This is an optimization exercise on Yosys and OpenROAD, whose aim is small area and a short achievable clock period, not a production implementation. Only simulation tests tie the RTL to the original design; equivalence was not proved. Some runs may be left out. An edit can pass the tests and still lose a function that they never use.

==> flow/design.v, too long to show whole: its modules and the start of the top module <==
// module dadda_32_reg: 14 lines
// module HA: 6 lines
// module HA_sum: 5 lines
// module HA_carry: 5 lines
// module csa_dadda: 6 lines
// module c_inv: 4 lines
// module c_nand2: 4 lines
// module c_nor2: 4 lines
// module c_xor2: 4 lines
// module c_xnor2: 4 lines
// module c_aoi21: 4 lines
// module c_oai21: 4 lines
// module c_aoi22: 4 lines
// module dadda_32: 4708 lines
module dadda_32_reg(clk, A, B, Y);
  // ...
==> flow/flow/run.sh <==
#!/bin/bash
# The standard layout, with timing repair aiming for a setup slack of
# 18 ns at the design's 24 ns clock, so that the achieved period shrinks,
# the smallest buffer on each port, and a light load in ABC's mapping so that
# the single-gate modules map to the smallest cells (timing repair sizes them).
bash standard.sh SETUP_SLACK_MARGIN=18 'BUFFER_PORTS_ARGS=-buffer_cell sky130_fd_sc_hd__buf_1' ABC_LOAD_IN_FF=1 finish > standard.log 2>&1
==> flow/standard.sh <==
#!/bin/bash
# synth_recipe.tcl (not shown) runs the flow's synth.tcl, then flattens the netlist and writes it again
# the make line also repeats each setting of config.mk as NAME=value (left out here)
make -C /OpenROAD-flow-scripts/flow DESIGN_CONFIG=/design/flow/config.mk WORK_HOME=/design/flow/orfs CLKGATE_MAP_FILE= SYNTH_SCRIPT=/design/flow/synth_recipe.tcl "${@:-finish}"
==> flow/config.mk <==
export PLATFORM = sky130hd
export DESIGN_NAME = dadda_32_reg
export DESIGN_NICKNAME = dadda_32_reg
export VERILOG_FILES = /design/flow/design.v
export SDC_FILE = /design/flow/constraint.sdc
export NUM_CORES = 4
export LEC_CHECK = 0
export CAP_MARGIN = 20
export CORE_MARGIN = 2
export CORE_UTILIZATION = 55
export SLEW_MARGIN = 20
export SYNTH_HIERARCHICAL = 1
export SYNTH_MINIMUM_KEEP_SIZE = 0
==> flow/constraint.sdc <==
create_clock -name core_clock -period 24.0 [get_ports {clk}]
set_input_delay 4.8000 -clock core_clock [delete_from_list [all_inputs] [get_ports {clk}]]
set_output_delay 4.8000 -clock core_clock [all_outputs]
set_load 0.01 [all_outputs]
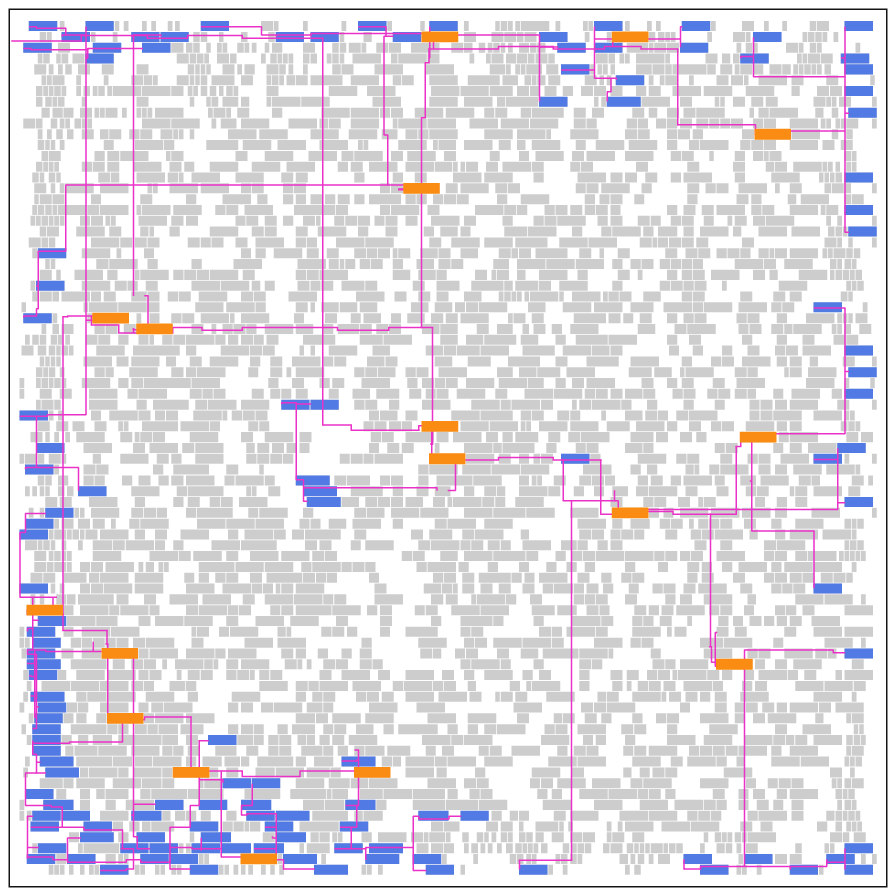
(run_1/clock_wires.png)
Key: orange = clock-net drivers [count 17]; blue = flip-flops [count 128]; magenta = clock wires [length 2830 µm]
There are 18 routed clock nets. Position of the flops: widely spread.
clock latency on the worst-skew pair: 500 ps
clk_skew: 22.08 ps

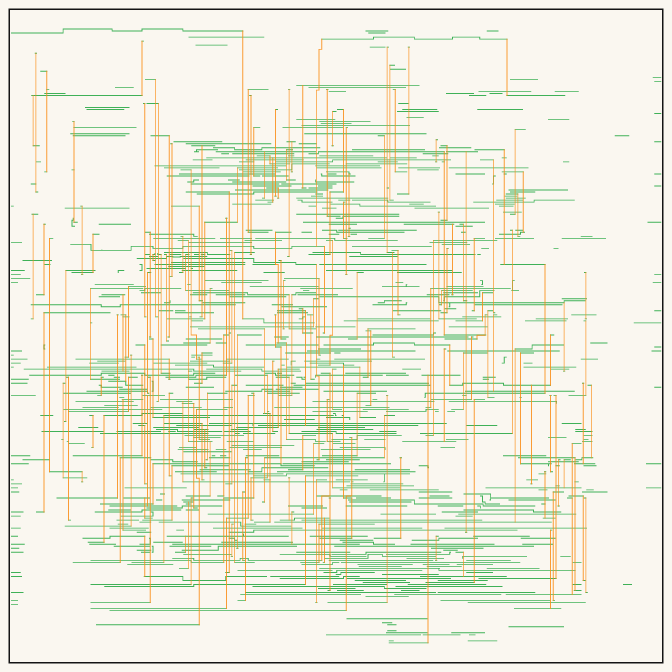
(run_1/layers.png)
Two of the layers only.
Key: green = M3 [wire length 11600 µm]; orange = M4 [wire length 6990 µm]
via count: 22790
Tot GR Track Use: 40.58%
final WL: 98630 µm
WL/cell: 28.83 µm

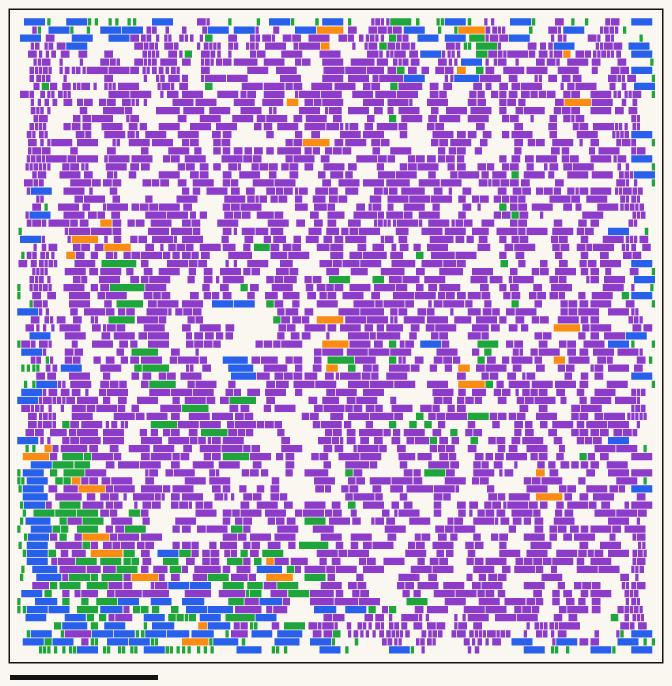
(run_1/class_map.png)
Scale bar: 50 µm.
Key: green = remaining buffers and delay cells [cells 266, share of their area 7.8%]; blue = registers [cells 128, share of their area 8.9%]; orange = clock drivers and dummy loads [cells 32, share of their area 2.0%]; purple = remaining logic cells [cells 2388, share of their area 81%]
final instance area: 30150 µm²
Final Core Density: 65.04%

==> summary.txt, run 1 <==
Run status
  – Run status: timing/DRC/antenna clean

Place
  – IO buf count: between 100 and 150
  – Dpl cells: ~3300
  – Placer Congestion: 0.9063
  – Post-placement cell area: ~27000 µm²
  – Post-DP HPWL: roughly 57000 µm

GRT
  – Initial antenna violation count: 0
  – Overflow after GRT: 0
  – Number of global-route vias before repair: about 24000
  – First-pass GRT wire length: 145300 µm
  – Largest net degree at the start of global routing: 36

Routing
  – Drt pass-1 iters: 6
  – Vias per cell: around 6.7
  – DR DRC count: 0
  – Antenna viol nets, final: 0
  – DR iter-0 viols: between 2000 and 2500

Worst setup path
  – Critical Path Source Type: flop
  – CP Capture Type: flop
  – Crit path required time: ~24000 ps
  – WS Path Type: flop to flop
  – Flop2flop setup slack: between 15000 and 20000 ps
  – Maximum fanout along the worst path: 32
  – R2R cell count: 19
  – Worst Path Arrival: 6300 ps

Layout
  – Share of cells above drive strength 1: between 10% and 20%
  – Non-Filler Instances: approximately 3400
  – Final nets: approximately 3400
  – Most common cell after layout, fill and taps aside: xor2_1
  – Ant diodes: 0
  – P&R area growth vs syn: 17.19%
  – Max reg flops: 64
  – Commonest non-fill, non-tap cells in the layout: 608 x xor2_1, 454 x fa_1, 451 x a22oi_1

Logic synthesis
  – Ranking of synthesized cells by area: fa_1 37%, xor2_1 21%, a22oi_1 14%
  – Ys flop type: dfxtp_1
  – Yosys warnings: 7
  – Synthesized cell area: approximately 26000 µm²
  – Sequential-to-total area share from yosys stat: under 10%
  – Most common cell in the netlist: xor2_1
  – Top cell type by total area after synthesis: fa_1
  – Number of flops mapped to enable cells by yosys: 0
  – Syn_area_per_cell: just over 10 µm²
  – Post-Syn Instances: about 2600
  – Top-area cell type share of the netlist area: a little under two fifths
  – Synth top cells by count: 623 x xor2_1, 496 x a22oi_1, 481 x fa_1
  – Asr flop ratio synth: 0%
  – Yosys reg bits: about 130
  – Synth cell types: 19

Die
  – Die W: between 200 and 250 µm
  – Die area: around 49000 µm²
  – DIE HEIGHT: 220.3 µm
  – Site Rows: 79
  – Core area: approximately 46000 µm²
  – I/O Pins: 129
  – Initial Utilization: between 50% and 60%

Timing
  – Period utilization: between 20% and 30%
  – Hold_ws: 884.2 ps
  – Final setup violating endpoints: 0
  – RSZ-0062 raised after global routing: yes
  – Pins Over Slew Limit: 0
  – Hold Violations, Final: 0
  – Minimum clock period: about 6000 ps
  – Setup_tns: 0 ps
  – Fmax achieved: 170.0 MHz
  – Rel. slew slack: 54.79%
  – Slew @ Worst Pin: roughly 680 ps

Clock tree
  – H-tree levels: 4
  – CTS Buf Count: 17
  – TritonCTS clock tree: yes
  – CTS Buffer Depth: 2
  – Clock Sinks: ~130
  – CTS Root Cell: clkbuf_16
  – Clock Pin Slew Worst Setup and Hold Paths: 70 ps

Min path
  – WHS Path Cells: 4
  – Min-Delay Path Class: flop to flop

Run
  – Max-Cap Viols: 0
-- run 1: kinds of logic (layout without fill, tap and decap cells) --
kind of cell,count (synthesis),count (layout),share of synthesized area [%]
AND/OR/NAND/NOR,402,403,6.774
XOR/XNOR,698,698,23.76
other,2,20,0.02919
flip-flops,128,128,9.959
AO/OA/AOI/OAI,697,698,18.39
buffers and inverters,137,371,2.932
adder cells (fa/ha/maj),496,496,38.15
-- run 1: metal layers --
| metal | up-vias | global-route usage, % | wire [µm] |
|---|---|---|---|
| li1 | 9286 | - | - |
| met1 | 11390 | 48.60 | 34690 |
| met2 | 1633 | 66.05 | 45310 |
| met3 | 486 | 10.60 | 11630 |
| met4 | 0 | 23.89 | 6992 |
| met5 | - | 0 | 0 |
-- run 1: worst max-delay path, stage by stage, from the launching register on --
cell,delay (ps)
dfxtp_2,360
ha_1,330
buf_12,190
a22oi_2,200
xor2_1,280
fa_1,490
fa_1,550
fa_1,440
fa_1,390
fa_1,460
fa_2,610
nor2_4,50
nor2_1,210
nand2_2,130
o21ai_4,310
a21oi_4,120
buf_4,180
o21ai_1,170
a21oi_2,50
xor2_1,220
-- run 1: layout make-up --
| cell class | count | area, µm² |
|---|---|---|
| multi-input cells | 2315 | 23580 |
| fillers | 3784 | 16210 |
| flip-flops and latches | 128 | 2630 |
| repair buffers | 266 | 2307 |
| well taps | 607 | 759.5 |
| clock buffers | 17 | 425.4 |
| inverters | 73 | 284.0 |
| clock inverters | 15 | 161.4 |
-- run 1: through the flow --
| stage | setup WS, ps |
|---|---|
| 2_1_floorplan | 18000 |
| 3_5_place_dp | 16760 |
| 5_1_grt | 17940 |
| 6_report | 18120 |
| 3_3_place_gp | 16850 |
| 4_1_cts | 18000 |
-- run 1: repair_timing --
| action | 4_1_cts | 5_1_grt |
|---|---|---|
| gates cloned | 4 | 11 |
| gates resized for setup | 91 | 216 |
| hold buffers | 0 | 0 |
| pin swaps | 7 | 57 |
| setup endpoints to repair | 36 | 32 |
| setup buffers | 24 | 35 |
| endpoints found under the hold margin | 0 | 0 |
## Run 2: what changed since run 1
==> flow/flow/run.sh (replaced) <==
#!/bin/bash
# The standard layout, with timing repair aiming for a setup slack of
# 17 ns at the design's 24 ns clock, so that the achieved period shrinks,
# the smallest buffer on each port, and a light load in ABC's mapping so that
# the single-gate modules map to the smallest cells (timing repair sizes them).
bash standard.sh SETUP_SLACK_MARGIN=17 'BUFFER_PORTS_ARGS=-buffer_cell sky130_fd_sc_hd__buf_1' ABC_LOAD_IN_FF=1 finish > standard.log 2>&1
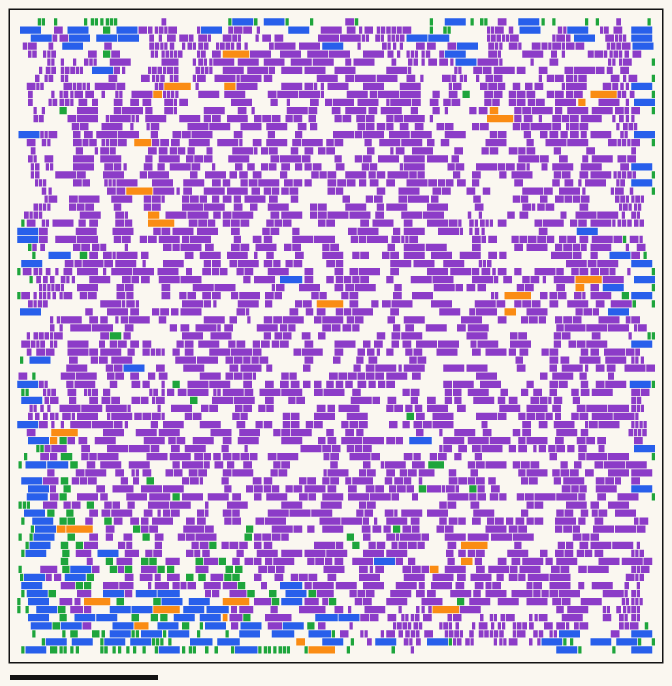
(run_2/class_map.png)
Scale bar: 50 µm.
Key: purple = remaining logic cells [cells 2387, share of their area 84%]; green = remaining buffers and delay cells [cells 209, share of their area 4.0%]; blue = registers [cells 128, share of their area 9.4%]; orange = clock drivers and dummy loads [cells 32, share of their area 2.1%]
sequential portion of the cell area: 9.185%
Final Core Density: 60.53%
final instance area: 28060 µm²
Site Rows: 79

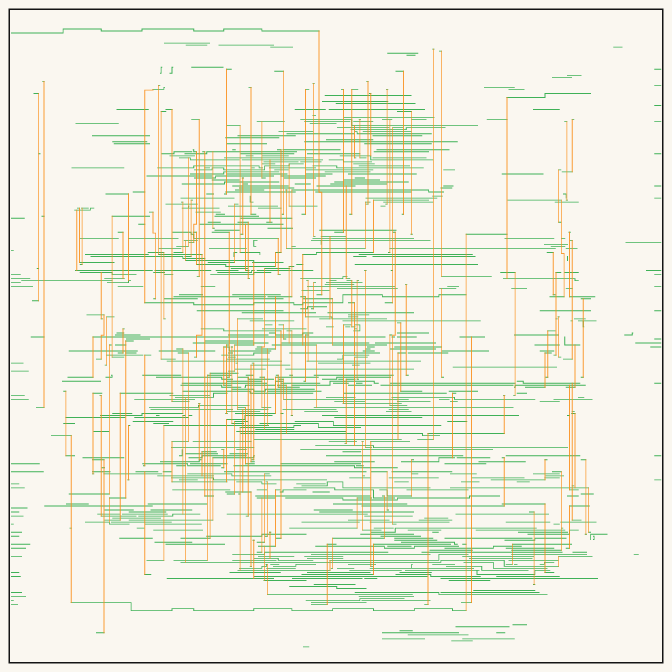
(run_2/layers.png)
Two of the layers only.
Key: green = M3 [wire length 10800 µm]; orange = M4 [wire length 5790 µm]
Tot GR Track Use: 39.53%
WL/cell: 27.64 µm
via count: 22100

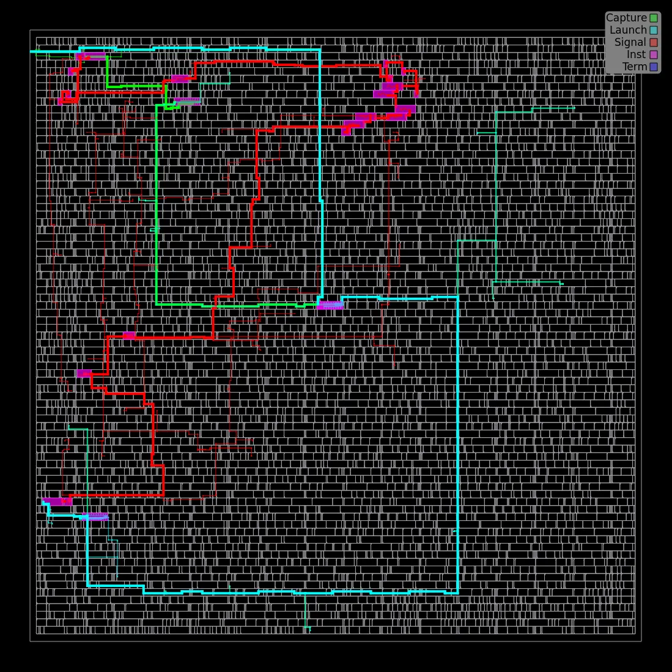
(run_2/critical_path.png)
Non-Filler Instances: 3363
Setup WS post-layout: 17310 ps
setup_tns: 0 ps
minimum clock period: 6689 ps

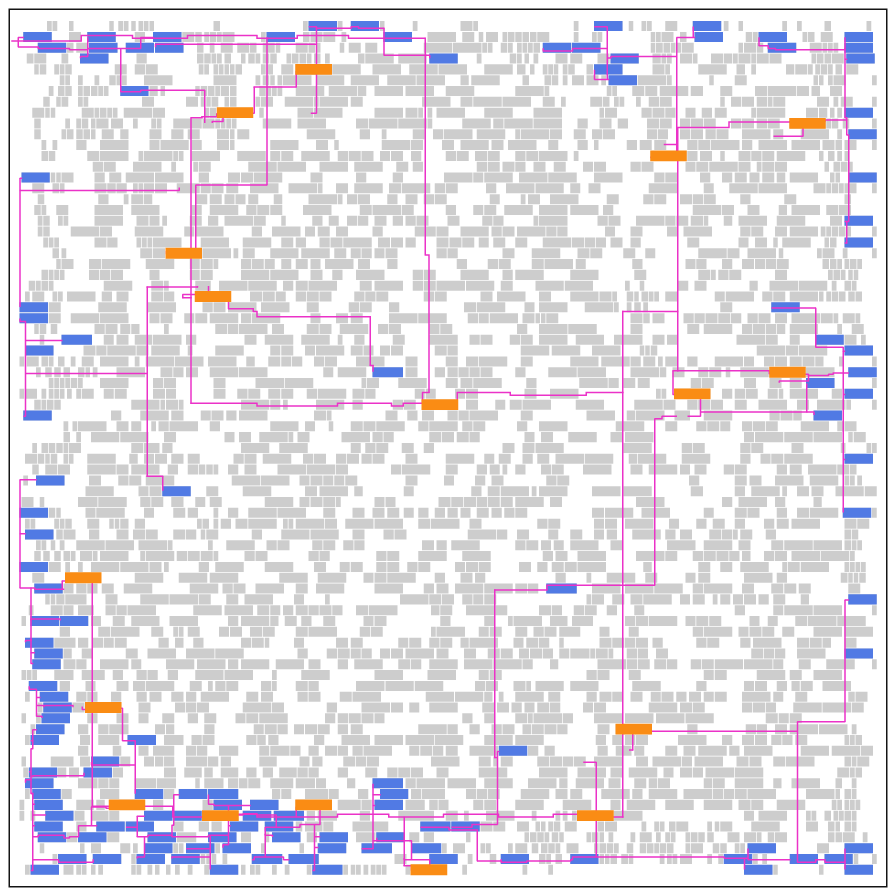
(run_2/clock_wires.png)
Key: magenta = clock wires [length 2750 µm]; orange = clock-net drivers [count 17]; blue = flip-flops [count 128]
There are 18 routed clock nets.
clock latency on the worst-skew pair: 510 ps
clk_skew: 23.98 ps

==> summary.txt, run 2 <==
Run status
  – Run status: timing/DRC/antenna clean (unchanged)

Logic synthesis
  – Top cell type by total area after synthesis: fa_1 (unchanged)
  – Top-area cell type share of the netlist area: 37.42% (unchanged)
  – Number of flops mapped to enable cells by yosys: 0 (unchanged)
  – Post-Syn Instances: 2560 (unchanged)
  – Most common cell in the netlist: xor2_1 (unchanged)
  – Yosys reg bits: 128 (unchanged)
  – Syn_area_per_cell: 10.05 µm² (unchanged)
  – Synth top cells by count: 623 x xor2_1, 496 x a22oi_1, 481 x fa_1 (unchanged)
  – Ys flop type: dfxtp_1 (unchanged)
  – Asr flop ratio synth: 0% (unchanged)
  – Synthesized cell area: 25730 µm² (unchanged)
  – Yosys warnings: 7 (unchanged)
  – Synth cell types: 19 (unchanged)

Die
  – Core area: 46360 µm² (unchanged)
  – I/O Pins: 129 (unchanged)
  – Die area: 48530 µm² (unchanged)
  – Die W: 220.3 µm (unchanged)

Timing
  – RSZ-0062 raised after global routing: no (was yes)
  – Final setup violating endpoints: 0 (unchanged)
  – Rel. slew slack: 24.82% (was 54.79%)
  – Period utilization: 27.87% (was 24.51%)
  – Fmax achieved: 149.5 MHz (was 170.0 MHz)
  – Hold Violations, Final: 0 (unchanged)
  – Pins Over Slew Limit: 0 (unchanged)
  – Slew @ Worst Pin: 1128 ps (was 678.2 ps)

Layout
  – P&R area growth vs syn: 9.060% (was 17.19%)
  – Commonest non-fill, non-tap cells in the layout: 623 x xor2_1, 496 x a22oi_1, 481 x fa_1 (was 608 x xor2_1, 454 x fa_1, 451 x a22oi_1)
  – Final nets: 3304 (was 3362)
  – Share of cells above drive strength 1: 6.277% (was 13.47%)
  – Fillers: 3966 (was 3784)
  – Max reg flops: 64 (unchanged)
  – Most common cell after layout, fill and taps aside: xor2_1 (unchanged)

Worst setup path
  – WS Path Type: flop to flop (unchanged)
  – Critical Path Source Type: flop (unchanged)
  – Maximum fanout along the worst path: 35 (was 32)
  – Crit path required time: 24390 ps (was 24410 ps)
  – Worst Path Arrival: 7080 ps (was 6300 ps)
  – CP Capture Type: flop (unchanged)

Routing
  – Antenna viol nets, final: 0 (unchanged)
  – Drt pass-1 iters: 7 (was 6)
  – DR DRC count: 0 (unchanged)
  – DR iter-0 viols: 2374 (was 2311)

GRT
  – Initial antenna violation count: 0 (unchanged)
  – Overflow after GRT: 0 (unchanged)
  – Largest net degree at the start of global routing: 39 (was 36)
  – Number of global-route vias before repair: 24000 (was 24370)

Run
  – Max-Cap Viols: 0 (unchanged)

Clock tree
  – TritonCTS clock tree: yes (unchanged)
  – H-tree levels: 4 (unchanged)
  – CTS Root Cell: clkbuf_16 (unchanged)
  – Clock Sinks: 128 (unchanged)
  – CTS Buf Count: 17 (unchanged)
  – CTS Buffer Depth: 2 (unchanged)

Place
  – Placer Congestion: 0.9159 (was 0.9063)
  – IO buf count: 128 (unchanged)
## run 2: cell counts after synthesis
No cell type changed its count.
## run 2: final cells by class
class	instances	area, µm²	area share, %
Clock buffer	18	439.2	1.565
Tap cell	607	759.5	2.707
Multi-Input combinational cell	2314	22770	81.14
Inverter	73	277.8	0.9899
Timing Repair Buffer	209	1104	3.933
Sequential cell	128	2577	9.185
Clock inverter	14	133.9	0.4771
## run 2: layer usage
layer  vias to the layer above  track usage (%)  share of wire (%)
li1                       9171                -                  -
met2                      1475            63.85                 47
met5                         -                0                  0
met4                         0            23.15                6.2
met1                     11010            47.68                 35
met3                       439            10.53                 12
## run 2: cell families after synthesis
group / after synthesis / share of synthesized area [%]
AOI/OAI and AO/OA: 697 / 18.39
xor gates and xnor gates: 698 / 23.76
adders and majority gates: 496 / 38.15
buffers and inverters: 137 / 2.932
DFF: 128 / 9.959
other: 2 / 0.02919
and+or+nand+nor: 402 / 6.774
## run 2: stage by stage
step,util [%],cell area (µm²),std cells,setup slack [ps],hold WS [ps]
floorplan,-,25860,2578,17110,1065
global placement,59.01,27360,3322,16290,936.3
detailed placement,59.02,27360,3322,16140,949.4
CTS,60.38,27990,3358,17010,966.6
global route,60.53,28060,3363,17010,1022
finish,60.53,28060,3363,17310,964.9
## run 2: repair_timing
item / in CTS / in global routing
setup buffers: 4 / 4
gates cloned: 0 / 1
hold buffers: 0 / 0
pin swaps: 1 / 0
gates resized for setup: 5 / 9
setup endpoints to repair: 23 / 23
## run 2: critical path, cell delays in order (launching register included)
cell     delay (ps)
dfxtp_1         300
buf_4           450
nor2b_4         540
buf_6           460
xor2_1          220
fa_1            450
fa_1            520
fa_1            430
fa_1            390
fa_1            450
fa_1            550
nor2_1           90
nor2_1          220
nand2_1         120
o21ai_1         580
a21oi_4         140
inv_1           300
a21oi_1         130
o21ai_1         120
xnor2_1          90
## Run 3: what changed since run 2
==> flow/flow/run.sh (replaced) <==
#!/bin/bash
# The standard layout, with timing repair aiming for a setup slack of
# 18.5 ns at the design's 24 ns clock, so that the achieved period shrinks,
# the smallest buffer on each port, and a light load in ABC's mapping so that
# the single-gate modules map to the smallest cells (timing repair sizes them).
bash standard.sh SETUP_SLACK_MARGIN=18.5 'BUFFER_PORTS_ARGS=-buffer_cell sky130_fd_sc_hd__buf_1' ABC_LOAD_IN_FF=1 finish > standard.log 2>&1
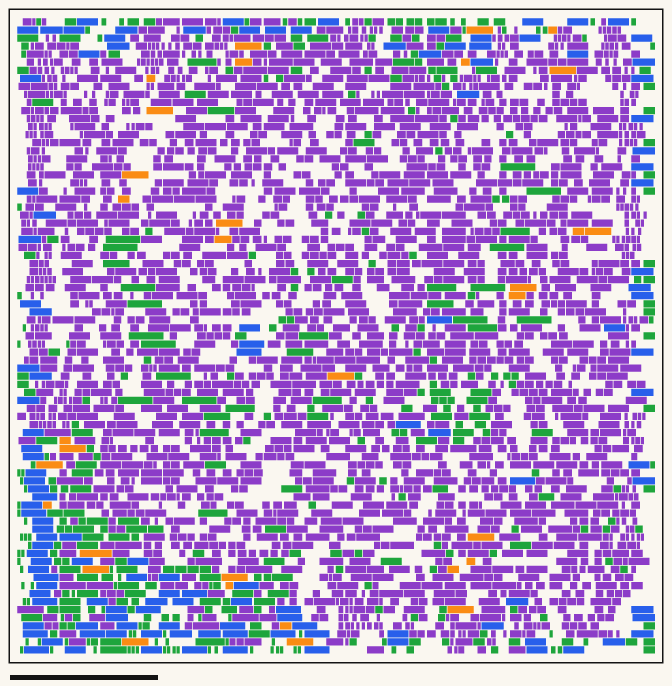
(run_3/class_map.png)
Scale bar: 50 µm.
Key: green = remaining buffers and delay cells [cells 386, share of their area 13%]; blue = registers [cells 128, share of their area 8.4%]; purple = remaining logic cells [cells 2388, share of their area 77%]; orange = clock drivers and dummy loads [cells 32, share of their area 1.9%]

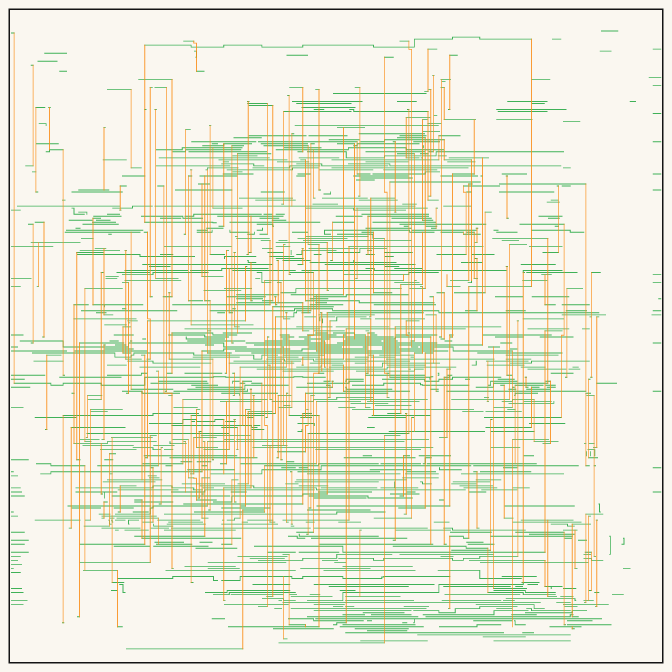
(run_3/layers.png)
Two of the layers only.
Key: green = M3 [wire length 13700 µm]; orange = M4 [wire length 9270 µm]

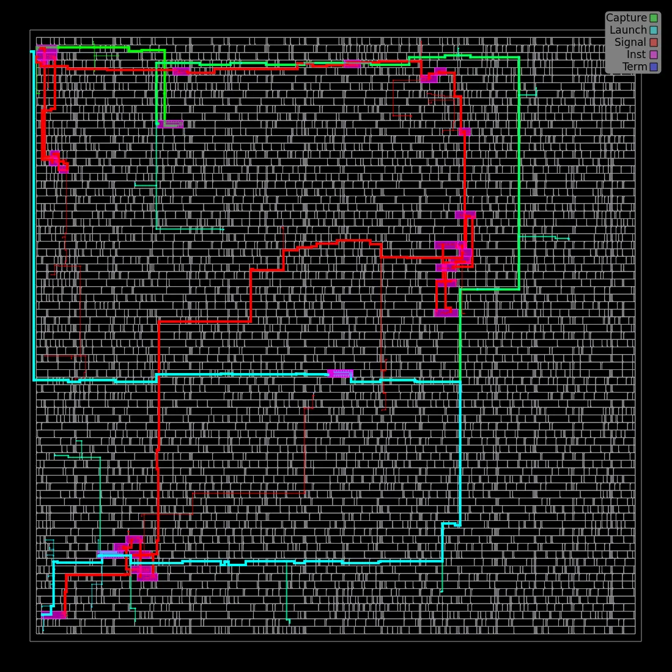
(run_3/critical_path.png)
minimum clock period: 5880 ps
Non-Filler Instances: 3543

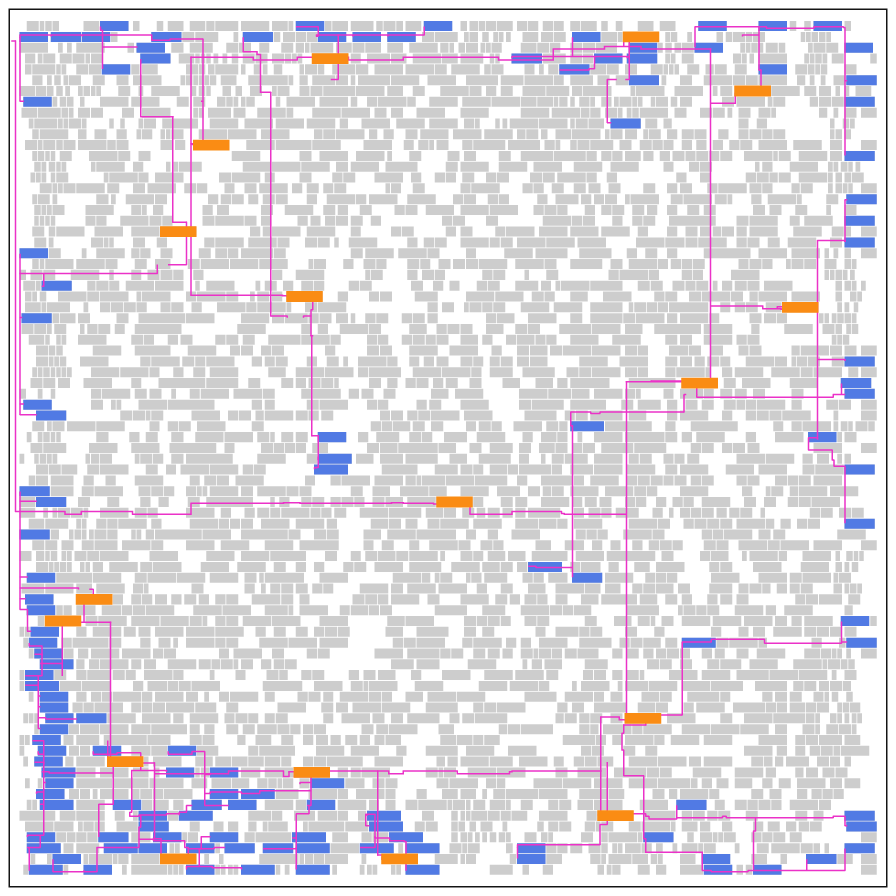
(run_3/clock_wires.png)
Key: orange = clock-net drivers [count 17]; magenta = clock wires [length 2720 µm]; blue = flip-flops [count 128]
There are 18 routed clock nets. Position of the flops: widely spread.

==> summary.txt, run 3 <==
Routing
  – DR DRC count: 0 (unchanged)
  – Drt pass-1 iters: 8 (was 7)
  – Via count: 23930 (was 22100)
  – DR iter-0 viols: 3158 (was 2374)
  – WL/cell: 30.63 µm (was 27.64 µm)

Die
  – Core area: 46360 µm² (unchanged)
  – Site Rows: 79 (unchanged)
  – Die W: 220.3 µm (unchanged)
  – Die area: 48530 µm² (unchanged)

Place
  – Post-placement cell area: 27360 µm² (about the same)
  – Post-DP HPWL: 56430 µm (was 57130 µm)
  – IO buf count: 128 (unchanged)

Timing
  – Fmax achieved: 170.1 MHz (was 149.5 MHz)
  – Hold Violations, Final: 0 (unchanged)
  – Final setup violating endpoints: 0 (unchanged)
  – RSZ-0062 raised after global routing: yes (was no)
  – Clk_skew: 18.01 ps (was 23.98 ps)
  – Slew @ Worst Pin: 696.3 ps (was 1128 ps)
  – Period utilization: 24.50% (was 27.87%)
  – Setup_tns: 0 ps (unchanged)

Layout
  – Most common cell after layout, fill and taps aside: xor2_1 (unchanged)
  – Fillers: 3417 (was 3966)
  – Final nets: 3482 (was 3304)
  – Final Core Density: 71.22% (was 60.53%)
  – Share of cells above drive strength 1: 25.36% (was 6.277%)
  – Final instance area: 33020 µm² (was 28060 µm²)
  – Commonest non-fill, non-tap cells in the layout: 602 x xor2_1, 447 x a22oi_1, 425 x fa_1 (was 623 x xor2_1, 496 x a22oi_1, 481 x fa_1)

Worst setup path
  – Worst Path Arrival: 6300 ps (was 7080 ps)
  – Flop2flop setup slack: 18120 ps (was 17310 ps)
  – WS Path Type: flop to flop (unchanged)
  – Critical Path Source Type: flop (unchanged)
  – CP Depth: 23 (was 19)
  – Largest stage delay on the critical path: 690 ps (was 580 ps)
  – Crit path required time: 24420 ps (was 24390 ps)
  – Crit-path slowest cell: fa_2 (was o21ai_1)
  – R2R cell count: 23 (was 19)
  – CP Capture Type: flop (unchanged)

Clock tree
  – TritonCTS clock tree: yes (unchanged)
  – Clock Pin Slew Worst Setup and Hold Paths: 80 ps (was 70 ps)
  – Clock latency on the worst-skew pair: 510 ps (about the same)
  – # hold bufs at CTS: 0 (unchanged)
  – H-tree levels: 4 (unchanged)
  – CTS Root Cell: clkbuf_16 (unchanged)
  – Clock Sinks: 128 (unchanged)
  – CTS Buf Count: 17 (unchanged)

Logic synthesis
  – Synth top cells by count: 623 x xor2_1, 496 x a22oi_1, 481 x fa_1 (unchanged)
  – Most common cell in the netlist: xor2_1 (unchanged)
  – Syn_area_per_cell: 10.05 µm² (unchanged)
  – Ys flop type: dfxtp_1 (unchanged)
  – Sequential-to-total area share from yosys stat: 9.959% (unchanged)
  – Top-area cell type share of the netlist area: 37.42% (unchanged)
  – Yosys warnings: 7 (unchanged)
  – Synth cell types: 19 (unchanged)
  – Synthesized cell area: 25730 µm² (unchanged)

Min path
  – Min-Delay Path Class: flop to flop (unchanged)
  – WHS Path Cells: 3 (was 4)

GRT
  – GRT met2 Usage: 67.69% (was 63.85%)
  – First-pass GRT wire length: 156100 µm (was 141600 µm)
  – Overflow after GRT: 0 (unchanged)
  – Initial antenna violation count: 5 (was 0)
  – Tot GR Track Use: 44.62% (was 39.53%)
  – Largest net degree at the start of global routing: 36 (was 39)
  – Met3 usage: 14.05% (was 10.53%)

Run status
  – Run status: timing/DRC/antenna clean (unchanged)

Run
  – Max-Cap Viols: 0 (unchanged)
[run 3: cell counts after synthesis]
Identical to the previous run, type by type.
[run 3: layout make-up]
class                   count  area, µm²  share of cell area (%)
diodes                      2      5.005                 0.01516
clock buffers              17      425.4                   1.289
repair buffers            386       4212                   12.76
multi-input cells        2315      24430                   73.99
flip-flops and latches    128       2706                   8.197
inverters                  73      291.5                  0.8830
clock inverters            15      186.4                  0.5647
well taps                 607      759.5                   2.300
[run 3: layer usage]
layer	up-vias	wire length [µm]
li1	9531	-
met1	11880	36730
met2	1899	48710
met3	611	13700
met4	5	9269
met5	-	104
[run 3: worst reg2reg max path, stage by stage (launching register included)]
cell and delay, ps:
dfxtp_4 390, buf_12 110, nand2b_4 50, o21ai_4 150, buf_12 160, buf_12 160, a22oi_2 80, xor2_1 210
fa_1 490, fa_1 570, fa_1 460, fa_2 370, fa_1 490, fa_2 690, nor2_4 80, nor2_4 180
a21oi_4 100, o21ai_4 250, a21oi_4 120, buf_4 150, buf_12 140, o21ai_2 130, a21oi_2 50, xor2_1 220
[run 3: cells by family (layout without fill, tap and decap cells)]
group / count (synthesis) / after routing / synth area share (%)
xor+xnor: 698 / 698 / 23.76
buf+inv: 137 / 491 / 2.932
fa+ha+maj: 496 / 496 / 38.15
flops: 128 / 128 / 9.959
compound gates: 697 / 698 / 18.39
other cells: 2 / 22 / 0.02919
simple gates: 402 / 403 / 6.774
[run 3: per-stage QoR]
stage,hold slack [ps],instances,setup WS (ps)
2_1_floorplan,958.1,2578,18040
3_3_place_gp,969.5,3311,16590
3_5_place_dp,964.4,3311,16500
4_1_cts,975.4,3484,18180
5_1_grt,1013,3542,17970
6_report,988.8,3543,18120
[run 3: repair_timing]
| item | in CTS | in global routing |
|---|---|---|
| hold endpoints to repair | 0 | 0 |
| pin swaps | 102 | 97 |
| setup endpoints to repair | 109 | 101 |
| cloned | 25 | 6 |
| resized for setup | 439 | 236 |
| buffers inserted | 116 | 51 |
## Run 4: what changed since run 3
==> flow/flow/run.sh (replaced) <==
#!/bin/bash
# The standard layout, with timing repair aiming for a setup slack of
# 17.5 ns at the design's 24 ns clock, so that the achieved period shrinks,
# the smallest buffer on each port, and a light load in ABC's mapping so that
# the single-gate modules map to the smallest cells (timing repair sizes them).
bash standard.sh SETUP_SLACK_MARGIN=17.5 'BUFFER_PORTS_ARGS=-buffer_cell sky130_fd_sc_hd__buf_1' ABC_LOAD_IN_FF=1 finish > standard.log 2>&1
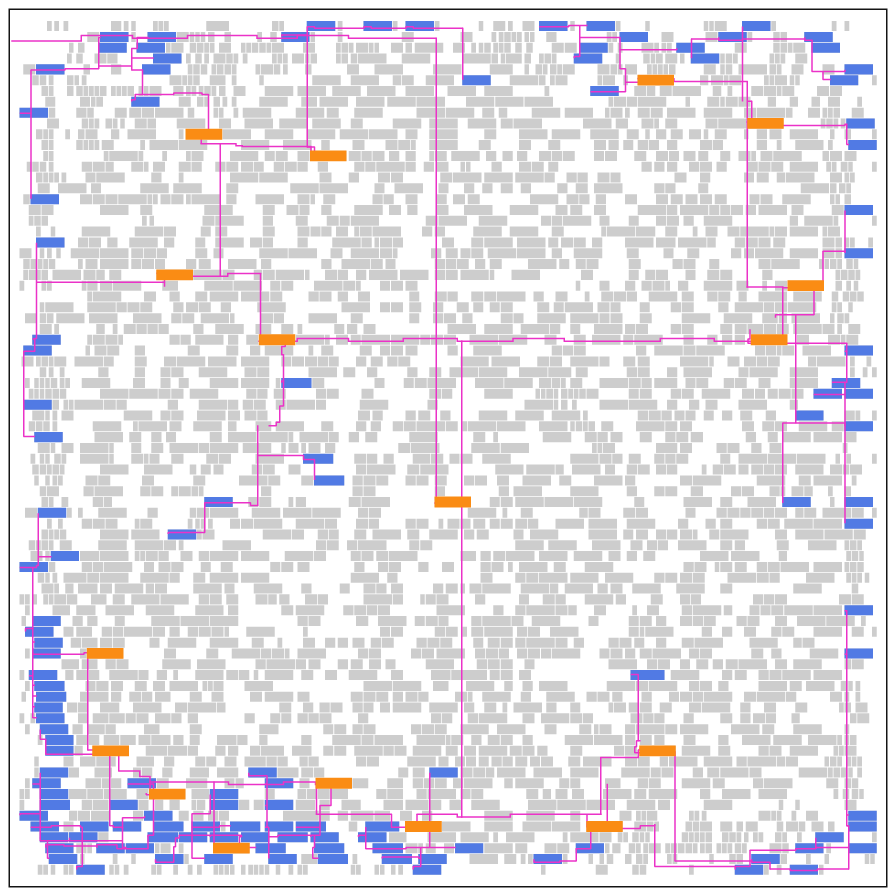
(run_4/clock_wires.png)
clk_skew: 14.09 ps
clock latency on the worst-skew pair: 490 ps

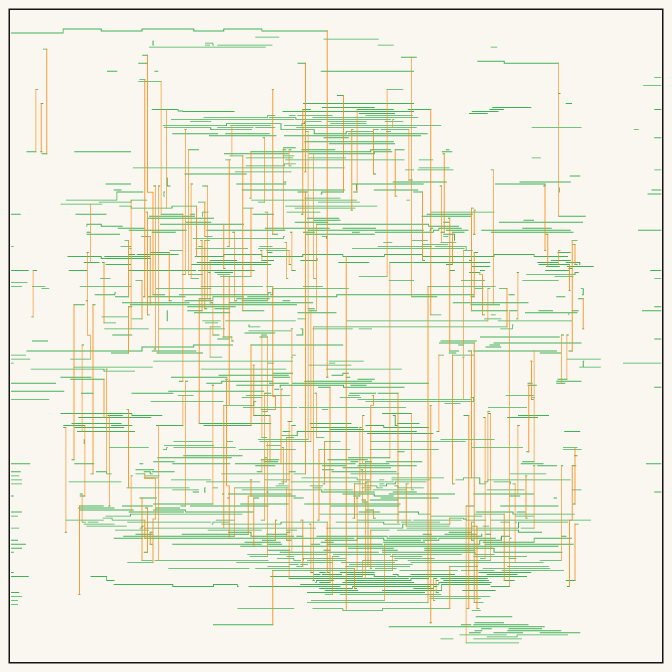
(run_4/layers.png)
Two of the layers only.
Key: orange = M4 [wire length 5840 µm]; green = M3 [wire length 10500 µm]
Tot GR Track Use: 39.72%
WL/cell: 27.33 µm

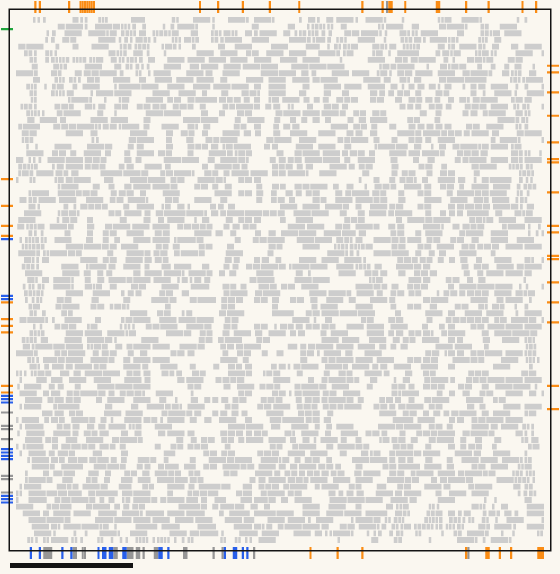
(run_4/pinout.png)
Scale bar: 50 µm. Pins as bars across the die edge, other pins in gray.
Key: green = clk [pins 1, direction input, edge left]; orange = Y [pins 64, direction output, edge 26 top, 17 right, 11 bottom, 10 left]; blue = A [pins 32, direction input, edge 19 bottom, 13 left]
All pins by edge: 54 bottom, 31 left, 27 top, 17 right.
IO buf count: 128
Die W: 220.3 µm
DIE HEIGHT: 220.3 µm

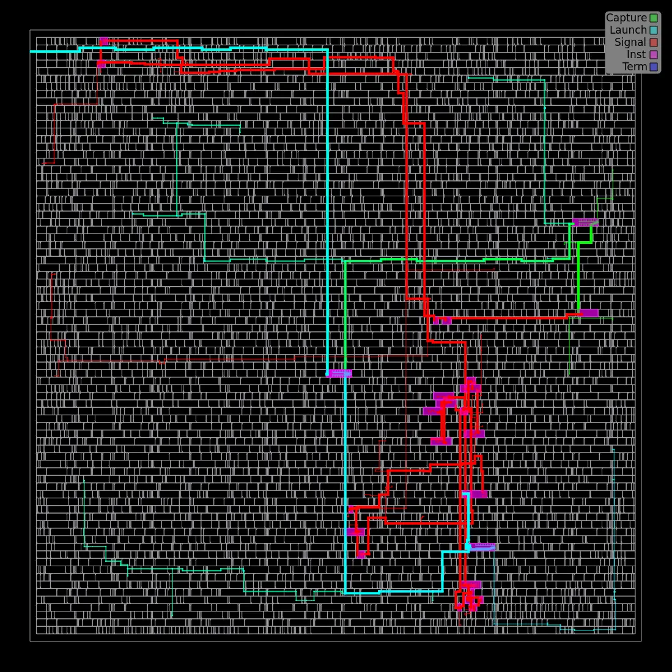
(run_4/critical_path.png)
Final Core Density: 61.44%
Setup WS post-layout: 17690 ps
Non-Filler Instances: 3385
minimum clock period: 6314 ps

==> summary.txt, run 4 <==
GRT
  – First-pass GRT wire length: 142800 µm (was 156100 µm)
  – Overflow after GRT: 0 (unchanged)
  – Largest net degree at the start of global routing: 36 (unchanged)
  – Initial antenna violation count: 0 (was 5)
  – Number of global-route vias before repair: 24450 (was 25040)

Layout
  – Commonest non-fill, non-tap cells in the layout: 623 x xor2_1, 495 x a22oi_1, 481 x fa_1 (was 602 x xor2_1, 447 x a22oi_1, 425 x fa_1)
  – Ant diodes: 0 (was 2)
  – Max reg flops: 64 (unchanged)
  – Most common cell after layout, fill and taps aside: xor2_1 (unchanged)
  – P&R area growth vs syn: 10.70% (was 28.32%)
  – Final nets: 3326 (was 3482)
  – Fillers: 4004 (was 3417)
  – Final instance area: 28480 µm² (was 33020 µm²)
  – Share of cells above drive strength 1: 7.415% (was 25.36%)

Run
  – Max-Cap Viols: 0 (unchanged)

Worst setup path
  – Flop2flop setup slack: 17690 ps (was 18120 ps)
  – Largest stage delay on the critical path: 640 ps (was 690 ps)
  – CP Depth: 22 (was 23)
  – Critical path's top delay family: adder cells (unchanged)
  – CP Cell Sequence: nand2_1, o22ai_4, buf_4, a22oi_1, xor2_1, fa_1, fa_1, fa_1, fa_1, fa_1, fa_1, nor2_1, nor2_1, nand2_1, nor2_1, nand2_1, o21ai_2, buf_12, clkinvlp_4, buf_4, o21ai_1, xnor2_1 (was buf_12, nand2b_4, o21ai_4, buf_12, buf_12, a22oi_2, xor2_1, fa_1, fa_1, fa_1, fa_2, fa_1, fa_2, nor2_4, nor2_4, a21oi_4, o21ai_4, a21oi_4, buf_4, buf_12, o21ai_2, a21oi_2, xor2_1)
  – Most used cell, CP: fa_1
  – Crit path buf inv count: 4 (was 5)
  – Worst Path Arrival: 6690 ps (was 6300 ps)
  – CP Capture Type: flop (unchanged)
  – WS Path Type: flop to flop (unchanged)
  – Crit path required time: 24380 ps (was 24420 ps)
  – Crit-path slowest cell: fa_1 (was fa_2)
  – Maximum fanout along the worst path: 17 (was 8)
  – Critical Path Source Type: flop (unchanged)
  – R2R cell count: 22 (was 23)

Die
  – Die area: 48530 µm² (unchanged)
  – Site Rows: 79 (unchanged)
  – Core area: 46360 µm² (unchanged)
  – I/O Pins: 129 (unchanged)
  – Initial Utilization: 55.50% (unchanged)

Timing
  – Final setup violating endpoints: 0 (unchanged)
  – Setup_tns: 0 ps (unchanged)
  – RSZ-0062 raised after global routing: yes (unchanged)
  – Period utilization: 26.31% (was 24.50%)
  – Slew @ Worst Pin: 1082 ps (was 696.3 ps)
  – Fmax achieved: 158.4 MHz (was 170.1 MHz)
  – Hold Violations, Final: 0 (unchanged)
  – Rel. slew slack: 27.85% (was 53.58%)
  – Pins Over Slew Limit: 0 (unchanged)

Logic synthesis
  – Ranking of synthesized cells by area: fa_1 37%, xor2_1 21%, a22oi_1 14% (unchanged)
  – Top cell type by total area after synthesis: fa_1 (unchanged)
  – Most common cell in the netlist: xor2_1 (unchanged)
  – Number of flops mapped to enable cells by yosys: 0 (unchanged)
  – Sequential-to-total area share from yosys stat: 9.959% (unchanged)
  – Syn_area_per_cell: 10.05 µm² (unchanged)
  – Asr flop ratio synth: 0% (unchanged)
  – Synth top cells by count: 623 x xor2_1, 496 x a22oi_1, 481 x fa_1 (unchanged)
  – Ys flop type: dfxtp_1 (unchanged)
  – Yosys warnings: 7 (unchanged)
  – Synthesized cell area: 25730 µm² (unchanged)
  – Top-area cell type share of the netlist area: 37.42% (unchanged)
  – Yosys reg bits: 128 (unchanged)
  – Synth cell types: 19 (unchanged)
  – Post-Syn Instances: 2560 (unchanged)

Clock tree
  – CTS Buffer Depth: 2 (unchanged)
  – # hold bufs at CTS: 0 (unchanged)
  – Clock Pin Slew Worst Setup and Hold Paths: 80 ps (about the same)
  – Clock Sinks: 128 (unchanged)
  – TritonCTS clock tree: yes (unchanged)
  – H-tree levels: 4 (unchanged)
  – CTS Root Cell: clkbuf_16 (unchanged)
  – CTS Buf Count: 17 (unchanged)

Routing
  – Vias per cell: 6.629 (was 6.754)
  – Antenna viol nets, final: 0 (unchanged)
  – Final WL: 92530 µm (was 108500 µm)
  – DR DRC count: 0 (unchanged)
  – Drt pass-1 iters: 7 (was 8)
  – Via count: 22440 (was 23930)
  – DR iter-0 viols: 2435 (was 3158)

Min path
  – WHS Path Cells: 4 (was 3)
  – Min-Delay Path Class: flop to flop (unchanged)

Place
  – Dpl cells: 3321 (was 3311)
  – Placer Congestion: 0.9017 (was 0.9075)
  – Post-placement cell area: 27370 µm² (was 27360 µm²)
  – Post-DP HPWL: 56180 µm (was 56430 µm)

Run status
  – Run status: timing/DRC/antenna clean (unchanged)
[run 4: kinds of logic (layout without fill, tap and decap cells)]
group	count (synthesis)	count (layout)	synth area share, %
compound gates	697	699	18.39
xor+xnor	698	698	23.76
simple gates	402	403	6.774
other cells	2	20	0.02919
fa+ha+maj	496	496	38.15
flops	128	128	9.959
buf+inv	137	334	2.932
[run 4: metal layers]
metal / share of wire, % / vias up / routed length, µm / global-route usage (%)
met5: 0 / - / 0 / 0
met4: 6.3 / 0 / 5842 / 23.74
met3: 11 / 463 / 10460 / 10.36
met2: 47 / 1597 / 43570 / 64.22
met1: 35 / 11170 / 32660 / 47.81
li1: - / 9208 / - / -
[run 4: worst register-to-register path, cell delays in order, from the launching register on]
cell	delay, ps
dfxtp_4	480
nand2_1	300
o22ai_4	250
buf_4	220
a22oi_1	100
xor2_1	200
fa_1	520
fa_1	430
fa_1	500
fa_1	410
fa_1	460
fa_1	640
nor2_1	110
nor2_1	140
nand2_1	90
nor2_1	130
nand2_1	80
o21ai_2	190
buf_12	230
clkinvlp_4	130
buf_4	190
o21ai_1	180
xnor2_1	200
[run 4: timing repair]
| action | CTS | global route |
|---|---|---|
| cloned | 3 | 0 |
| endpoints found under the setup margin | 32 | 27 |
| buffers inserted | 15 | 14 |
| resized for setup | 19 | 42 |
| pin swaps | 4 | 2 |
[run 4: cell type report]
type	count	area [µm²]	share of cell area (%)
clock buffer	17	425.4	1.494
clock inverter	15	138.9	0.4876
inverter	73	285.3	1.002
multi-input combinational	2316	22860	80.26
sequential	128	2590	9.093
tap	607	759.5	2.666
timing repair buffer	229	1423	4.994
[run 4: stage by stage]
step | hold slack, ps | util (%) | setup WS (ps)
floorplan | 947.7 | - | 17520
global placement | 937.6 | 59.03 | 16100
detailed placement | 946.1 | 59.03 | 15980
CTS | 976.1 | 60.86 | 17500
global route | 1011 | 61.44 | 17460
finish | 962.5 | 61.44 | 17690
## Run 5: large edit since run 4, in outline
flow/design.v: 4777 -> 4736 lines; modules unchanged: 13
  dadda_32: edited, 4708 -> 4667 lines
==> flow/flow/run.sh (replaced) <==
#!/bin/bash
# The standard layout, with timing repair aiming for a setup slack of
# 17.75 ns at the design's 24 ns clock, so that the achieved period shrinks,
# the smallest buffer on each port, and a light load in ABC's mapping so that
# the single-gate modules map to the smallest cells (timing repair sizes them).
bash standard.sh SETUP_SLACK_MARGIN=17.75 'BUFFER_PORTS_ARGS=-buffer_cell sky130_fd_sc_hd__buf_1' ABC_LOAD_IN_FF=1 finish > standard.log 2>&1
==> summary.txt, run 5 <==
Die
  – Initial Utilization: 55.29% (was 55.50%)
  – Die area: 48240 µm² (was 48530 µm²)
  – Die W: 219.6 µm (was 220.3 µm)
  – DIE HEIGHT: 219.6 µm (was 220.3 µm)
  – I/O Pins: 129 (unchanged)
  – Site Rows: 79 (unchanged)

Clock tree
  – CTS Buf Count: 17 (unchanged)
  – H-tree levels: 4 (unchanged)
  – TritonCTS clock tree: yes (unchanged)
  – CTS Buffer Depth: 2 (unchanged)
  – Clock Sinks: 128 (unchanged)
  – CTS Root Cell: clkbuf_16 (unchanged)
  – Clock Pin Slew Worst Setup and Hold Paths: 80 ps (about the same)

Worst setup path
  – R2R cell count: 19 (was 22)
  – CP Cell Sequence: ha_1, buf_4, a22oi_1, xor2_1, fa_1, fa_1, fa_1, fa_1, fa_1, fa_1, nor2_1, nor2_2, nand2_1, nor2_2, nand2_1, o21ai_1, a21oi_4, buf_4, xor2_1 (was nand2_1, o22ai_4, buf_4, a22oi_1, xor2_1, fa_1, fa_1, fa_1, fa_1, fa_1, fa_1, nor2_1, nor2_1, nand2_1, nor2_1, nand2_1, o21ai_2, buf_12, clkinvlp_4, buf_4, o21ai_1, xnor2_1)
  – WS Path Type: flop to flop (unchanged)
  – Worst Path Arrival: 6490 ps (was 6690 ps)
  – Crit path required time: 24390 ps (was 24380 ps)
  – Maximum fanout along the worst path: 32 (was 17)
  – Most used cell, CP: fa_1 (unchanged)
  – CP Capture Type: flop (unchanged)
  – Critical Path Source Type: flop (unchanged)
  – Flop2flop setup slack: 17900 ps (was 17690 ps)
  – Crit-path slowest cell: fa_1 (unchanged)
  – Largest stage delay on the critical path: 570 ps (was 640 ps)

Routing
  – Via count: 22540 (was 22440)
  – Antenna viol nets, final: 0 (unchanged)
  – DR iter-0 viols: 2896 (was 2435)
  – Final WL: 99800 µm (was 92530 µm)
  – WL/cell: 30.00 µm (was 27.33 µm)
  – DR DRC count: 0 (unchanged)
  – Vias per cell: 6.774 (was 6.629)
  – Drt pass-1 iters: 6 (was 7)

Logic synthesis
  – Top cell type by total area after synthesis: fa_1 (unchanged)
  – Ys flop type: dfxtp_1 (unchanged)
  – Top-area cell type share of the netlist area: 37.65% (was 37.42%)
  – Sequential-to-total area share from yosys stat: 10.02% (was 9.959%)
  – Number of flops mapped to enable cells by yosys: 0 (unchanged)
  – Yosys warnings: 7 (unchanged)
  – Ranking of synthesized cells by area: fa_1 38%, xor2_1 21%, a22oi_1 15% (was fa_1 37%, xor2_1 21%, a22oi_1 14%)
  – Post-Syn Instances: 2519 (was 2560)
  – Yosys reg bits: 128 (unchanged)
  – Asr flop ratio synth: 0% (unchanged)
  – Synth cell types: 19 (unchanged)
  – Synthesized cell area: 25580 µm² (was 25730 µm²)
  – Most common cell in the netlist: xor2_1 (unchanged)
  – Synth top cells by count: 613 x xor2_1, 496 x a22oi_1, 481 x fa_1 (was 623 x xor2_1, 496 x a22oi_1, 481 x fa_1)
  – Syn_area_per_cell: 10.15 µm² (was 10.05 µm²)

Timing
  – Setup_tns: 0 ps (unchanged)
  – Rel. slew slack: 33.93% (was 27.85%)
  – Final setup violating endpoints: 0 (unchanged)
  – Hold_ws: 1023 ps (was 962.5 ps)
  – Pins Over Slew Limit: 0 (unchanged)
  – RSZ-0062 raised after global routing: yes (unchanged)
  – Hold Violations, Final: 0 (unchanged)
  – Slew @ Worst Pin: 991.1 ps (was 1082 ps)
  – Period utilization: 25.42% (was 26.31%)
  – Fmax achieved: 163.9 MHz (was 158.4 MHz)

GRT
  – Number of global-route vias before repair: 24140 (was 24450)
  – Initial antenna violation count: 0 (unchanged)
  – Largest net degree at the start of global routing: 40 (was 36)
  – Overflow after GRT: 0 (unchanged)
  – First-pass GRT wire length: 149000 µm (was 142800 µm)
  – Tot GR Track Use: 42.36% (was 39.72%)

Place
  – IO buf count: 128 (unchanged)
  – Dpl cells: 3280 (was 3321)
  – Post-DP HPWL: 63520 µm (was 56180 µm)
  – Placer Congestion: 0.9623 (was 0.9017)

Layout
  – Commonest non-fill, non-tap cells in the layout: 613 x xor2_1, 495 x a22oi_1, 480 x fa_1 (was 623 x xor2_1, 495 x a22oi_1, 481 x fa_1)
  – P&R area growth vs syn: 11.26% (was 10.70%)
  – Max reg flops: 64 (unchanged)
  – Most common cell after layout, fill and taps aside: xor2_1 (unchanged)
  – Ant diodes: 0 (unchanged)
  – Non-Filler Instances: 3327 (was 3385)
  – Final nets: 3268 (was 3326)
  – Share of cells above drive strength 1: 7.831% (was 7.415%)

Run status
  – Run status: timing/DRC/antenna clean (unchanged)

Min path
  – WHS Path Cells: 3 (was 4)
  – Min-Delay Path Class: flop to flop (unchanged)

Run
  – Max-Cap Viols: 0 (unchanged)
-- run 5: changes by cell type after synthesis, sizes merged --
| cell | previous run | this run |
|---|---|---|
| nand2 | 175 | 180 |
| nor2 | 140 | 135 |
| xor2 | 623 | 613 |
| xnor2 | 75 | 85 |
| inv | 73 | 32 |
| o21ai | 122 | 127 |
| a21oi | 77 | 72 |
-- run 5: timing repair --
item / in CTS / in global routing
gates cloned: 0 / 2
pin swaps: 1 / 7
resized for setup: 39 / 79
setup endpoints to repair: 41 / 38
hold buffers: 0 / 0
setup buffers: 5 / 8
-- run 5: logic make-up (layout without fill, tap and decap cells) --
logic type / Yosys count / count (layout) / synth area share (%)
buffers and inverters: 96 / 279 / 2.348
XOR/XNOR: 698 / 698 / 23.90
AO/OA/AOI/OAI: 697 / 697 / 18.50
AND/OR/NAND/NOR: 402 / 402 / 6.815
other: 2 / 20 / 0.02936
flip-flops: 128 / 128 / 10.02
adder cells (fa/ha/maj): 496 / 496 / 38.38
-- run 5: stage by stage --
step	area (µm²)	setup WS [ps]
floorplan	25700	17790
global placement	27140	17100
detailed placement	27140	17050
CTS	28000	17740
global route	28460	17720
finish	28460	17900
-- run 5: metal layers --
metal,track usage [%],part of all wire [%]
met1,54.65,37
met2,62.63,44
met3,14.20,13
met4,23.53,5.5
met5,0,0
-- run 5: final cells by class --
cell class / instances / area [µm²]
clock inverter: 15 / 195.2
tap: 607 / 759.5
fill: 3984 / 17800
inverter: 32 / 120.1
multi-input combinational: 2313 / 22970
clock buffer: 17 / 425.4
sequential: 128 / 2575
timing repair buffer: 215 / 1411
-- run 5: worst max-delay path: cells and delay by family (launching register included) --
family                   cells  cell delay (ps)
buffers and inverters        2              600
adder cells (fa/ha/maj)      7             3230
AO/OA/AOI/OAI                3              540
AND/OR/NAND/NOR              5              870
flip-flops                   1              370
XOR/XNOR                     2              360
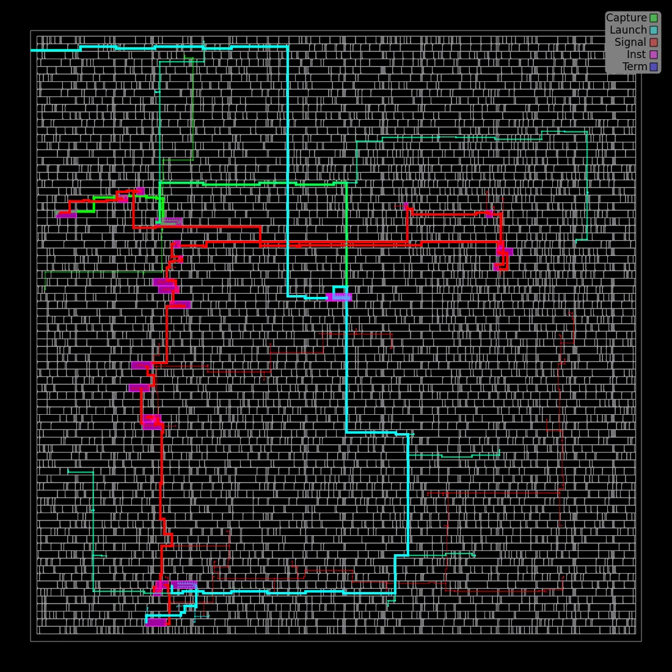
(run_5/critical_path.png)
Final Core Density: 61.51%
Setup WS post-layout: 17900 ps
minimum clock period: 6102 ps

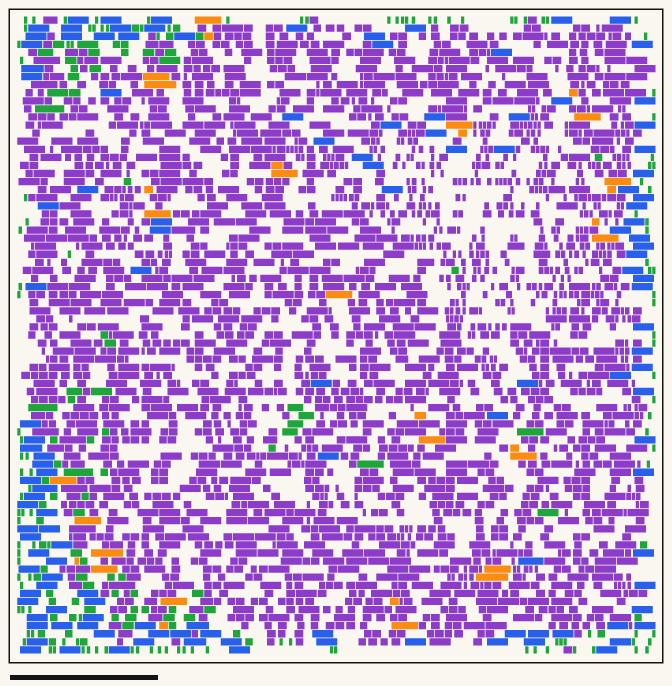
(run_5/class_map.png)
Scale bar: 50 µm.
final instance area: 28460 µm²
sequential portion of the cell area: 9.049%
core area: 46260 µm²

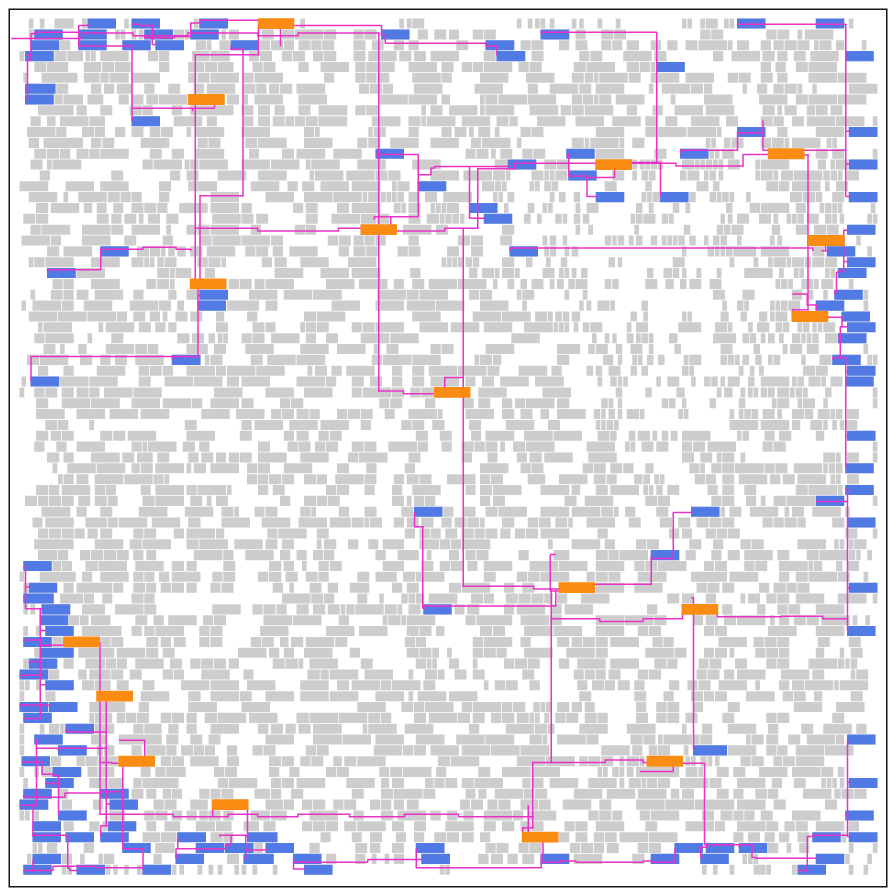
(run_5/clock_wires.png)
clock latency on the worst-skew pair: 510 ps
clk_skew: 20.97 ps

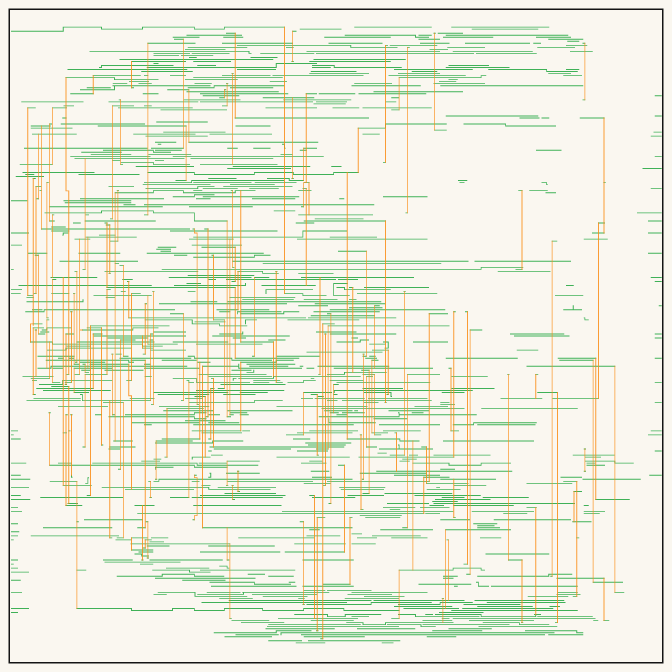
(run_5/layers.png)
Two of the layers only.
Key: orange = M4 [wire length 5490 µm]; green = M3 [wire length 13200 µm]

==> run_5/pinout.png <==
Scale bar: 50 µm. Pins as bars across the die edge, other pins in gray.
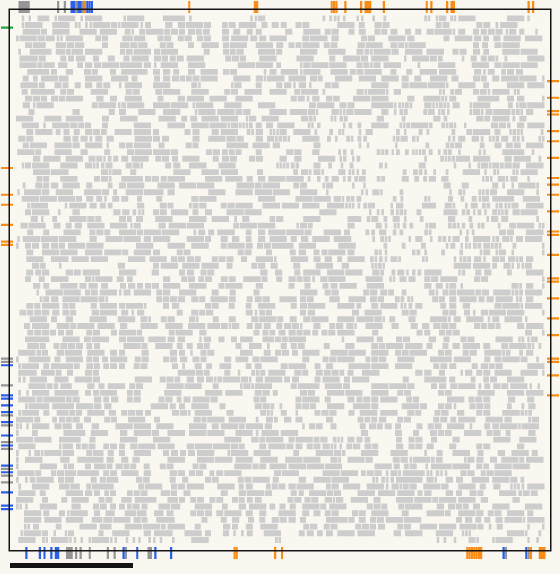

## Run 6: what changed since run 5
==> flow/flow/run.sh (replaced) <==
#!/bin/bash
# The standard layout, with timing repair aiming for a setup slack of
# 18 ns at the design's 24 ns clock, so that the achieved period shrinks,
# the smallest buffer on each port, and a light load in ABC's mapping so that
# the single-gate modules map to the smallest cells (timing repair sizes them).
bash standard.sh SETUP_SLACK_MARGIN=18 'BUFFER_PORTS_ARGS=-buffer_cell sky130_fd_sc_hd__buf_1' ABC_LOAD_IN_FF=1 finish > standard.log 2>&1
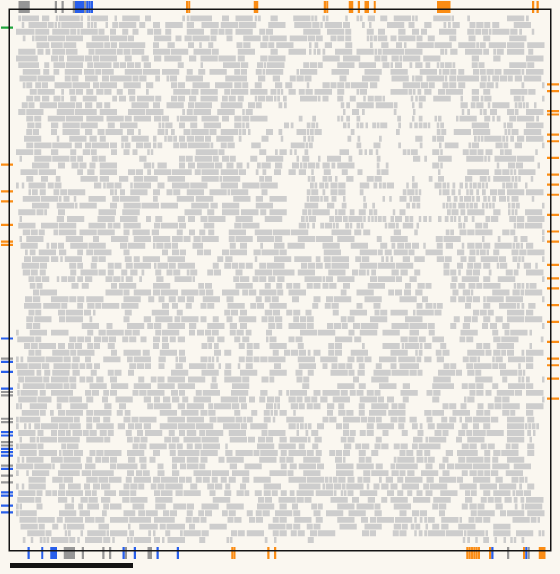
(run_6/pinout.png)
Scale bar: 50 µm. Pins as bars across the die edge, other pins in gray.
Key: green = clk [pins 1, direction input, edge left]; orange = Y [pins 64, direction output, edge 23 right, 20 top, 15 bottom, 6 left]; blue = A [pins 32, direction input, edge 14 left, 11 bottom, 7 top]
All pins by edge: 39 bottom, 36 top, 31 left, 23 right.
Die W: 219.6 µm
DIE HEIGHT: 219.6 µm

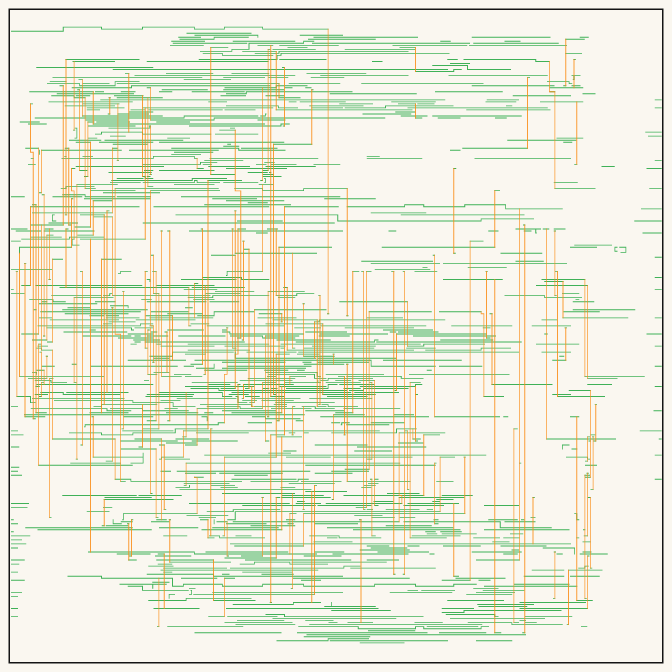
(run_6/layers.png)
Two of the layers only.
Key: green = M3 [wire length 14800 µm]; orange = M4 [wire length 6910 µm]
WL/cell: 31.26 µm
final WL: 105100 µm
Tot GR Track Use: 44.30%
via count: 23150

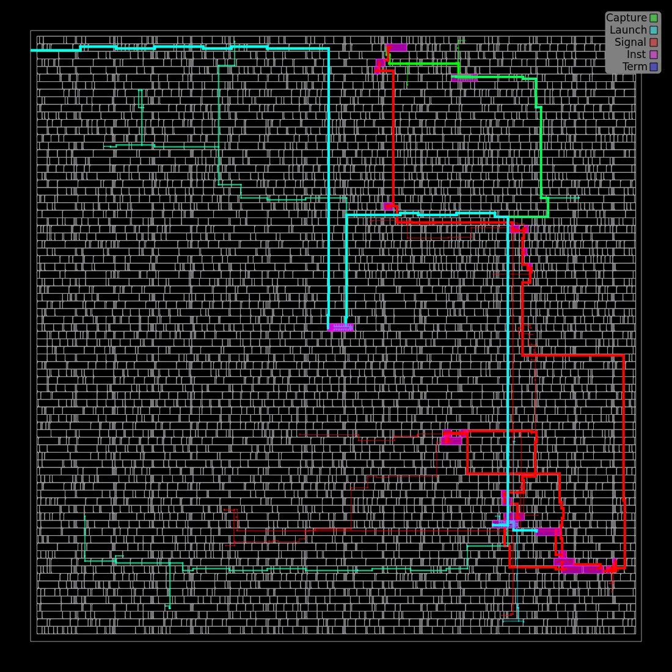
(run_6/critical_path.png)
Final Core Density: 63.22%
minimum clock period: 5947 ps
Non-Filler Instances: 3363
Setup WS post-layout: 18050 ps

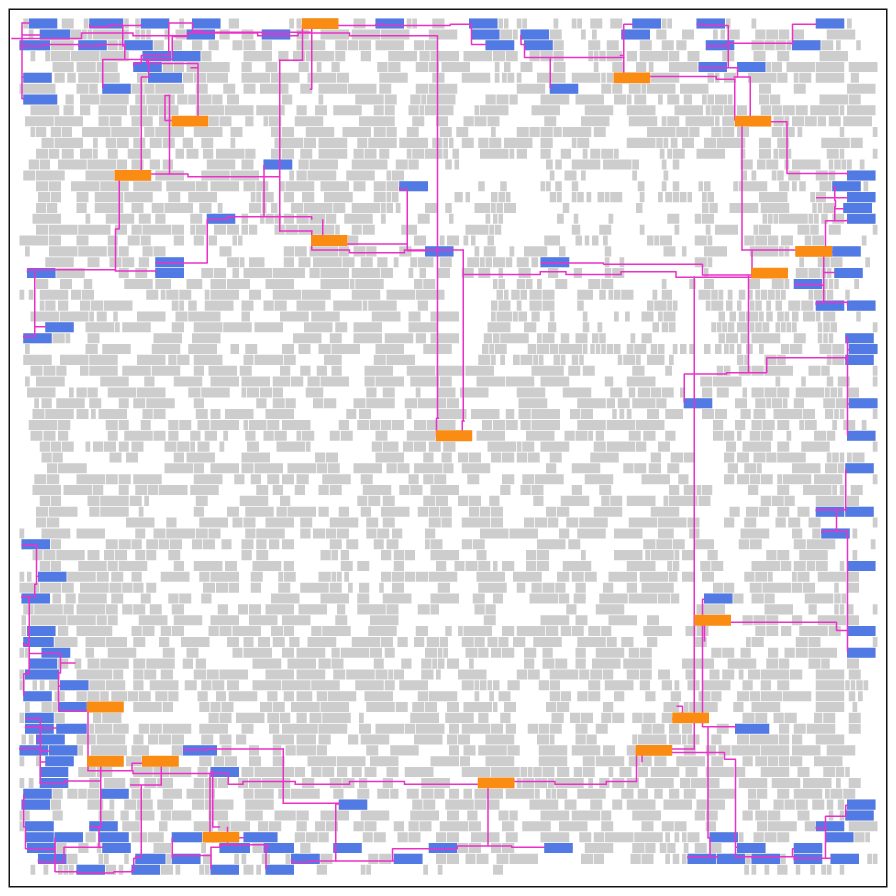
(run_6/clock_wires.png)
Key: blue = flip-flops [count 128]; magenta = clock wires [length 2640 µm]; orange = clock-net drivers [count 17]
Position of the flops: widely spread. There are 18 routed clock nets.
clk_skew: 20.23 ps

==> summary.txt, run 6 <==
Run status
  – Run status: timing/DRC/antenna clean (unchanged)

Layout
  – P&R area growth vs syn: 14.34% (was 11.26%)
  – Register Area: 2600 µm² (was 2575 µm²)
  – Final nets: 3302 (was 3268)
  – Fillers: 3826 (was 3984)
  – Multi-input gate area: 23290 µm² (was 22970 µm²)
  – Commonest non-fill, non-tap cells in the layout: 612 x xor2_1, 489 x a22oi_1, 476 x fa_1 (was 613 x xor2_1, 495 x a22oi_1, 480 x fa_1)
  – Max reg flops: 64 (unchanged)
  – Most common cell after layout, fill and taps aside: xor2_1 (unchanged)
  – Share of cells above drive strength 1: 11.29% (was 7.831%)

Clock tree
  – CTS Root Cell: clkbuf_16 (unchanged)
  – Clock latency on the worst-skew pair: 500 ps (was 510 ps)
  – H-tree levels: 4 (unchanged)
  – CTS Buf Count: 17 (unchanged)
  – Clock Sinks: 128 (unchanged)
  – TritonCTS clock tree: yes (unchanged)
  – # hold bufs at CTS: 0 (unchanged)
  – Clock Pin Slew Worst Setup and Hold Paths: 70 ps (was 80 ps)
  – CTS Buffer Depth: 2 (unchanged)

Worst setup path
  – Critical path's top delay family: adder cells (unchanged)
  – Most used cell, CP: fa_1 (unchanged)
  – WS Path Type: flop to flop (unchanged)
  – Maximum fanout along the worst path: 12 (was 32)
  – Worst Path Arrival: 6360 ps (was 6490 ps)
  – Critical Path Source Type: flop (unchanged)
  – CP Cell Sequence: clkbuf_4, buf_4, o22ai_4, buf_4, a22oi_1, xor2_1, fa_1, fa_1, fa_1, fa_1, nor2_1, nor2_1, nand2_1, nor2_1, nand2_1, o21ai_2, a21oi_2, o21ai_1, xnor2_1 (was ha_1, buf_4, a22oi_1, xor2_1, fa_1, fa_1, fa_1, fa_1, fa_1, fa_1, nor2_1, nor2_2, nand2_1, nor2_2, nand2_1, o21ai_1, a21oi_4, buf_4, xor2_1)
  – Crit path required time: 24420 ps (was 24390 ps)
  – R2R cell count: 19 (unchanged)
  – CP Capture Type: flop (unchanged)
  – Crit path buf inv count: 3 (was 2)
  – Largest stage delay on the critical path: 560 ps (was 570 ps)
  – Flop2flop setup slack: 18050 ps (was 17900 ps)
  – Crit-path slowest cell: fa_1 (unchanged)
  – CP Depth: 19 (unchanged)

Timing
  – Setup_tns: 0 ps (unchanged)
  – Rel. slew slack: 38.92% (was 33.93%)
  – Slew @ Worst Pin: 916.3 ps (was 991.1 ps)
  – Final setup violating endpoints: 0 (unchanged)
  – Pins Over Slew Limit: 0 (unchanged)
  – Hold Violations, Final: 0 (unchanged)
  – Period utilization: 24.78% (was 25.42%)
  – RSZ-0062 raised after global routing: yes (unchanged)
  – Fmax achieved: 168.2 MHz (was 163.9 MHz)

Die
  – Site Rows: 79 (unchanged)
  – Initial Utilization: 55.29% (unchanged)
  – Core area: 46260 µm² (unchanged)
  – Die area: 48240 µm² (unchanged)
  – I/O Pins: 129 (unchanged)

Run
  – Max-Cap Viols: 0 (unchanged)

GRT
  – First-pass GRT wire length: 154500 µm (was 149000 µm)
  – Overflow after GRT: 0 (unchanged)
  – Largest net degree at the start of global routing: 36 (was 40)
  – Number of global-route vias before repair: 24420 (was 24140)
  – Initial antenna violation count: 2 (was 0)

Logic synthesis
  – Most common cell in the netlist: xor2_1 (unchanged)
  – Yosys reg bits: 128 (unchanged)
  – Top cell type by total area after synthesis: fa_1 (unchanged)
  – Asr flop ratio synth: 0% (unchanged)
  – Post-Syn Instances: 2519 (unchanged)
  – Yosys warnings: 7 (unchanged)
  – Ys flop type: dfxtp_1 (unchanged)
  – Synth top cells by count: 613 x xor2_1, 496 x a22oi_1, 481 x fa_1 (unchanged)
  – Top-area cell type share of the netlist area: 37.65% (unchanged)
  – Number of flops mapped to enable cells by yosys: 0 (unchanged)
  – Synth cell types: 19 (unchanged)
  – Syn_area_per_cell: 10.15 µm² (unchanged)
  – Ranking of synthesized cells by area: fa_1 38%, xor2_1 21%, a22oi_1 15% (unchanged)
  – Sequential-to-total area share from yosys stat: 10.02% (unchanged)
  – Synthesized cell area: 25580 µm² (unchanged)

Routing
  – Antenna viol nets, final: 0 (unchanged)
  – Vias per cell: 6.884 (was 6.774)
  – DR iter-0 viols: 3280 (was 2896)
  – DR DRC count: 0 (unchanged)
  – Drt pass-1 iters: 6 (unchanged)

Min path
  – Min-Delay Path Class: flop to flop (unchanged)
  – WHS Path Cells: 4 (was 3)

Place
  – Post-DP HPWL: 63360 µm (was 63520 µm)
  – Post-Place Worst Slack: 16760 ps (was 17050 ps)
  – IO buf count: 128 (unchanged)
  – Placer Congestion: 1.004 (was 0.9623)
[run 6: cells by family after synthesis]
kind of cell | synth area share [%]
and+or+nand+nor | 6.815
xor gates and xnor gates | 23.90
buffers and inverters | 2.348
other | 0.02936
DFF | 10.02
AOI/OAI and AO/OA | 18.50
adders and majority gates | 38.38
[run 6: repair_timing]
item,in CTS,in global routing
setup endpoints to repair,47,42
pin swaps,7,12
resized for setup,78,163
buffers inserted,24,21
cloned,3,3
[run 6: final cells by class]
type / instances / share of cell area, %
Sequential cell: 128 / 8.891
Timing Repair Buffer: 246 / 6.469
Clock inverter: 15 / 0.5220
Clock buffer: 17 / 1.455
Multi-Input combinational cell: 2316 / 79.64
Antenna cell: 2 / 0.01711
Inverter: 32 / 0.4107
Tap cell: 607 / 2.597
[run 6: tightest hold or removal path, stage by stage (launching register included)]
cell     delay (ps)
dfxtp_1         330
buf_12          180
nand2_1         100
xor2_1          110
xor2_1          160
[run 6: layer usage]
layer	track usage [%]	up-vias	wire length [µm]
li1	-	9183	-
met1	56.20	11580	38290
met2	65.58	1920	45070
met3	15.72	470	14840
met4	25.37	4	6911
met5	0	-	32
[run 6: stage by stage]
| step | cells | hold slack [ps] | instance area (µm²) | util (%) |
|---|---|---|---|---|
| after floorplan | 2537 | 947.7 | 25810 | - |
| after global placement | 3278 | 1002 | 27150 | 58.69 |
| after detailed placement | 3278 | 1009 | 27150 | 58.69 |
| after CTS | 3337 | 945.0 | 28360 | 61.31 |
| after global routing | 3361 | 997.6 | 29240 | 63.20 |
| final | 3363 | 960.0 | 29240 | 63.22 |
## Run 7: what changed since run 6
--- a/flow/config.mk
+++ b/flow/config.mk
@@ -8,6 +8,7 @@
 export CAP_MARGIN = 20
 export CORE_MARGIN = 2
 export CORE_UTILIZATION = 55
+export CTS_BUF_LIST = sky130_fd_sc_hd__clkbuf_4 sky130_fd_sc_hd__clkbuf_8
 export SLEW_MARGIN = 20
 export SYNTH_HIERARCHICAL = 1
 export SYNTH_MINIMUM_KEEP_SIZE = 0
==> summary.txt, run 7 <==
Layout
  – Max reg flops: 64 (unchanged)
  – Commonest non-fill, non-tap cells in the layout: 612 x xor2_1, 491 x a22oi_1, 477 x fa_1 (was 612 x xor2_1, 489 x a22oi_1, 476 x fa_1)
  – Final nets: 3305 (was 3302)
  – P&R area growth vs syn: 13.50% (was 14.34%)
  – Share of cells above drive strength 1: 11.46% (was 11.29%)

Routing
  – DR iter-0 viols: 3282 (was 3280)
  – Drt pass-1 iters: 8 (was 6)
  – Vias per cell: 6.882 (was 6.884)
  – DR DRC count: 0 (unchanged)

Timing
  – Slew @ Worst Pin: 860.4 ps (was 916.3 ps)
  – Rel. slew slack: 42.63% (was 38.92%)
  – RSZ-0062 raised after global routing: yes (unchanged)
  – Final setup violating endpoints: 0 (unchanged)
  – Setup_tns: 0 ps (unchanged)
  – Fmax achieved: 168.3 MHz (was 168.2 MHz)
  – Pins Over Slew Limit: 0 (unchanged)

Place
  – Dpl cells: 3278 (unchanged)
  – IO buf count: 128 (unchanged)

Worst setup path
  – Crit path required time: 19200 ps (was 24420 ps)
  – Crit path buf inv count: 1 (was 3)
  – CP Cell Sequence: buf_1 (was clkbuf_4, buf_4, o22ai_4, buf_4, a22oi_1, xor2_1, fa_1, fa_1, fa_1, fa_1, nor2_1, nor2_1, nand2_1, nor2_1, nand2_1, o21ai_2, a21oi_2, o21ai_1, xnor2_1)
  – Worst Path Arrival: 1140 ps (was 6360 ps)
  – Flop2flop setup slack: 18090 ps (was 18050 ps)
  – Critical path's top delay family: flip-flops (was adder cells)
  – WS Path Type: flop to output pin (was flop to flop)
  – CP Capture Type: output pin (was flop)
  – CP Depth: 1 (was 19)
  – R2R cell count: 19 (unchanged)

Clock tree
  – Clock Pin Slew Worst Setup and Hold Paths: 90 ps (was 70 ps)
  – CTS Buf Count: 17 (unchanged)
  – Clock Sinks: 128 (unchanged)
  – CTS Buffer Depth: 2 (unchanged)

GRT
  – Tot GR Track Use: 44.27% (was 44.30%)
  – First-pass GRT wire length: 154200 µm (was 154500 µm)
  – Met1 Resource Use GR: 56.09% (was 56.20%)
  – Met3 usage: 16.15% (was 15.72%)

Die
  – Core area: 46260 µm² (unchanged)
  – Site Rows: 79 (unchanged)
  – Die area: 48240 µm² (unchanged)
  – DIE HEIGHT: 219.6 µm (unchanged)
  – I/O Pins: 129 (unchanged)
  – Initial Utilization: 55.29% (unchanged)
  – Die W: 219.6 µm (unchanged)

Run status
  – Run status: timing/DRC/antenna clean (unchanged)

Min path
  – WHS Path Cells: 4 (unchanged)
  – Min-Delay Path Class: flop to flop (unchanged)

Logic synthesis
  – Ranking of synthesized cells by area: fa_1 38%, xor2_1 21%, a22oi_1 15% (unchanged)
  – Yosys warnings: 7 (unchanged)
  – Xor/xnor share of the synthesized area: 23.90% (unchanged)
  – Largest family of logic cells by synthesized area: adder cells (unchanged)
  – Yosys reg bits: 128 (unchanged)
  – Post-synthesis adder-cell area fraction: 38.38% (unchanged)
  – Top-area cell type share of the netlist area: 37.65% (unchanged)
  – Asr flop ratio synth: 0% (unchanged)
  – Post-Syn Instances: 2519 (unchanged)
  – Synth Area in Compound Gates: 18.50% (unchanged)
  – Number of flops mapped to enable cells by yosys: 0 (unchanged)
  – Synthesized cell area: 25580 µm² (unchanged)
## run 7: metrics by stage
stage	setup slack [ps]	area, µm²	hold slack [ps]
CTS	17980	28180	956.2
global route	17940	29020	1002
floorplan	18000	25810	947.7
detailed placement	16760	27150	1009
global placement	16850	27150	1002
finish	18060	29030	965.5
## run 7: cell families (layout without fill, tap and decap cells)
| logic type | count (synthesis) | count (layout) |
|---|---|---|
| compound gates | 697 | 699 |
| buf+inv | 96 | 313 |
| flops | 128 | 128 |
| fa+ha+maj | 496 | 496 |
| simple gates | 402 | 403 |
| other cells | 2 | 23 |
| xor+xnor | 698 | 698 |
## run 7: final cells by class
cell class | count | area, µm²
multi-input combinational | 2316 | 23260
tap | 607 | 759.5
inverter | 32 | 120.1
sequential | 128 | 2603
clock buffer | 17 | 234.0
timing repair buffer | 249 | 1893
antenna | 3 | 7.507
clock inverter | 15 | 152.6
fill | 3873 | 17230
## run 7: what timing repair did
action	CTS	global route
buffers inserted	25	23
gates cloned	3	3
pin swaps	7	12
resized for setup	79	158
endpoints found under the setup margin	48	44
hold buffers	0	0
## run 7: per-layer routing
metal / part of all wire, % / vias to the layer above
met1: 36 / 11450
met5: 0.025 / -
met3: 15 / 496
met4: 6.7 / 4
li1: - / 9176
met2: 43 / 2043
## run 7: tightest hold or removal path, delay by kind of cell (launching register included)
family / cells / cell delay [ps]
buffers and inverters: 1 / 180
XOR/XNOR: 2 / 270
flip-flops: 1 / 340
AND/OR/NAND/NOR: 1 / 100
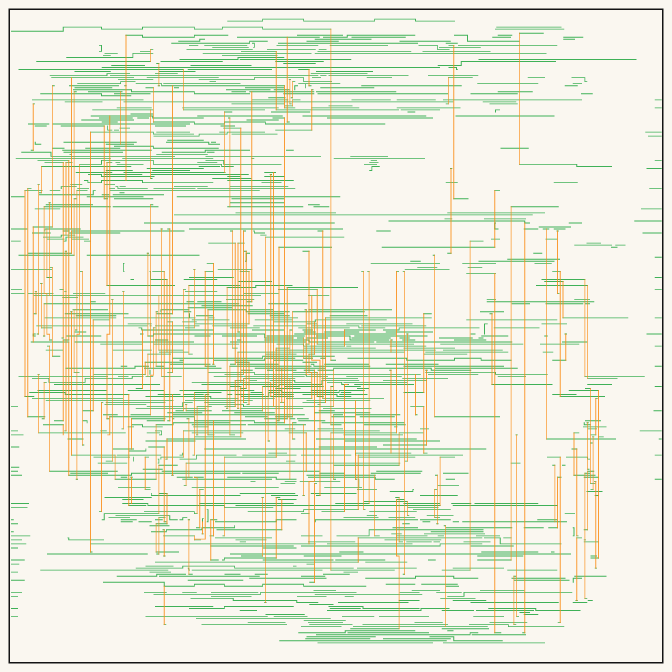
(run_7/layers.png)
Two of the layers only.
Key: green = M3 [wire length 15300 µm]; orange = M4 [wire length 7050 µm]
final WL: 105200 µm
WL/cell: 31.25 µm
via count: 23170

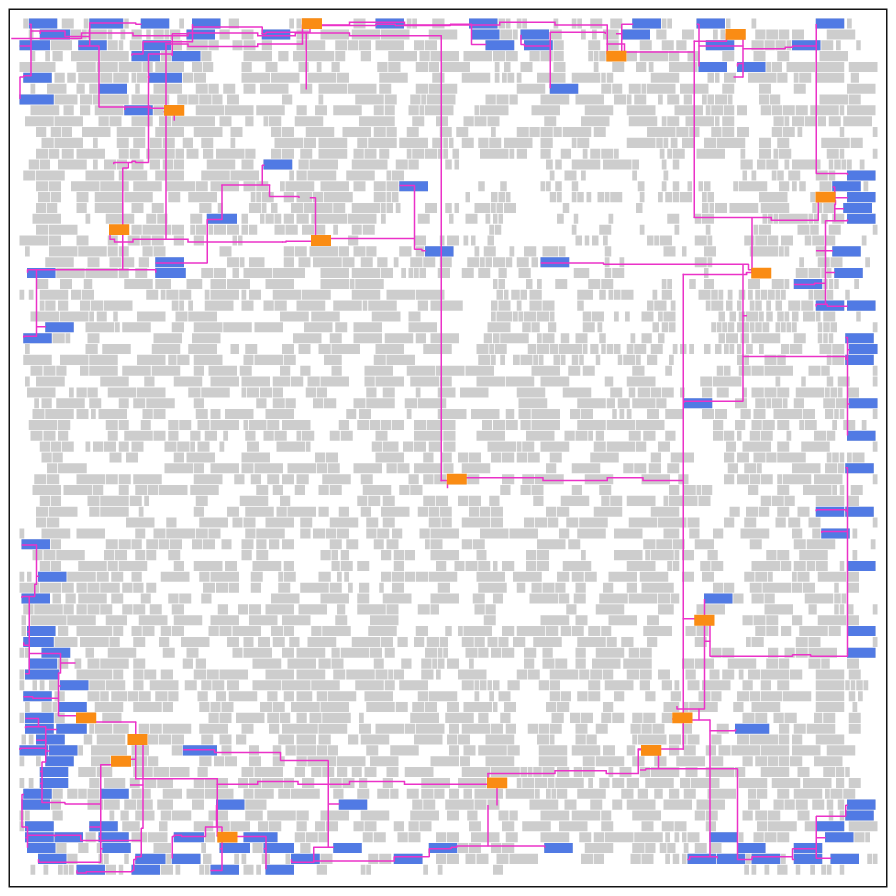
(run_7/clock_wires.png)

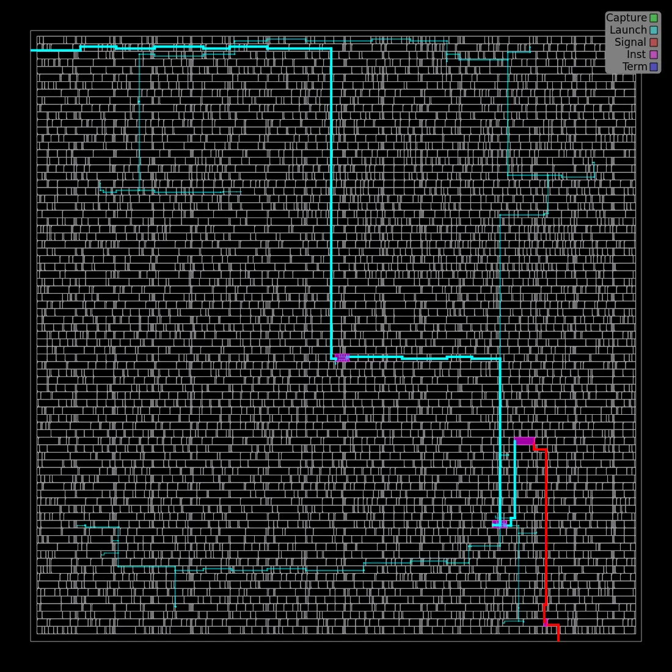
(run_7/critical_path.png)
Setup WS post-layout: 18060 ps
Final Core Density: 62.75%
Non-Filler Instances: 3367
minimum clock period: 5943 ps

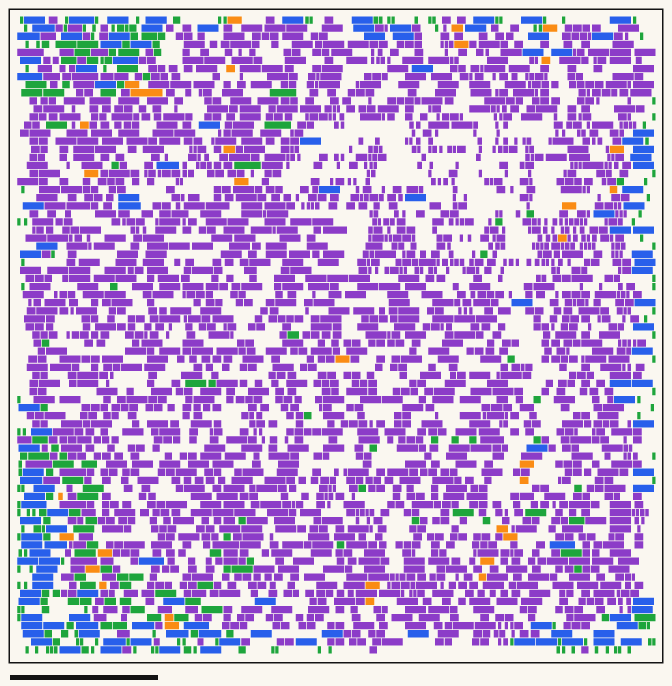
(run_7/class_map.png)
Scale bar: 50 µm.
Key: green = remaining buffers and delay cells [cells 249, share of their area 6.7%]; purple = remaining logic cells [cells 2348, share of their area 83%]; blue = registers [cells 128, share of their area 9.2%]; orange = clock drivers and dummy loads [cells 32, share of their area 1.4%]
sequential portion of the cell area: 8.966%
final instance area: 29030 µm²

## Run 8: what changed since run 7
--- a/flow/config.mk
+++ b/flow/config.mk
@@ -8,7 +8,7 @@
 export CAP_MARGIN = 20
 export CORE_MARGIN = 2
 export CORE_UTILIZATION = 55
-export CTS_BUF_LIST = sky130_fd_sc_hd__clkbuf_4 sky130_fd_sc_hd__clkbuf_8
+export CTS_BUF_LIST = sky130_fd_sc_hd__clkbuf_8
 export SLEW_MARGIN = 20
 export SYNTH_HIERARCHICAL = 1
 export SYNTH_MINIMUM_KEEP_SIZE = 0
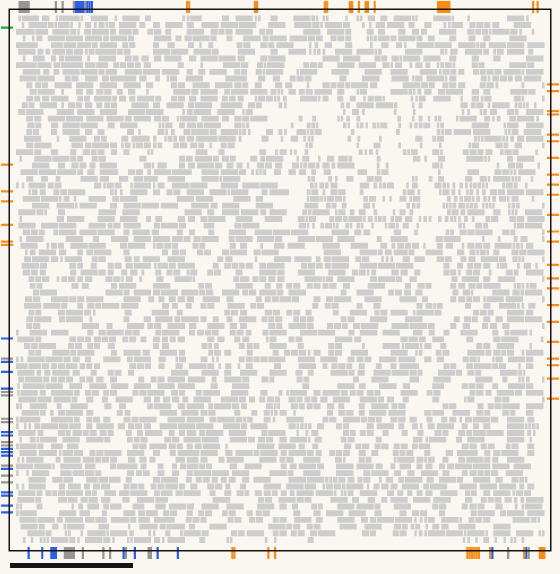
(run_8/pinout.png)
Scale bar: 50 µm. Pins as bars across the die edge, other pins in gray.

==> summary.txt, run 8 <==
Routing
  – WL/cell: 31.25 µm (unchanged)
  – DR iter-0 viols: 3282 (unchanged)
  – Final WL: 105200 µm (unchanged)
  – Drt pass-1 iters: 8 (unchanged)
  – DR DRC count: 0 (unchanged)
  – Vias per cell: 6.882 (unchanged)
  – Via count: 23170 (unchanged)
  – Antenna viol nets, final: 0 (unchanged)

Die
  – Site Rows: 79 (unchanged)
  – Die W: 219.6 µm (unchanged)
  – Initial Utilization: 55.29% (unchanged)
  – Die area: 48240 µm² (unchanged)
  – I/O Pins: 129 (unchanged)
  – Core area: 46260 µm² (unchanged)
  – DIE HEIGHT: 219.6 µm (unchanged)

Clock tree
  – Clock latency on the worst-skew pair: 590 ps (about the same)
  – CTS Buf Count: 17 (unchanged)
  – H-tree levels: 4 (unchanged)
  – CTS Buffer Depth: 2 (unchanged)
  – Clock Sinks: 128 (unchanged)
  – CTS Root Cell: clkbuf_8 (unchanged)
  – TritonCTS clock tree: yes (unchanged)
  – Clock Pin Slew Worst Setup and Hold Paths: 90 ps (about the same)

Timing
  – Final setup violating endpoints: 0 (unchanged)
  – Fmax achieved: 168.3 MHz (unchanged)
  – RSZ-0062 raised after global routing: yes (unchanged)
  – Rel. slew slack: 42.63% (unchanged)
  – Minimum clock period: 5943 ps (unchanged)
  – Hold Violations, Final: 0 (unchanged)
  – Period utilization: 24.76% (unchanged)
  – Slew @ Worst Pin: 860.4 ps (unchanged)
  – Hold_ws: 965.5 ps (unchanged)
  – Clk_skew: 24.71 ps (unchanged)
  – Setup_tns: 0 ps (unchanged)
  – Pins Over Slew Limit: 0 (unchanged)

Layout
  – Max reg flops: 64 (unchanged)
  – Commonest non-fill, non-tap cells in the layout: 612 x xor2_1, 491 x a22oi_1, 477 x fa_1 (unchanged)
  – Final Core Density: 62.75% (unchanged)
  – Share of cells above drive strength 1: 11.46% (unchanged)
  – P&R area growth vs syn: 13.50% (unchanged)
  – Most common cell after layout, fill and taps aside: xor2_1 (unchanged)
  – Final nets: 3305 (unchanged)

Worst setup path
  – Critical path's top delay family: flip-flops (unchanged)
  – Largest stage delay on the critical path: 400 ps (about the same)
  – Crit path buf inv count: 1 (unchanged)
  – Critical Path Source Type: flop (unchanged)
  – WS Path Type: flop to output pin (unchanged)
  – Crit-path slowest cell: dfxtp_1 (unchanged)
  – CP Capture Type: output pin (unchanged)
  – CP Cell Sequence: buf_1 (unchanged)
  – R2R cell count: 19 (unchanged)
  – CP Depth: 1 (unchanged)
  – Maximum fanout along the worst path: 1 (unchanged)
  – Crit path required time: 19200 ps (about the same)
  – Worst Path Arrival: 1140 ps (about the same)
  – Flop2flop setup slack: 18090 ps (about the same)

Place
  – Post-DP HPWL: 63360 µm (unchanged)
  – Placer Congestion: 1.004 (unchanged)
  – IO buf count: 128 (unchanged)

Logic synthesis
  – Asr flop ratio synth: 0% (unchanged)
  – Ranking of synthesized cells by area: fa_1 38%, xor2_1 21%, a22oi_1 15% (unchanged)
  – Ys flop type: dfxtp_1 (unchanged)
  – Most common cell in the netlist: xor2_1 (unchanged)
  – Syn_area_per_cell: 10.15 µm² (unchanged)
  – Number of flops mapped to enable cells by yosys: 0 (unchanged)
  – Sequential-to-total area share from yosys stat: 10.02% (unchanged)
  – Post-Syn Instances: 2519 (unchanged)
  – Top cell type by total area after synthesis: fa_1 (unchanged)
  – Yosys reg bits: 128 (unchanged)
  – Top-area cell type share of the netlist area: 37.65% (unchanged)
  – Synthesized cell area: 25580 µm² (unchanged)
  – Synth top cells by count: 613 x xor2_1, 496 x a22oi_1, 481 x fa_1 (unchanged)
  – Synth cell types: 19 (unchanged)
  – Yosys warnings: 7 (unchanged)

GRT
  – Tot GR Track Use: 44.27% (unchanged)
  – Overflow after GRT: 0 (unchanged)
  – Largest net degree at the start of global routing: 36 (unchanged)
  – Number of global-route vias before repair: 24430 (unchanged)
  – First-pass GRT wire length: 154200 µm (unchanged)
  – Initial antenna violation count: 4 (unchanged)

Min path
  – Min-Delay Path Class: flop to flop (unchanged)
  – WHS Path Cells: 4 (unchanged)

Run status
  – Run status: timing/DRC/antenna clean (unchanged)

Run
  – Max-Cap Viols: 0 (unchanged)
-- run 8: logic make-up after synthesis --
group / Yosys count / synth area share, %
flip-flops: 128 / 10.02
AND/OR/NAND/NOR: 402 / 6.815
adder cells (fa/ha/maj): 496 / 38.38
AO/OA/AOI/OAI: 697 / 18.50
XOR/XNOR: 698 / 23.90
buffers and inverters: 96 / 2.348
other: 2 / 0.02936
-- run 8: per-layer routing --
layer	vias to the layer above	GRT usage, %	part of all wire [%]
li1	9176	-	-
met1	11450	56.09	36
met2	2043	65.65	43
met3	496	16.15	15
met4	4	24.63	6.7
met5	-	0	0.025
-- run 8: worst min-delay path, stage by stage, from the launching register on --
cell and delay [ps]:
dfxtp_1 340, buf_12 180, nand2_1 100, xor2_1 110, xor2_1 160
-- run 8: cell type report --
class	instances	area (µm²)
clock buffers	17	234.0
repair buffers	249	1893
flip-flops and latches	128	2603
diodes	3	7.507
well taps	607	759.5
clock inverters	15	152.6
multi-input cells	2316	23260
inverters	32	120.1
fillers	3873	17230
-- run 8: repair_timing --
item                                    4_1_cts  5_1_grt
gates resized for setup                      79      158
pin swaps                                     7       12
setup buffers                                25       23
cloned                                        3        3
hold buffers                                  0        0
endpoints found under the setup margin       48       44
-- run 8: per-stage QoR --
step	area [µm²]	setup slack, ps	cells
after CTS	28180	17980	3338
final	29030	18060	3367
after global placement	27150	16850	3278
after floorplan	25810	18000	2537
after detailed placement	27150	16760	3278
after global routing	29020	17940	3365
## Run 9: what changed since run 8
--- a/flow/config.mk
+++ b/flow/config.mk
@@ -9,6 +9,7 @@
 export CORE_MARGIN = 2
 export CORE_UTILIZATION = 55
 export CTS_BUF_LIST = sky130_fd_sc_hd__clkbuf_8
+export GPL_ROUTABILITY_DRIVEN = 0
 export SLEW_MARGIN = 20
 export SYNTH_HIERARCHICAL = 1
 export SYNTH_MINIMUM_KEEP_SIZE = 0
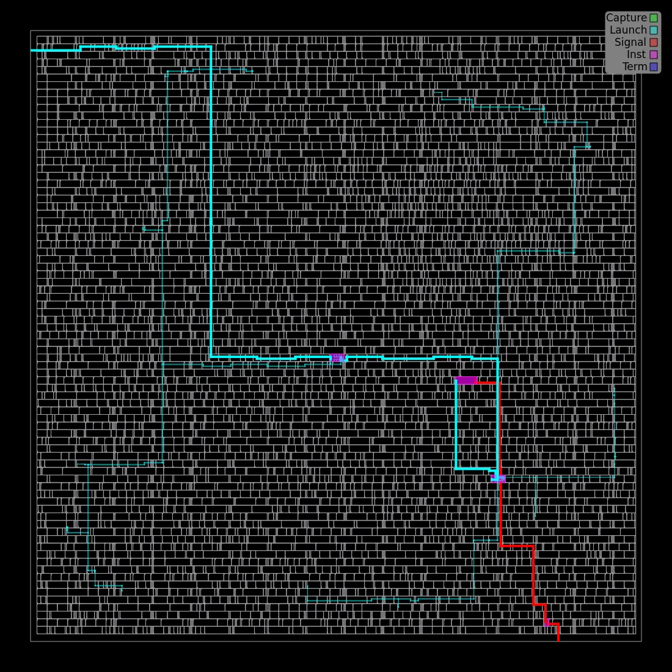
(run_9/critical_path.png)
Setup WS post-layout: 18050 ps
Final Core Density: 62.64%

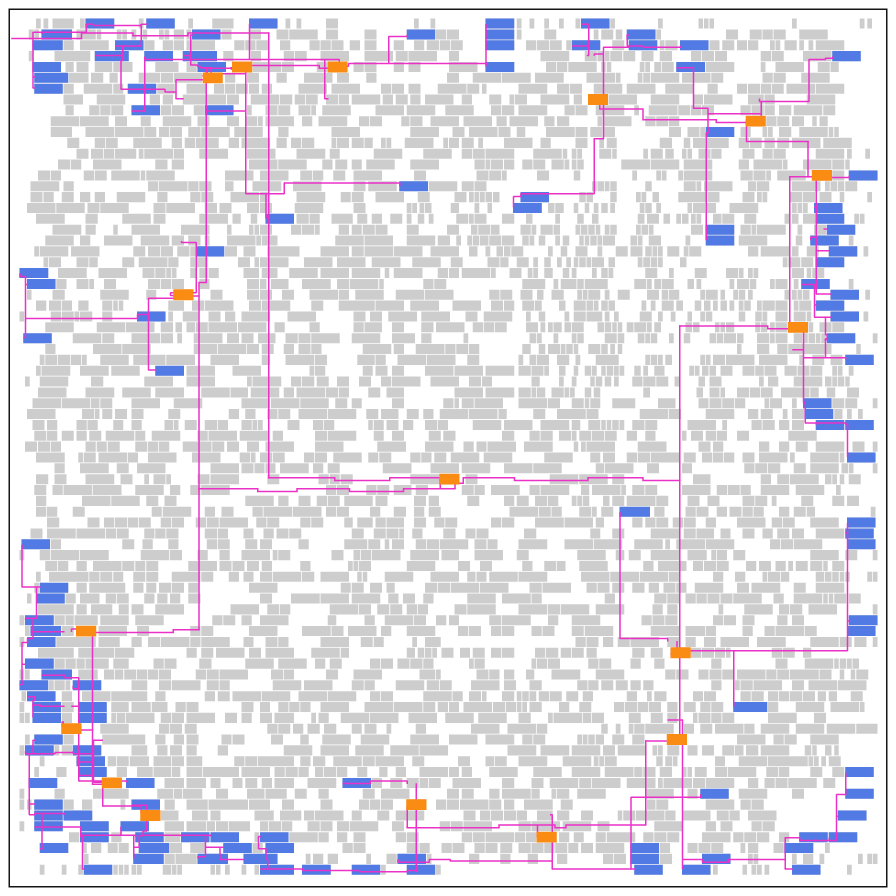
(run_9/clock_wires.png)
Key: magenta = clock wires [length 2580 µm]; blue = flip-flops [count 128]; orange = clock-net drivers [count 17]
There are 18 routed clock nets.
clk_skew: 26.06 ps
clock latency on the worst-skew pair: 590 ps

==> summary.txt, run 9 <==
Run status
  – Run status: timing/DRC/antenna clean (unchanged)

Timing
  – Final setup violating endpoints: 0 (unchanged)
  – Hold_ws: 992.6 ps (was 965.5 ps)
  – Pins Over Slew Limit: 0 (unchanged)
  – Minimum clock period: 5945 ps (was 5943 ps)
  – Slew @ Worst Pin: 920.3 ps (was 860.4 ps)
  – Rel. slew slack: 38.65% (was 42.63%)
  – Setup_tns: 0 ps (unchanged)
  – Hold Violations, Final: 0 (unchanged)
  – Fmax achieved: 168.2 MHz (was 168.3 MHz)
  – RSZ-0062 raised after global routing: yes (unchanged)
  – Period utilization: 24.77% (was 24.76%)

GRT
  – Initial antenna violation count: 3 (was 4)
  – Largest net degree at the start of global routing: 36 (unchanged)
  – Tot GR Track Use: 43.62% (was 44.27%)
  – Overflow after GRT: 0 (unchanged)
  – Number of global-route vias before repair: 24610 (was 24430)
  – First-pass GRT wire length: 152500 µm (was 154200 µm)

Routing
  – Vias per cell: 6.872 (was 6.882)
  – Final WL: 103700 µm (was 105200 µm)
  – Antenna viol nets, final: 0 (unchanged)
  – Drt pass-1 iters: 7 (was 8)
  – Via count: 23030 (was 23170)
  – WL/cell: 30.95 µm (was 31.25 µm)
  – DR DRC count: 0 (unchanged)
  – DR iter-0 viols: 3068 (was 3282)

Logic synthesis
  – Synth Area in Compound Gates: 18.50% (unchanged)
  – Ys flop type: dfxtp_1 (unchanged)
  – Syn_area_per_cell: 10.15 µm² (unchanged)
  – Yosys reg bits: 128 (unchanged)
  – Synth top cells by count: 613 x xor2_1, 496 x a22oi_1, 481 x fa_1 (unchanged)
  – Xor/xnor share of the synthesized area: 23.90% (unchanged)
  – Post-Syn Instances: 2519 (unchanged)
  – Ranking of synthesized cells by area: fa_1 38%, xor2_1 21%, a22oi_1 15% (unchanged)
  – Multiplexer area fraction after synthesis: 0% (unchanged)
  – Yosys warnings: 7 (unchanged)
  – Largest family of logic cells by synthesized area: adder cells (unchanged)
  – Top cell type by total area after synthesis: fa_1 (unchanged)
  – Asr flop ratio synth: 0% (unchanged)
  – Most common cell in the netlist: xor2_1 (unchanged)
  – Synth cell types: 19 (unchanged)
  – Top-area cell type share of the netlist area: 37.65% (unchanged)
  – Sequential-to-total area share from yosys stat: 10.02% (unchanged)
  – Post-synthesis adder-cell area fraction: 38.38% (unchanged)
  – Number of flops mapped to enable cells by yosys: 0 (unchanged)
  – Simple-gate share of the synthesized area: 6.815% (unchanged)
  – Synthesized cell area: 25580 µm² (unchanged)

Die
  – Initial Utilization: 55.29% (unchanged)
  – I/O Pins: 129 (unchanged)
  – DIE HEIGHT: 219.6 µm (unchanged)
  – Die area: 48240 µm² (unchanged)
  – Core area: 46260 µm² (unchanged)
  – Site Rows: 79 (unchanged)
  – Die W: 219.6 µm (unchanged)

Worst setup path
  – CP Depth: 1 (unchanged)
  – WS Path Type: flop to output pin (unchanged)
  – CP Cell Sequence: buf_1 (unchanged)
  – Crit path required time: 19200 ps (about the same)
  – Worst Path Arrival: 1150 ps (was 1140 ps)
  – Largest stage delay on the critical path: 390 ps (was 400 ps)
  – Crit path buf inv count: 1 (unchanged)
  – Crit-path slowest cell: dfxtp_2 (was dfxtp_1)
  – Maximum fanout along the worst path: 1 (unchanged)
  – Critical path's top delay family: flip-flops (unchanged)
  – R2R cell count: 16 (was 19)
  – Critical Path Source Type: flop (unchanged)
  – CP Capture Type: output pin (unchanged)
  – Flop2flop setup slack: 18090 ps (about the same)

Min path
  – Min-Delay Path Class: flop to flop (unchanged)
  – WHS Path Cells: 4 (unchanged)

Clock tree
  – Clock Sinks: 128 (unchanged)
  – # hold bufs at CTS: 0 (unchanged)
  – Clock Pin Slew Worst Setup and Hold Paths: 100 ps (was 90 ps)
  – CTS Root Cell: clkbuf_8 (unchanged)
  – H-tree levels: 4 (unchanged)
  – TritonCTS clock tree: yes (unchanged)
  – CTS Buf Count: 17 (unchanged)
  – CTS Buffer Depth: 2 (unchanged)

Layout
  – Fillers: 3921 (was 3873)
  – Non-Filler Instances: 3351 (was 3367)
  – Share of cells above drive strength 1: 10.76% (was 11.46%)
  – P&R area growth vs syn: 13.29% (was 13.50%)
  – Final nets: 3290 (was 3305)
  – Commonest non-fill, non-tap cells in the layout: 610 x xor2_1, 483 x a22oi_1, 479 x fa_1 (was 612 x xor2_1, 491 x a22oi_1, 477 x fa_1)
  – Most common cell after layout, fill and taps aside: xor2_1 (unchanged)
  – Max reg flops: 64 (unchanged)

Place
  – IO buf count: 128 (unchanged)
  – Post-DP HPWL: 61920 µm (was 63360 µm)
  – Post-placement cell area: 27130 µm² (was 27150 µm²)
  – Post-Place Worst Slack: 16860 ps (was 16760 ps)
  – Dpl cells: 3275 (was 3278)

Run
  – Max-Cap Viols: 0 (unchanged)
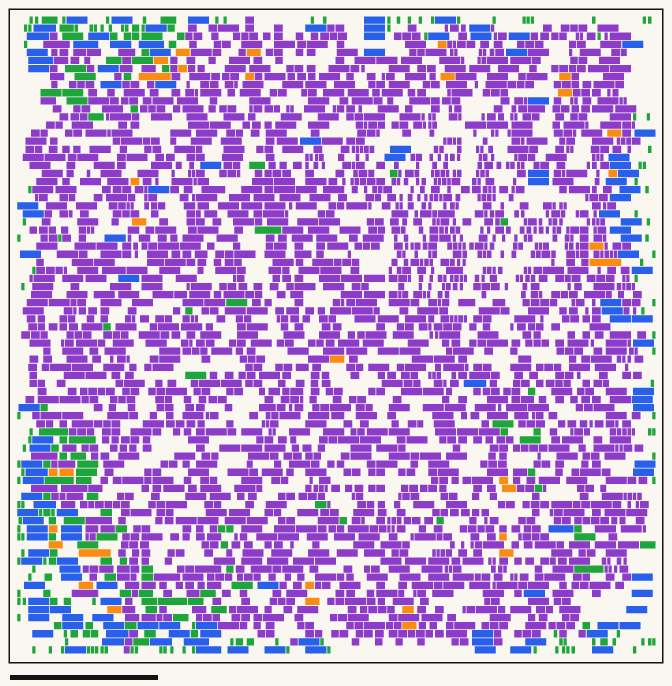
(run_9/class_map.png)
Scale bar: 50 µm.
final instance area: 28980 µm²
sequential portion of the cell area: 8.956%

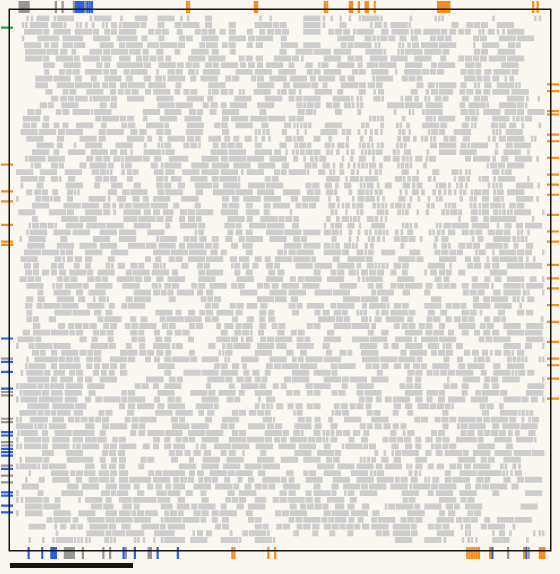
(run_9/pinout.png)
Scale bar: 50 µm. Pins as bars across the die edge, other pins in gray.
Key: green = clk [pins 1, direction input, edge left]; orange = Y [pins 64, direction output, edge 23 right, 20 top, 15 bottom, 6 left]; blue = A [pins 32, direction input, edge 14 left, 11 bottom, 7 top]

==> run 9: cell counts after synthesis <==
Identical to the previous run, type by type.
==> run 9: area by class of cell <==
class	count	area (µm²)	share of cell area, %
Multi-Input combinational cell	2316	23270	80.31
Clock buffer	17	234.0	0.8075
Tap cell	607	759.5	2.621
Sequential cell	128	2595	8.956
Clock inverter	15	198.9	0.6866
Timing Repair Buffer	234	1792	6.184
Inverter	32	120.1	0.4145
Antenna cell	2	5.005	0.01727
==> run 9: logic make-up after synthesis <==
group,Yosys count
AOI/OAI and AO/OA,697
adders and majority gates,496
and+or+nand+nor,402
xor gates and xnor gates,698
other,2
buffers and inverters,96
DFF,128
==> run 9: worst min-delay path: stages, from the launching register on <==
cell,delay (ps)
dfxtp_1,330
buf_8,190
nand2_1,110
xor2_1,110
xor2_1,160
==> run 9: repair_timing <==
action,4_1_cts,5_1_grt
buffers inserted,21,16
gates resized for setup,61,163
setup endpoints to repair,48,43
pin swaps,5,15
cloned,3,2
==> run 9: metal layers <==
metal | wire length (µm) | up-vias | track usage (%)
li1 | - | 9142 | -
met1 | 37860 | 11560 | 55.31
met2 | 45160 | 1877 | 65.11
met3 | 14210 | 449 | 14.73
met4 | 6455 | 2 | 25.23
met5 | 13 | - | 0
## Run 10: what changed since run 9
--- a/flow/config.mk
+++ b/flow/config.mk
@@ -7,9 +7,9 @@
 export LEC_CHECK = 0
 export CAP_MARGIN = 20
 export CORE_MARGIN = 2
-export CORE_UTILIZATION = 55
+export CORE_UTILIZATION = 62
 export CTS_BUF_LIST = sky130_fd_sc_hd__clkbuf_8
-export GPL_ROUTABILITY_DRIVEN = 0
+export PLACE_DENSITY = 0.7
 export SLEW_MARGIN = 20
 export SYNTH_HIERARCHICAL = 1
 export SYNTH_MINIMUM_KEEP_SIZE = 0
==> summary.txt, run 10 <==
Run status
  – Run status: timing/DRC/antenna clean (unchanged)

Timing
  – Hold Violations, Final: 0 (unchanged)
  – Rel. slew slack: 35.34% (was 38.65%)
  – RSZ-0062 raised after global routing: yes (unchanged)
  – Clk_skew: 33.44 ps (was 26.06 ps)
  – Setup_tns: 0 ps (unchanged)
  – Fmax achieved: 167.1 MHz (was 168.2 MHz)
  – Period utilization: 24.94% (was 24.77%)
  – Pins Over Slew Limit: 0 (unchanged)
  – Slew @ Worst Pin: 969.8 ps (was 920.3 ps)
  – Final setup violating endpoints: 0 (unchanged)

Logic synthesis
  – Most common cell in the netlist: xor2_1 (unchanged)
  – Sequential-to-total area share from yosys stat: 10.02% (unchanged)
  – Synth top cells by count: 613 x xor2_1, 496 x a22oi_1, 481 x fa_1 (unchanged)
  – Synth cell types: 19 (unchanged)
  – Number of flops mapped to enable cells by yosys: 0 (unchanged)
  – Ys flop type: dfxtp_1 (unchanged)
  – Asr flop ratio synth: 0% (unchanged)
  – Syn_area_per_cell: 10.15 µm² (unchanged)
  – Post-Syn Instances: 2519 (unchanged)
  – Ranking of synthesized cells by area: fa_1 38%, xor2_1 21%, a22oi_1 15% (unchanged)
  – Synthesized cell area: 25580 µm² (unchanged)
  – Yosys warnings: 7 (unchanged)
  – Top cell type by total area after synthesis: fa_1 (unchanged)
  – Top-area cell type share of the netlist area: 37.65% (unchanged)
  – Yosys reg bits: 128 (unchanged)

Routing
  – DR iter-0 viols: 3471 (was 3068)
  – Final WL: 102100 µm (was 103700 µm)
  – Via count: 23450 (was 23030)
  – Vias per cell: 7.135 (was 6.872)
  – DR DRC count: 0 (unchanged)
  – Drt pass-1 iters: 7 (unchanged)
  – Antenna viol nets, final: 0 (unchanged)
  – WL/cell: 31.05 µm (was 30.95 µm)

Worst setup path
  – Maximum fanout along the worst path: 1 (unchanged)
  – CP Depth: 1 (unchanged)
  – CP Capture Type: output pin (unchanged)
  – Flop2flop setup slack: 18010 ps (was 18090 ps)
  – Crit-path slowest cell: dfxtp_1 (was dfxtp_2)
  – CP Cell Sequence: buf_1 (unchanged)
  – Crit path required time: 19200 ps (about the same)
  – Worst Path Arrival: 1190 ps (was 1150 ps)
  – Critical path's top delay family: flip-flops (unchanged)
  – Crit path buf inv count: 1 (unchanged)
  – Critical Path Source Type: flop (unchanged)
  – R2R cell count: 18 (was 16)
  – Largest stage delay on the critical path: 420 ps (was 390 ps)
  – WS Path Type: flop to output pin (unchanged)

Place
  – Placer Congestion: around 1
  – Post-DP HPWL: 61450 µm (was 61920 µm)
  – Post-Place Worst Slack: 16820 ps (was 16860 ps)
  – Post-placement cell area: 27060 µm² (was 27130 µm²)
  – Dpl cells: 3203 (was 3275)
  – IO buf count: 128 (unchanged)

Clock tree
  – CTS Buf Count: 17 (unchanged)
  – H-tree levels: 4 (unchanged)
  – # hold bufs at CTS: 0 (unchanged)
  – Clock Sinks: 128 (unchanged)
  – Clock Pin Slew Worst Setup and Hold Paths: 110 ps (was 100 ps)
  – TritonCTS clock tree: yes (unchanged)
  – CTS Root Cell: clkbuf_8 (unchanged)
  – Clock latency on the worst-skew pair: 600 ps (was 590 ps)
  – CTS Buffer Depth: 2 (unchanged)

Min path
  – WHS Path Cells: 4 (unchanged)
  – Min-Delay Path Class: flop to flop (unchanged)

Layout
  – Multi-input gate area: 23360 µm² (was 23270 µm²)
  – Register Area: 2604 µm² (was 2595 µm²)
  – Max reg flops: 64 (unchanged)
  – Commonest non-fill, non-tap cells in the layout: 607 x xor2_1, 475 x a22oi_1, 475 x fa_1 (was 610 x xor2_1, 483 x a22oi_1, 479 x fa_1)
  – Final nets: 3301 (was 3290)
  – Final instance area: 29020 µm² (was 28980 µm²)
  – Most common cell after layout, fill and taps aside: xor2_1 (unchanged)
  – Share of cells above drive strength 1: 12.06% (was 10.76%)
  – P&R area growth vs syn: 13.45% (was 13.29%)
  – Fillers: 3125 (was 3921)

Die
  – Initial Utilization: 62.78% (was 55.29%)
  – Core area: 40740 µm² (was 46260 µm²)
  – I/O Pins: 129 (unchanged)
  – Die area: 42890 µm² (was 48240 µm²)
  – Site Rows: 74 (was 79)

GRT
  – Overflow after GRT: 0 (unchanged)
  – Tot GR Track Use: 46.80% (was 43.62%)
  – First-pass GRT wire length: 149500 µm (was 152500 µm)
  – Number of global-route vias before repair: 24600 (was 24610)
  – Largest net degree at the start of global routing: 36 (unchanged)
  – Initial antenna violation count: 1 (was 3)

Run
  – Max-Cap Viols: 0 (unchanged)
==> run 10: cell type report <==
| cell class | instances | share of cell area [%] |
|---|---|---|
| Clock inverter | 14 | 0.5347 |
| Timing Repair Buffer | 245 | 6.391 |
| Sequential cell | 128 | 8.974 |
| Multi-Input combinational cell | 2316 | 80.52 |
| Inverter | 32 | 0.4140 |
| Clock buffer | 18 | 0.8538 |
| Tap cell | 532 | 2.294 |
| Antenna cell | 2 | 0.01725 |
==> run 10: kinds of logic after synthesis <==
family                     after synthesis  share of synthesized area (%)
AOI/OAI and AO/OA                      697                          18.50
other                                    2                        0.02936
DFF                                    128                          10.02
and+or+nand+nor                        402                          6.815
adders and majority gates              496                          38.38
buffers and inverters                   96                          2.348
xor gates and xnor gates               698                          23.90
==> run 10: worst register-to-register path: stages, from the launching register on <==
cell     delay (ps)
dfxtp_4         420
ha_4            540
buf_8           250
a22oi_1         130
xor2_1          190
fa_1            510
or2_0           240
fa_1            490
fa_1            530
fa_1            460
nor2_1          220
o21ai_1         210
a21oi_1         360
o21ai_1         180
a21oi_1         280
o21ai_2         200
inv_1           140
o21ai_1          90
xnor2_1         400
==> run 10: routing by layer <==
| layer | vias to the layer above | GRT usage, % | share of wire (%) |
|---|---|---|---|
| met4 | 0 | 30.44 | 7.9 |
| met3 | 563 | 17.71 | 16 |
| met2 | 2219 | 67.78 | 42 |
| li1 | 9165 | - | - |
| met1 | 11510 | 58.73 | 34 |
| met5 | - | 0.1112 | 0 |
==> run 10: what timing repair did <==
item                                    4_1_cts  5_1_grt
endpoints found under the hold margin         0        0
setup buffers                                23       21
gates resized for setup                      54      206
endpoints found under the setup margin       47       44
cloned                                        3        3
pin swaps                                     6       26
==> run 10: through the flow <==
stage / utilization [%] / hold WS [ps]
after CTS: 68.72 / 951.7
after floorplan: - / 947.7
after detailed placement: 66.42 / 1024
final: 71.22 / 940.9
after global routing: 71.21 / 992.9
after global placement: 66.42 / 1011
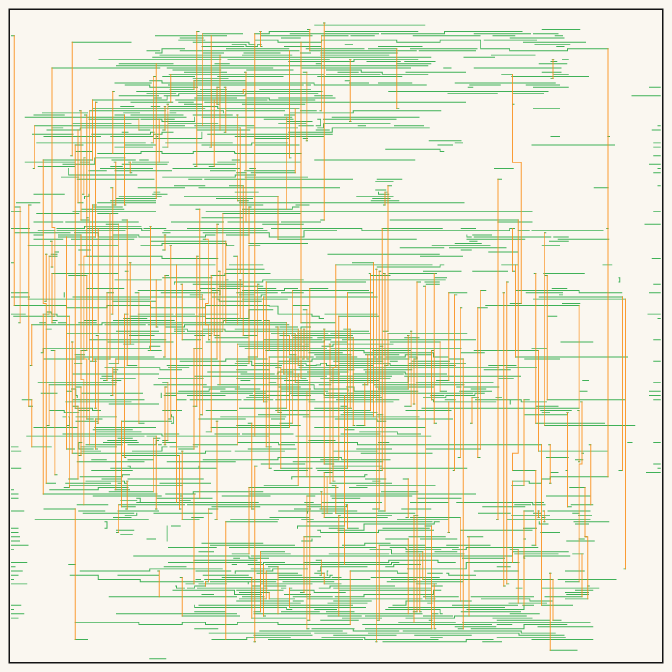
(run_10/layers.png)
Two of the layers only.
Key: green = M3 [wire length 16100 µm]; orange = M4 [wire length 8100 µm]

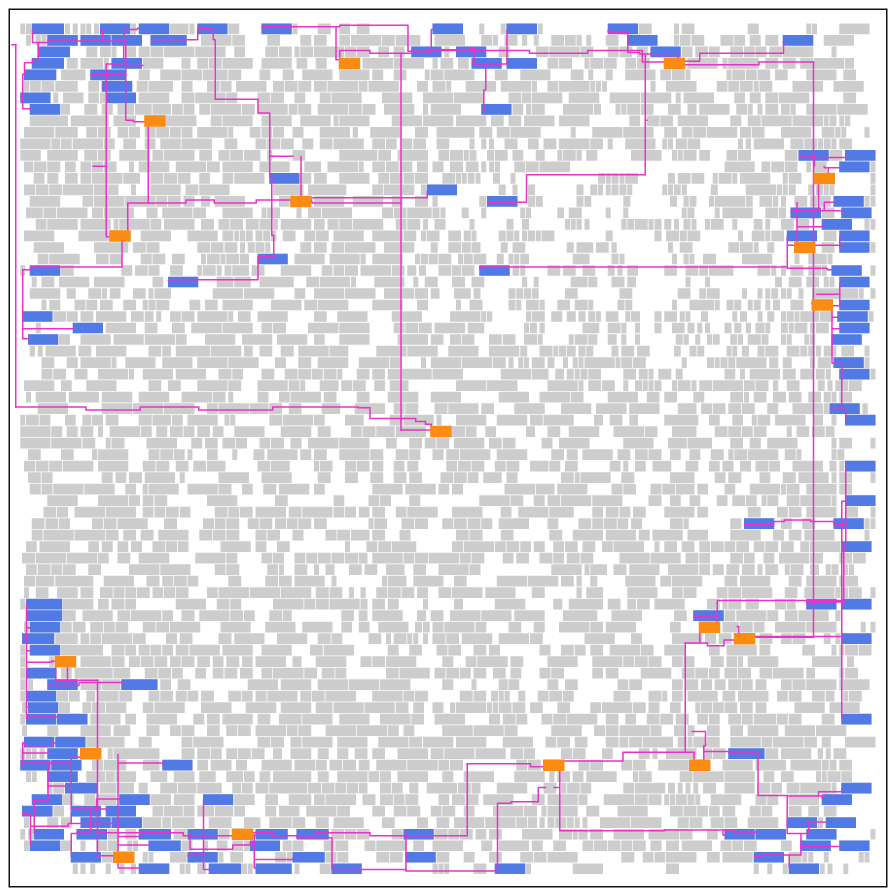
(run_10/clock_wires.png)
Key: orange = clock-net drivers [count 17]; magenta = clock wires [length 2600 µm]; blue = flip-flops [count 128]
Position of the flops: widely spread.

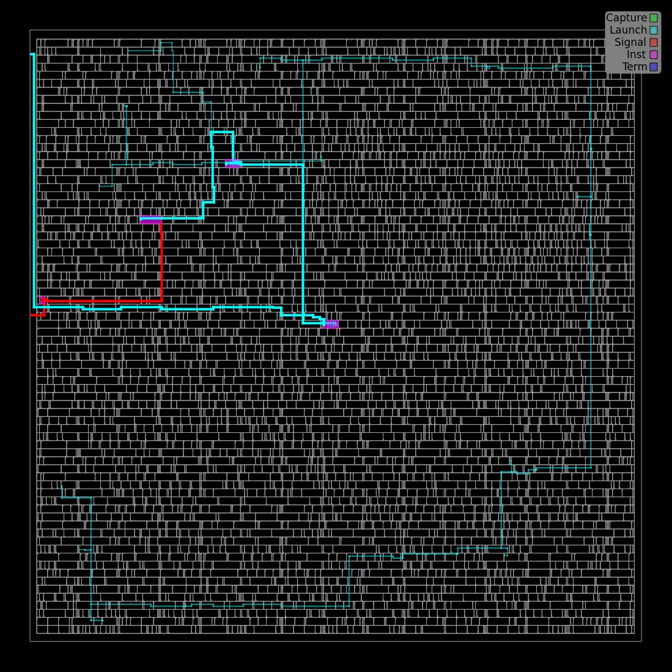
(run_10/critical_path.png)
Final Core Density: 71.22%
Setup WS post-layout: 18010 ps
Non-Filler Instances: 3287
minimum clock period: 5986 ps

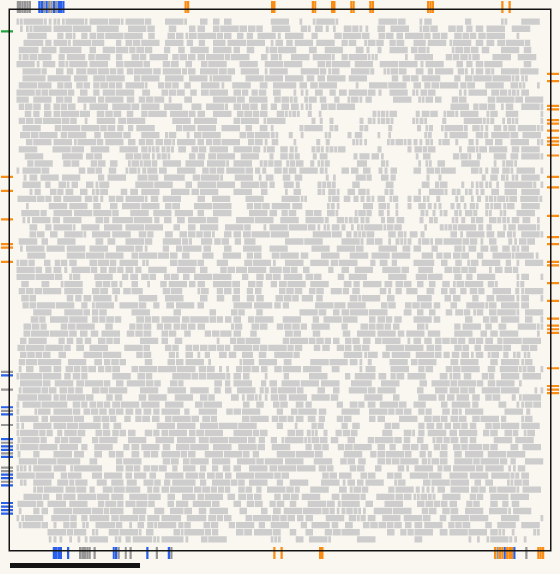
(run_10/pinout.png)
Scale bar: 50 µm. Pins as bars across the die edge, other pins in gray.
Key: orange = Y [pins 64, direction output, edge 28 right, 17 top, 13 bottom, 6 left]; blue = A [pins 32, direction input, edge 14 left, 11 bottom, 7 top]; green = clk [pins 1, direction input, edge left]
All pins by edge: 37 bottom, 34 top, 30 left, 28 right.
Die W: 207.1 µm
DIE HEIGHT: 207.1 µm

==> re-timing with driven ports <==
Ports are ideal in the flow. The routed layouts listed here were re-timed in OpenROAD. Step 1 sets driving cells, clkbuf_16 on the clock port and buf_2 on the other inputs (assumed; they add their load-dependent delay and slew). Step 2, shift: input delay + t, output delay - t, t = (earliest + latest rising clock arrival at the registers) / 2. This alone moves slack from input paths to output paths. Three values: ideal ports, drivers, drivers and shift; two values: the first two.
run | t, ns | setup slack, ns | pins driven straight from the clock port
run 1 | 0.551 | 18.116 / 18.069 / 18.116 | 1
run 2 | 0.559 | 17.311 / 17.311 / 17.311 | 1
run 3 | 0.567 | 18.120 / 18.120 / 18.120 | 1
run 4 | 0.549 | 17.686 / 17.686 / 17.686 | 1
run 5 | 0.556 | 17.898 / 17.898 / 17.898 | 1
run 6 | 0.552 | 18.053 / 18.053 / 18.053 | 1
run 7 | 0.631 | 18.057 / 17.999 / 18.089 | 1
run 8 | 0.631 | 18.057 / 17.999 / 18.089 | 1
run 9 | 0.638 | 18.055 / 17.994 / 18.092 | 1
run 10 | 0.637 | 18.014 / 17.959 / 18.014 | 1
After both steps setup and hold are still met in every run listed.
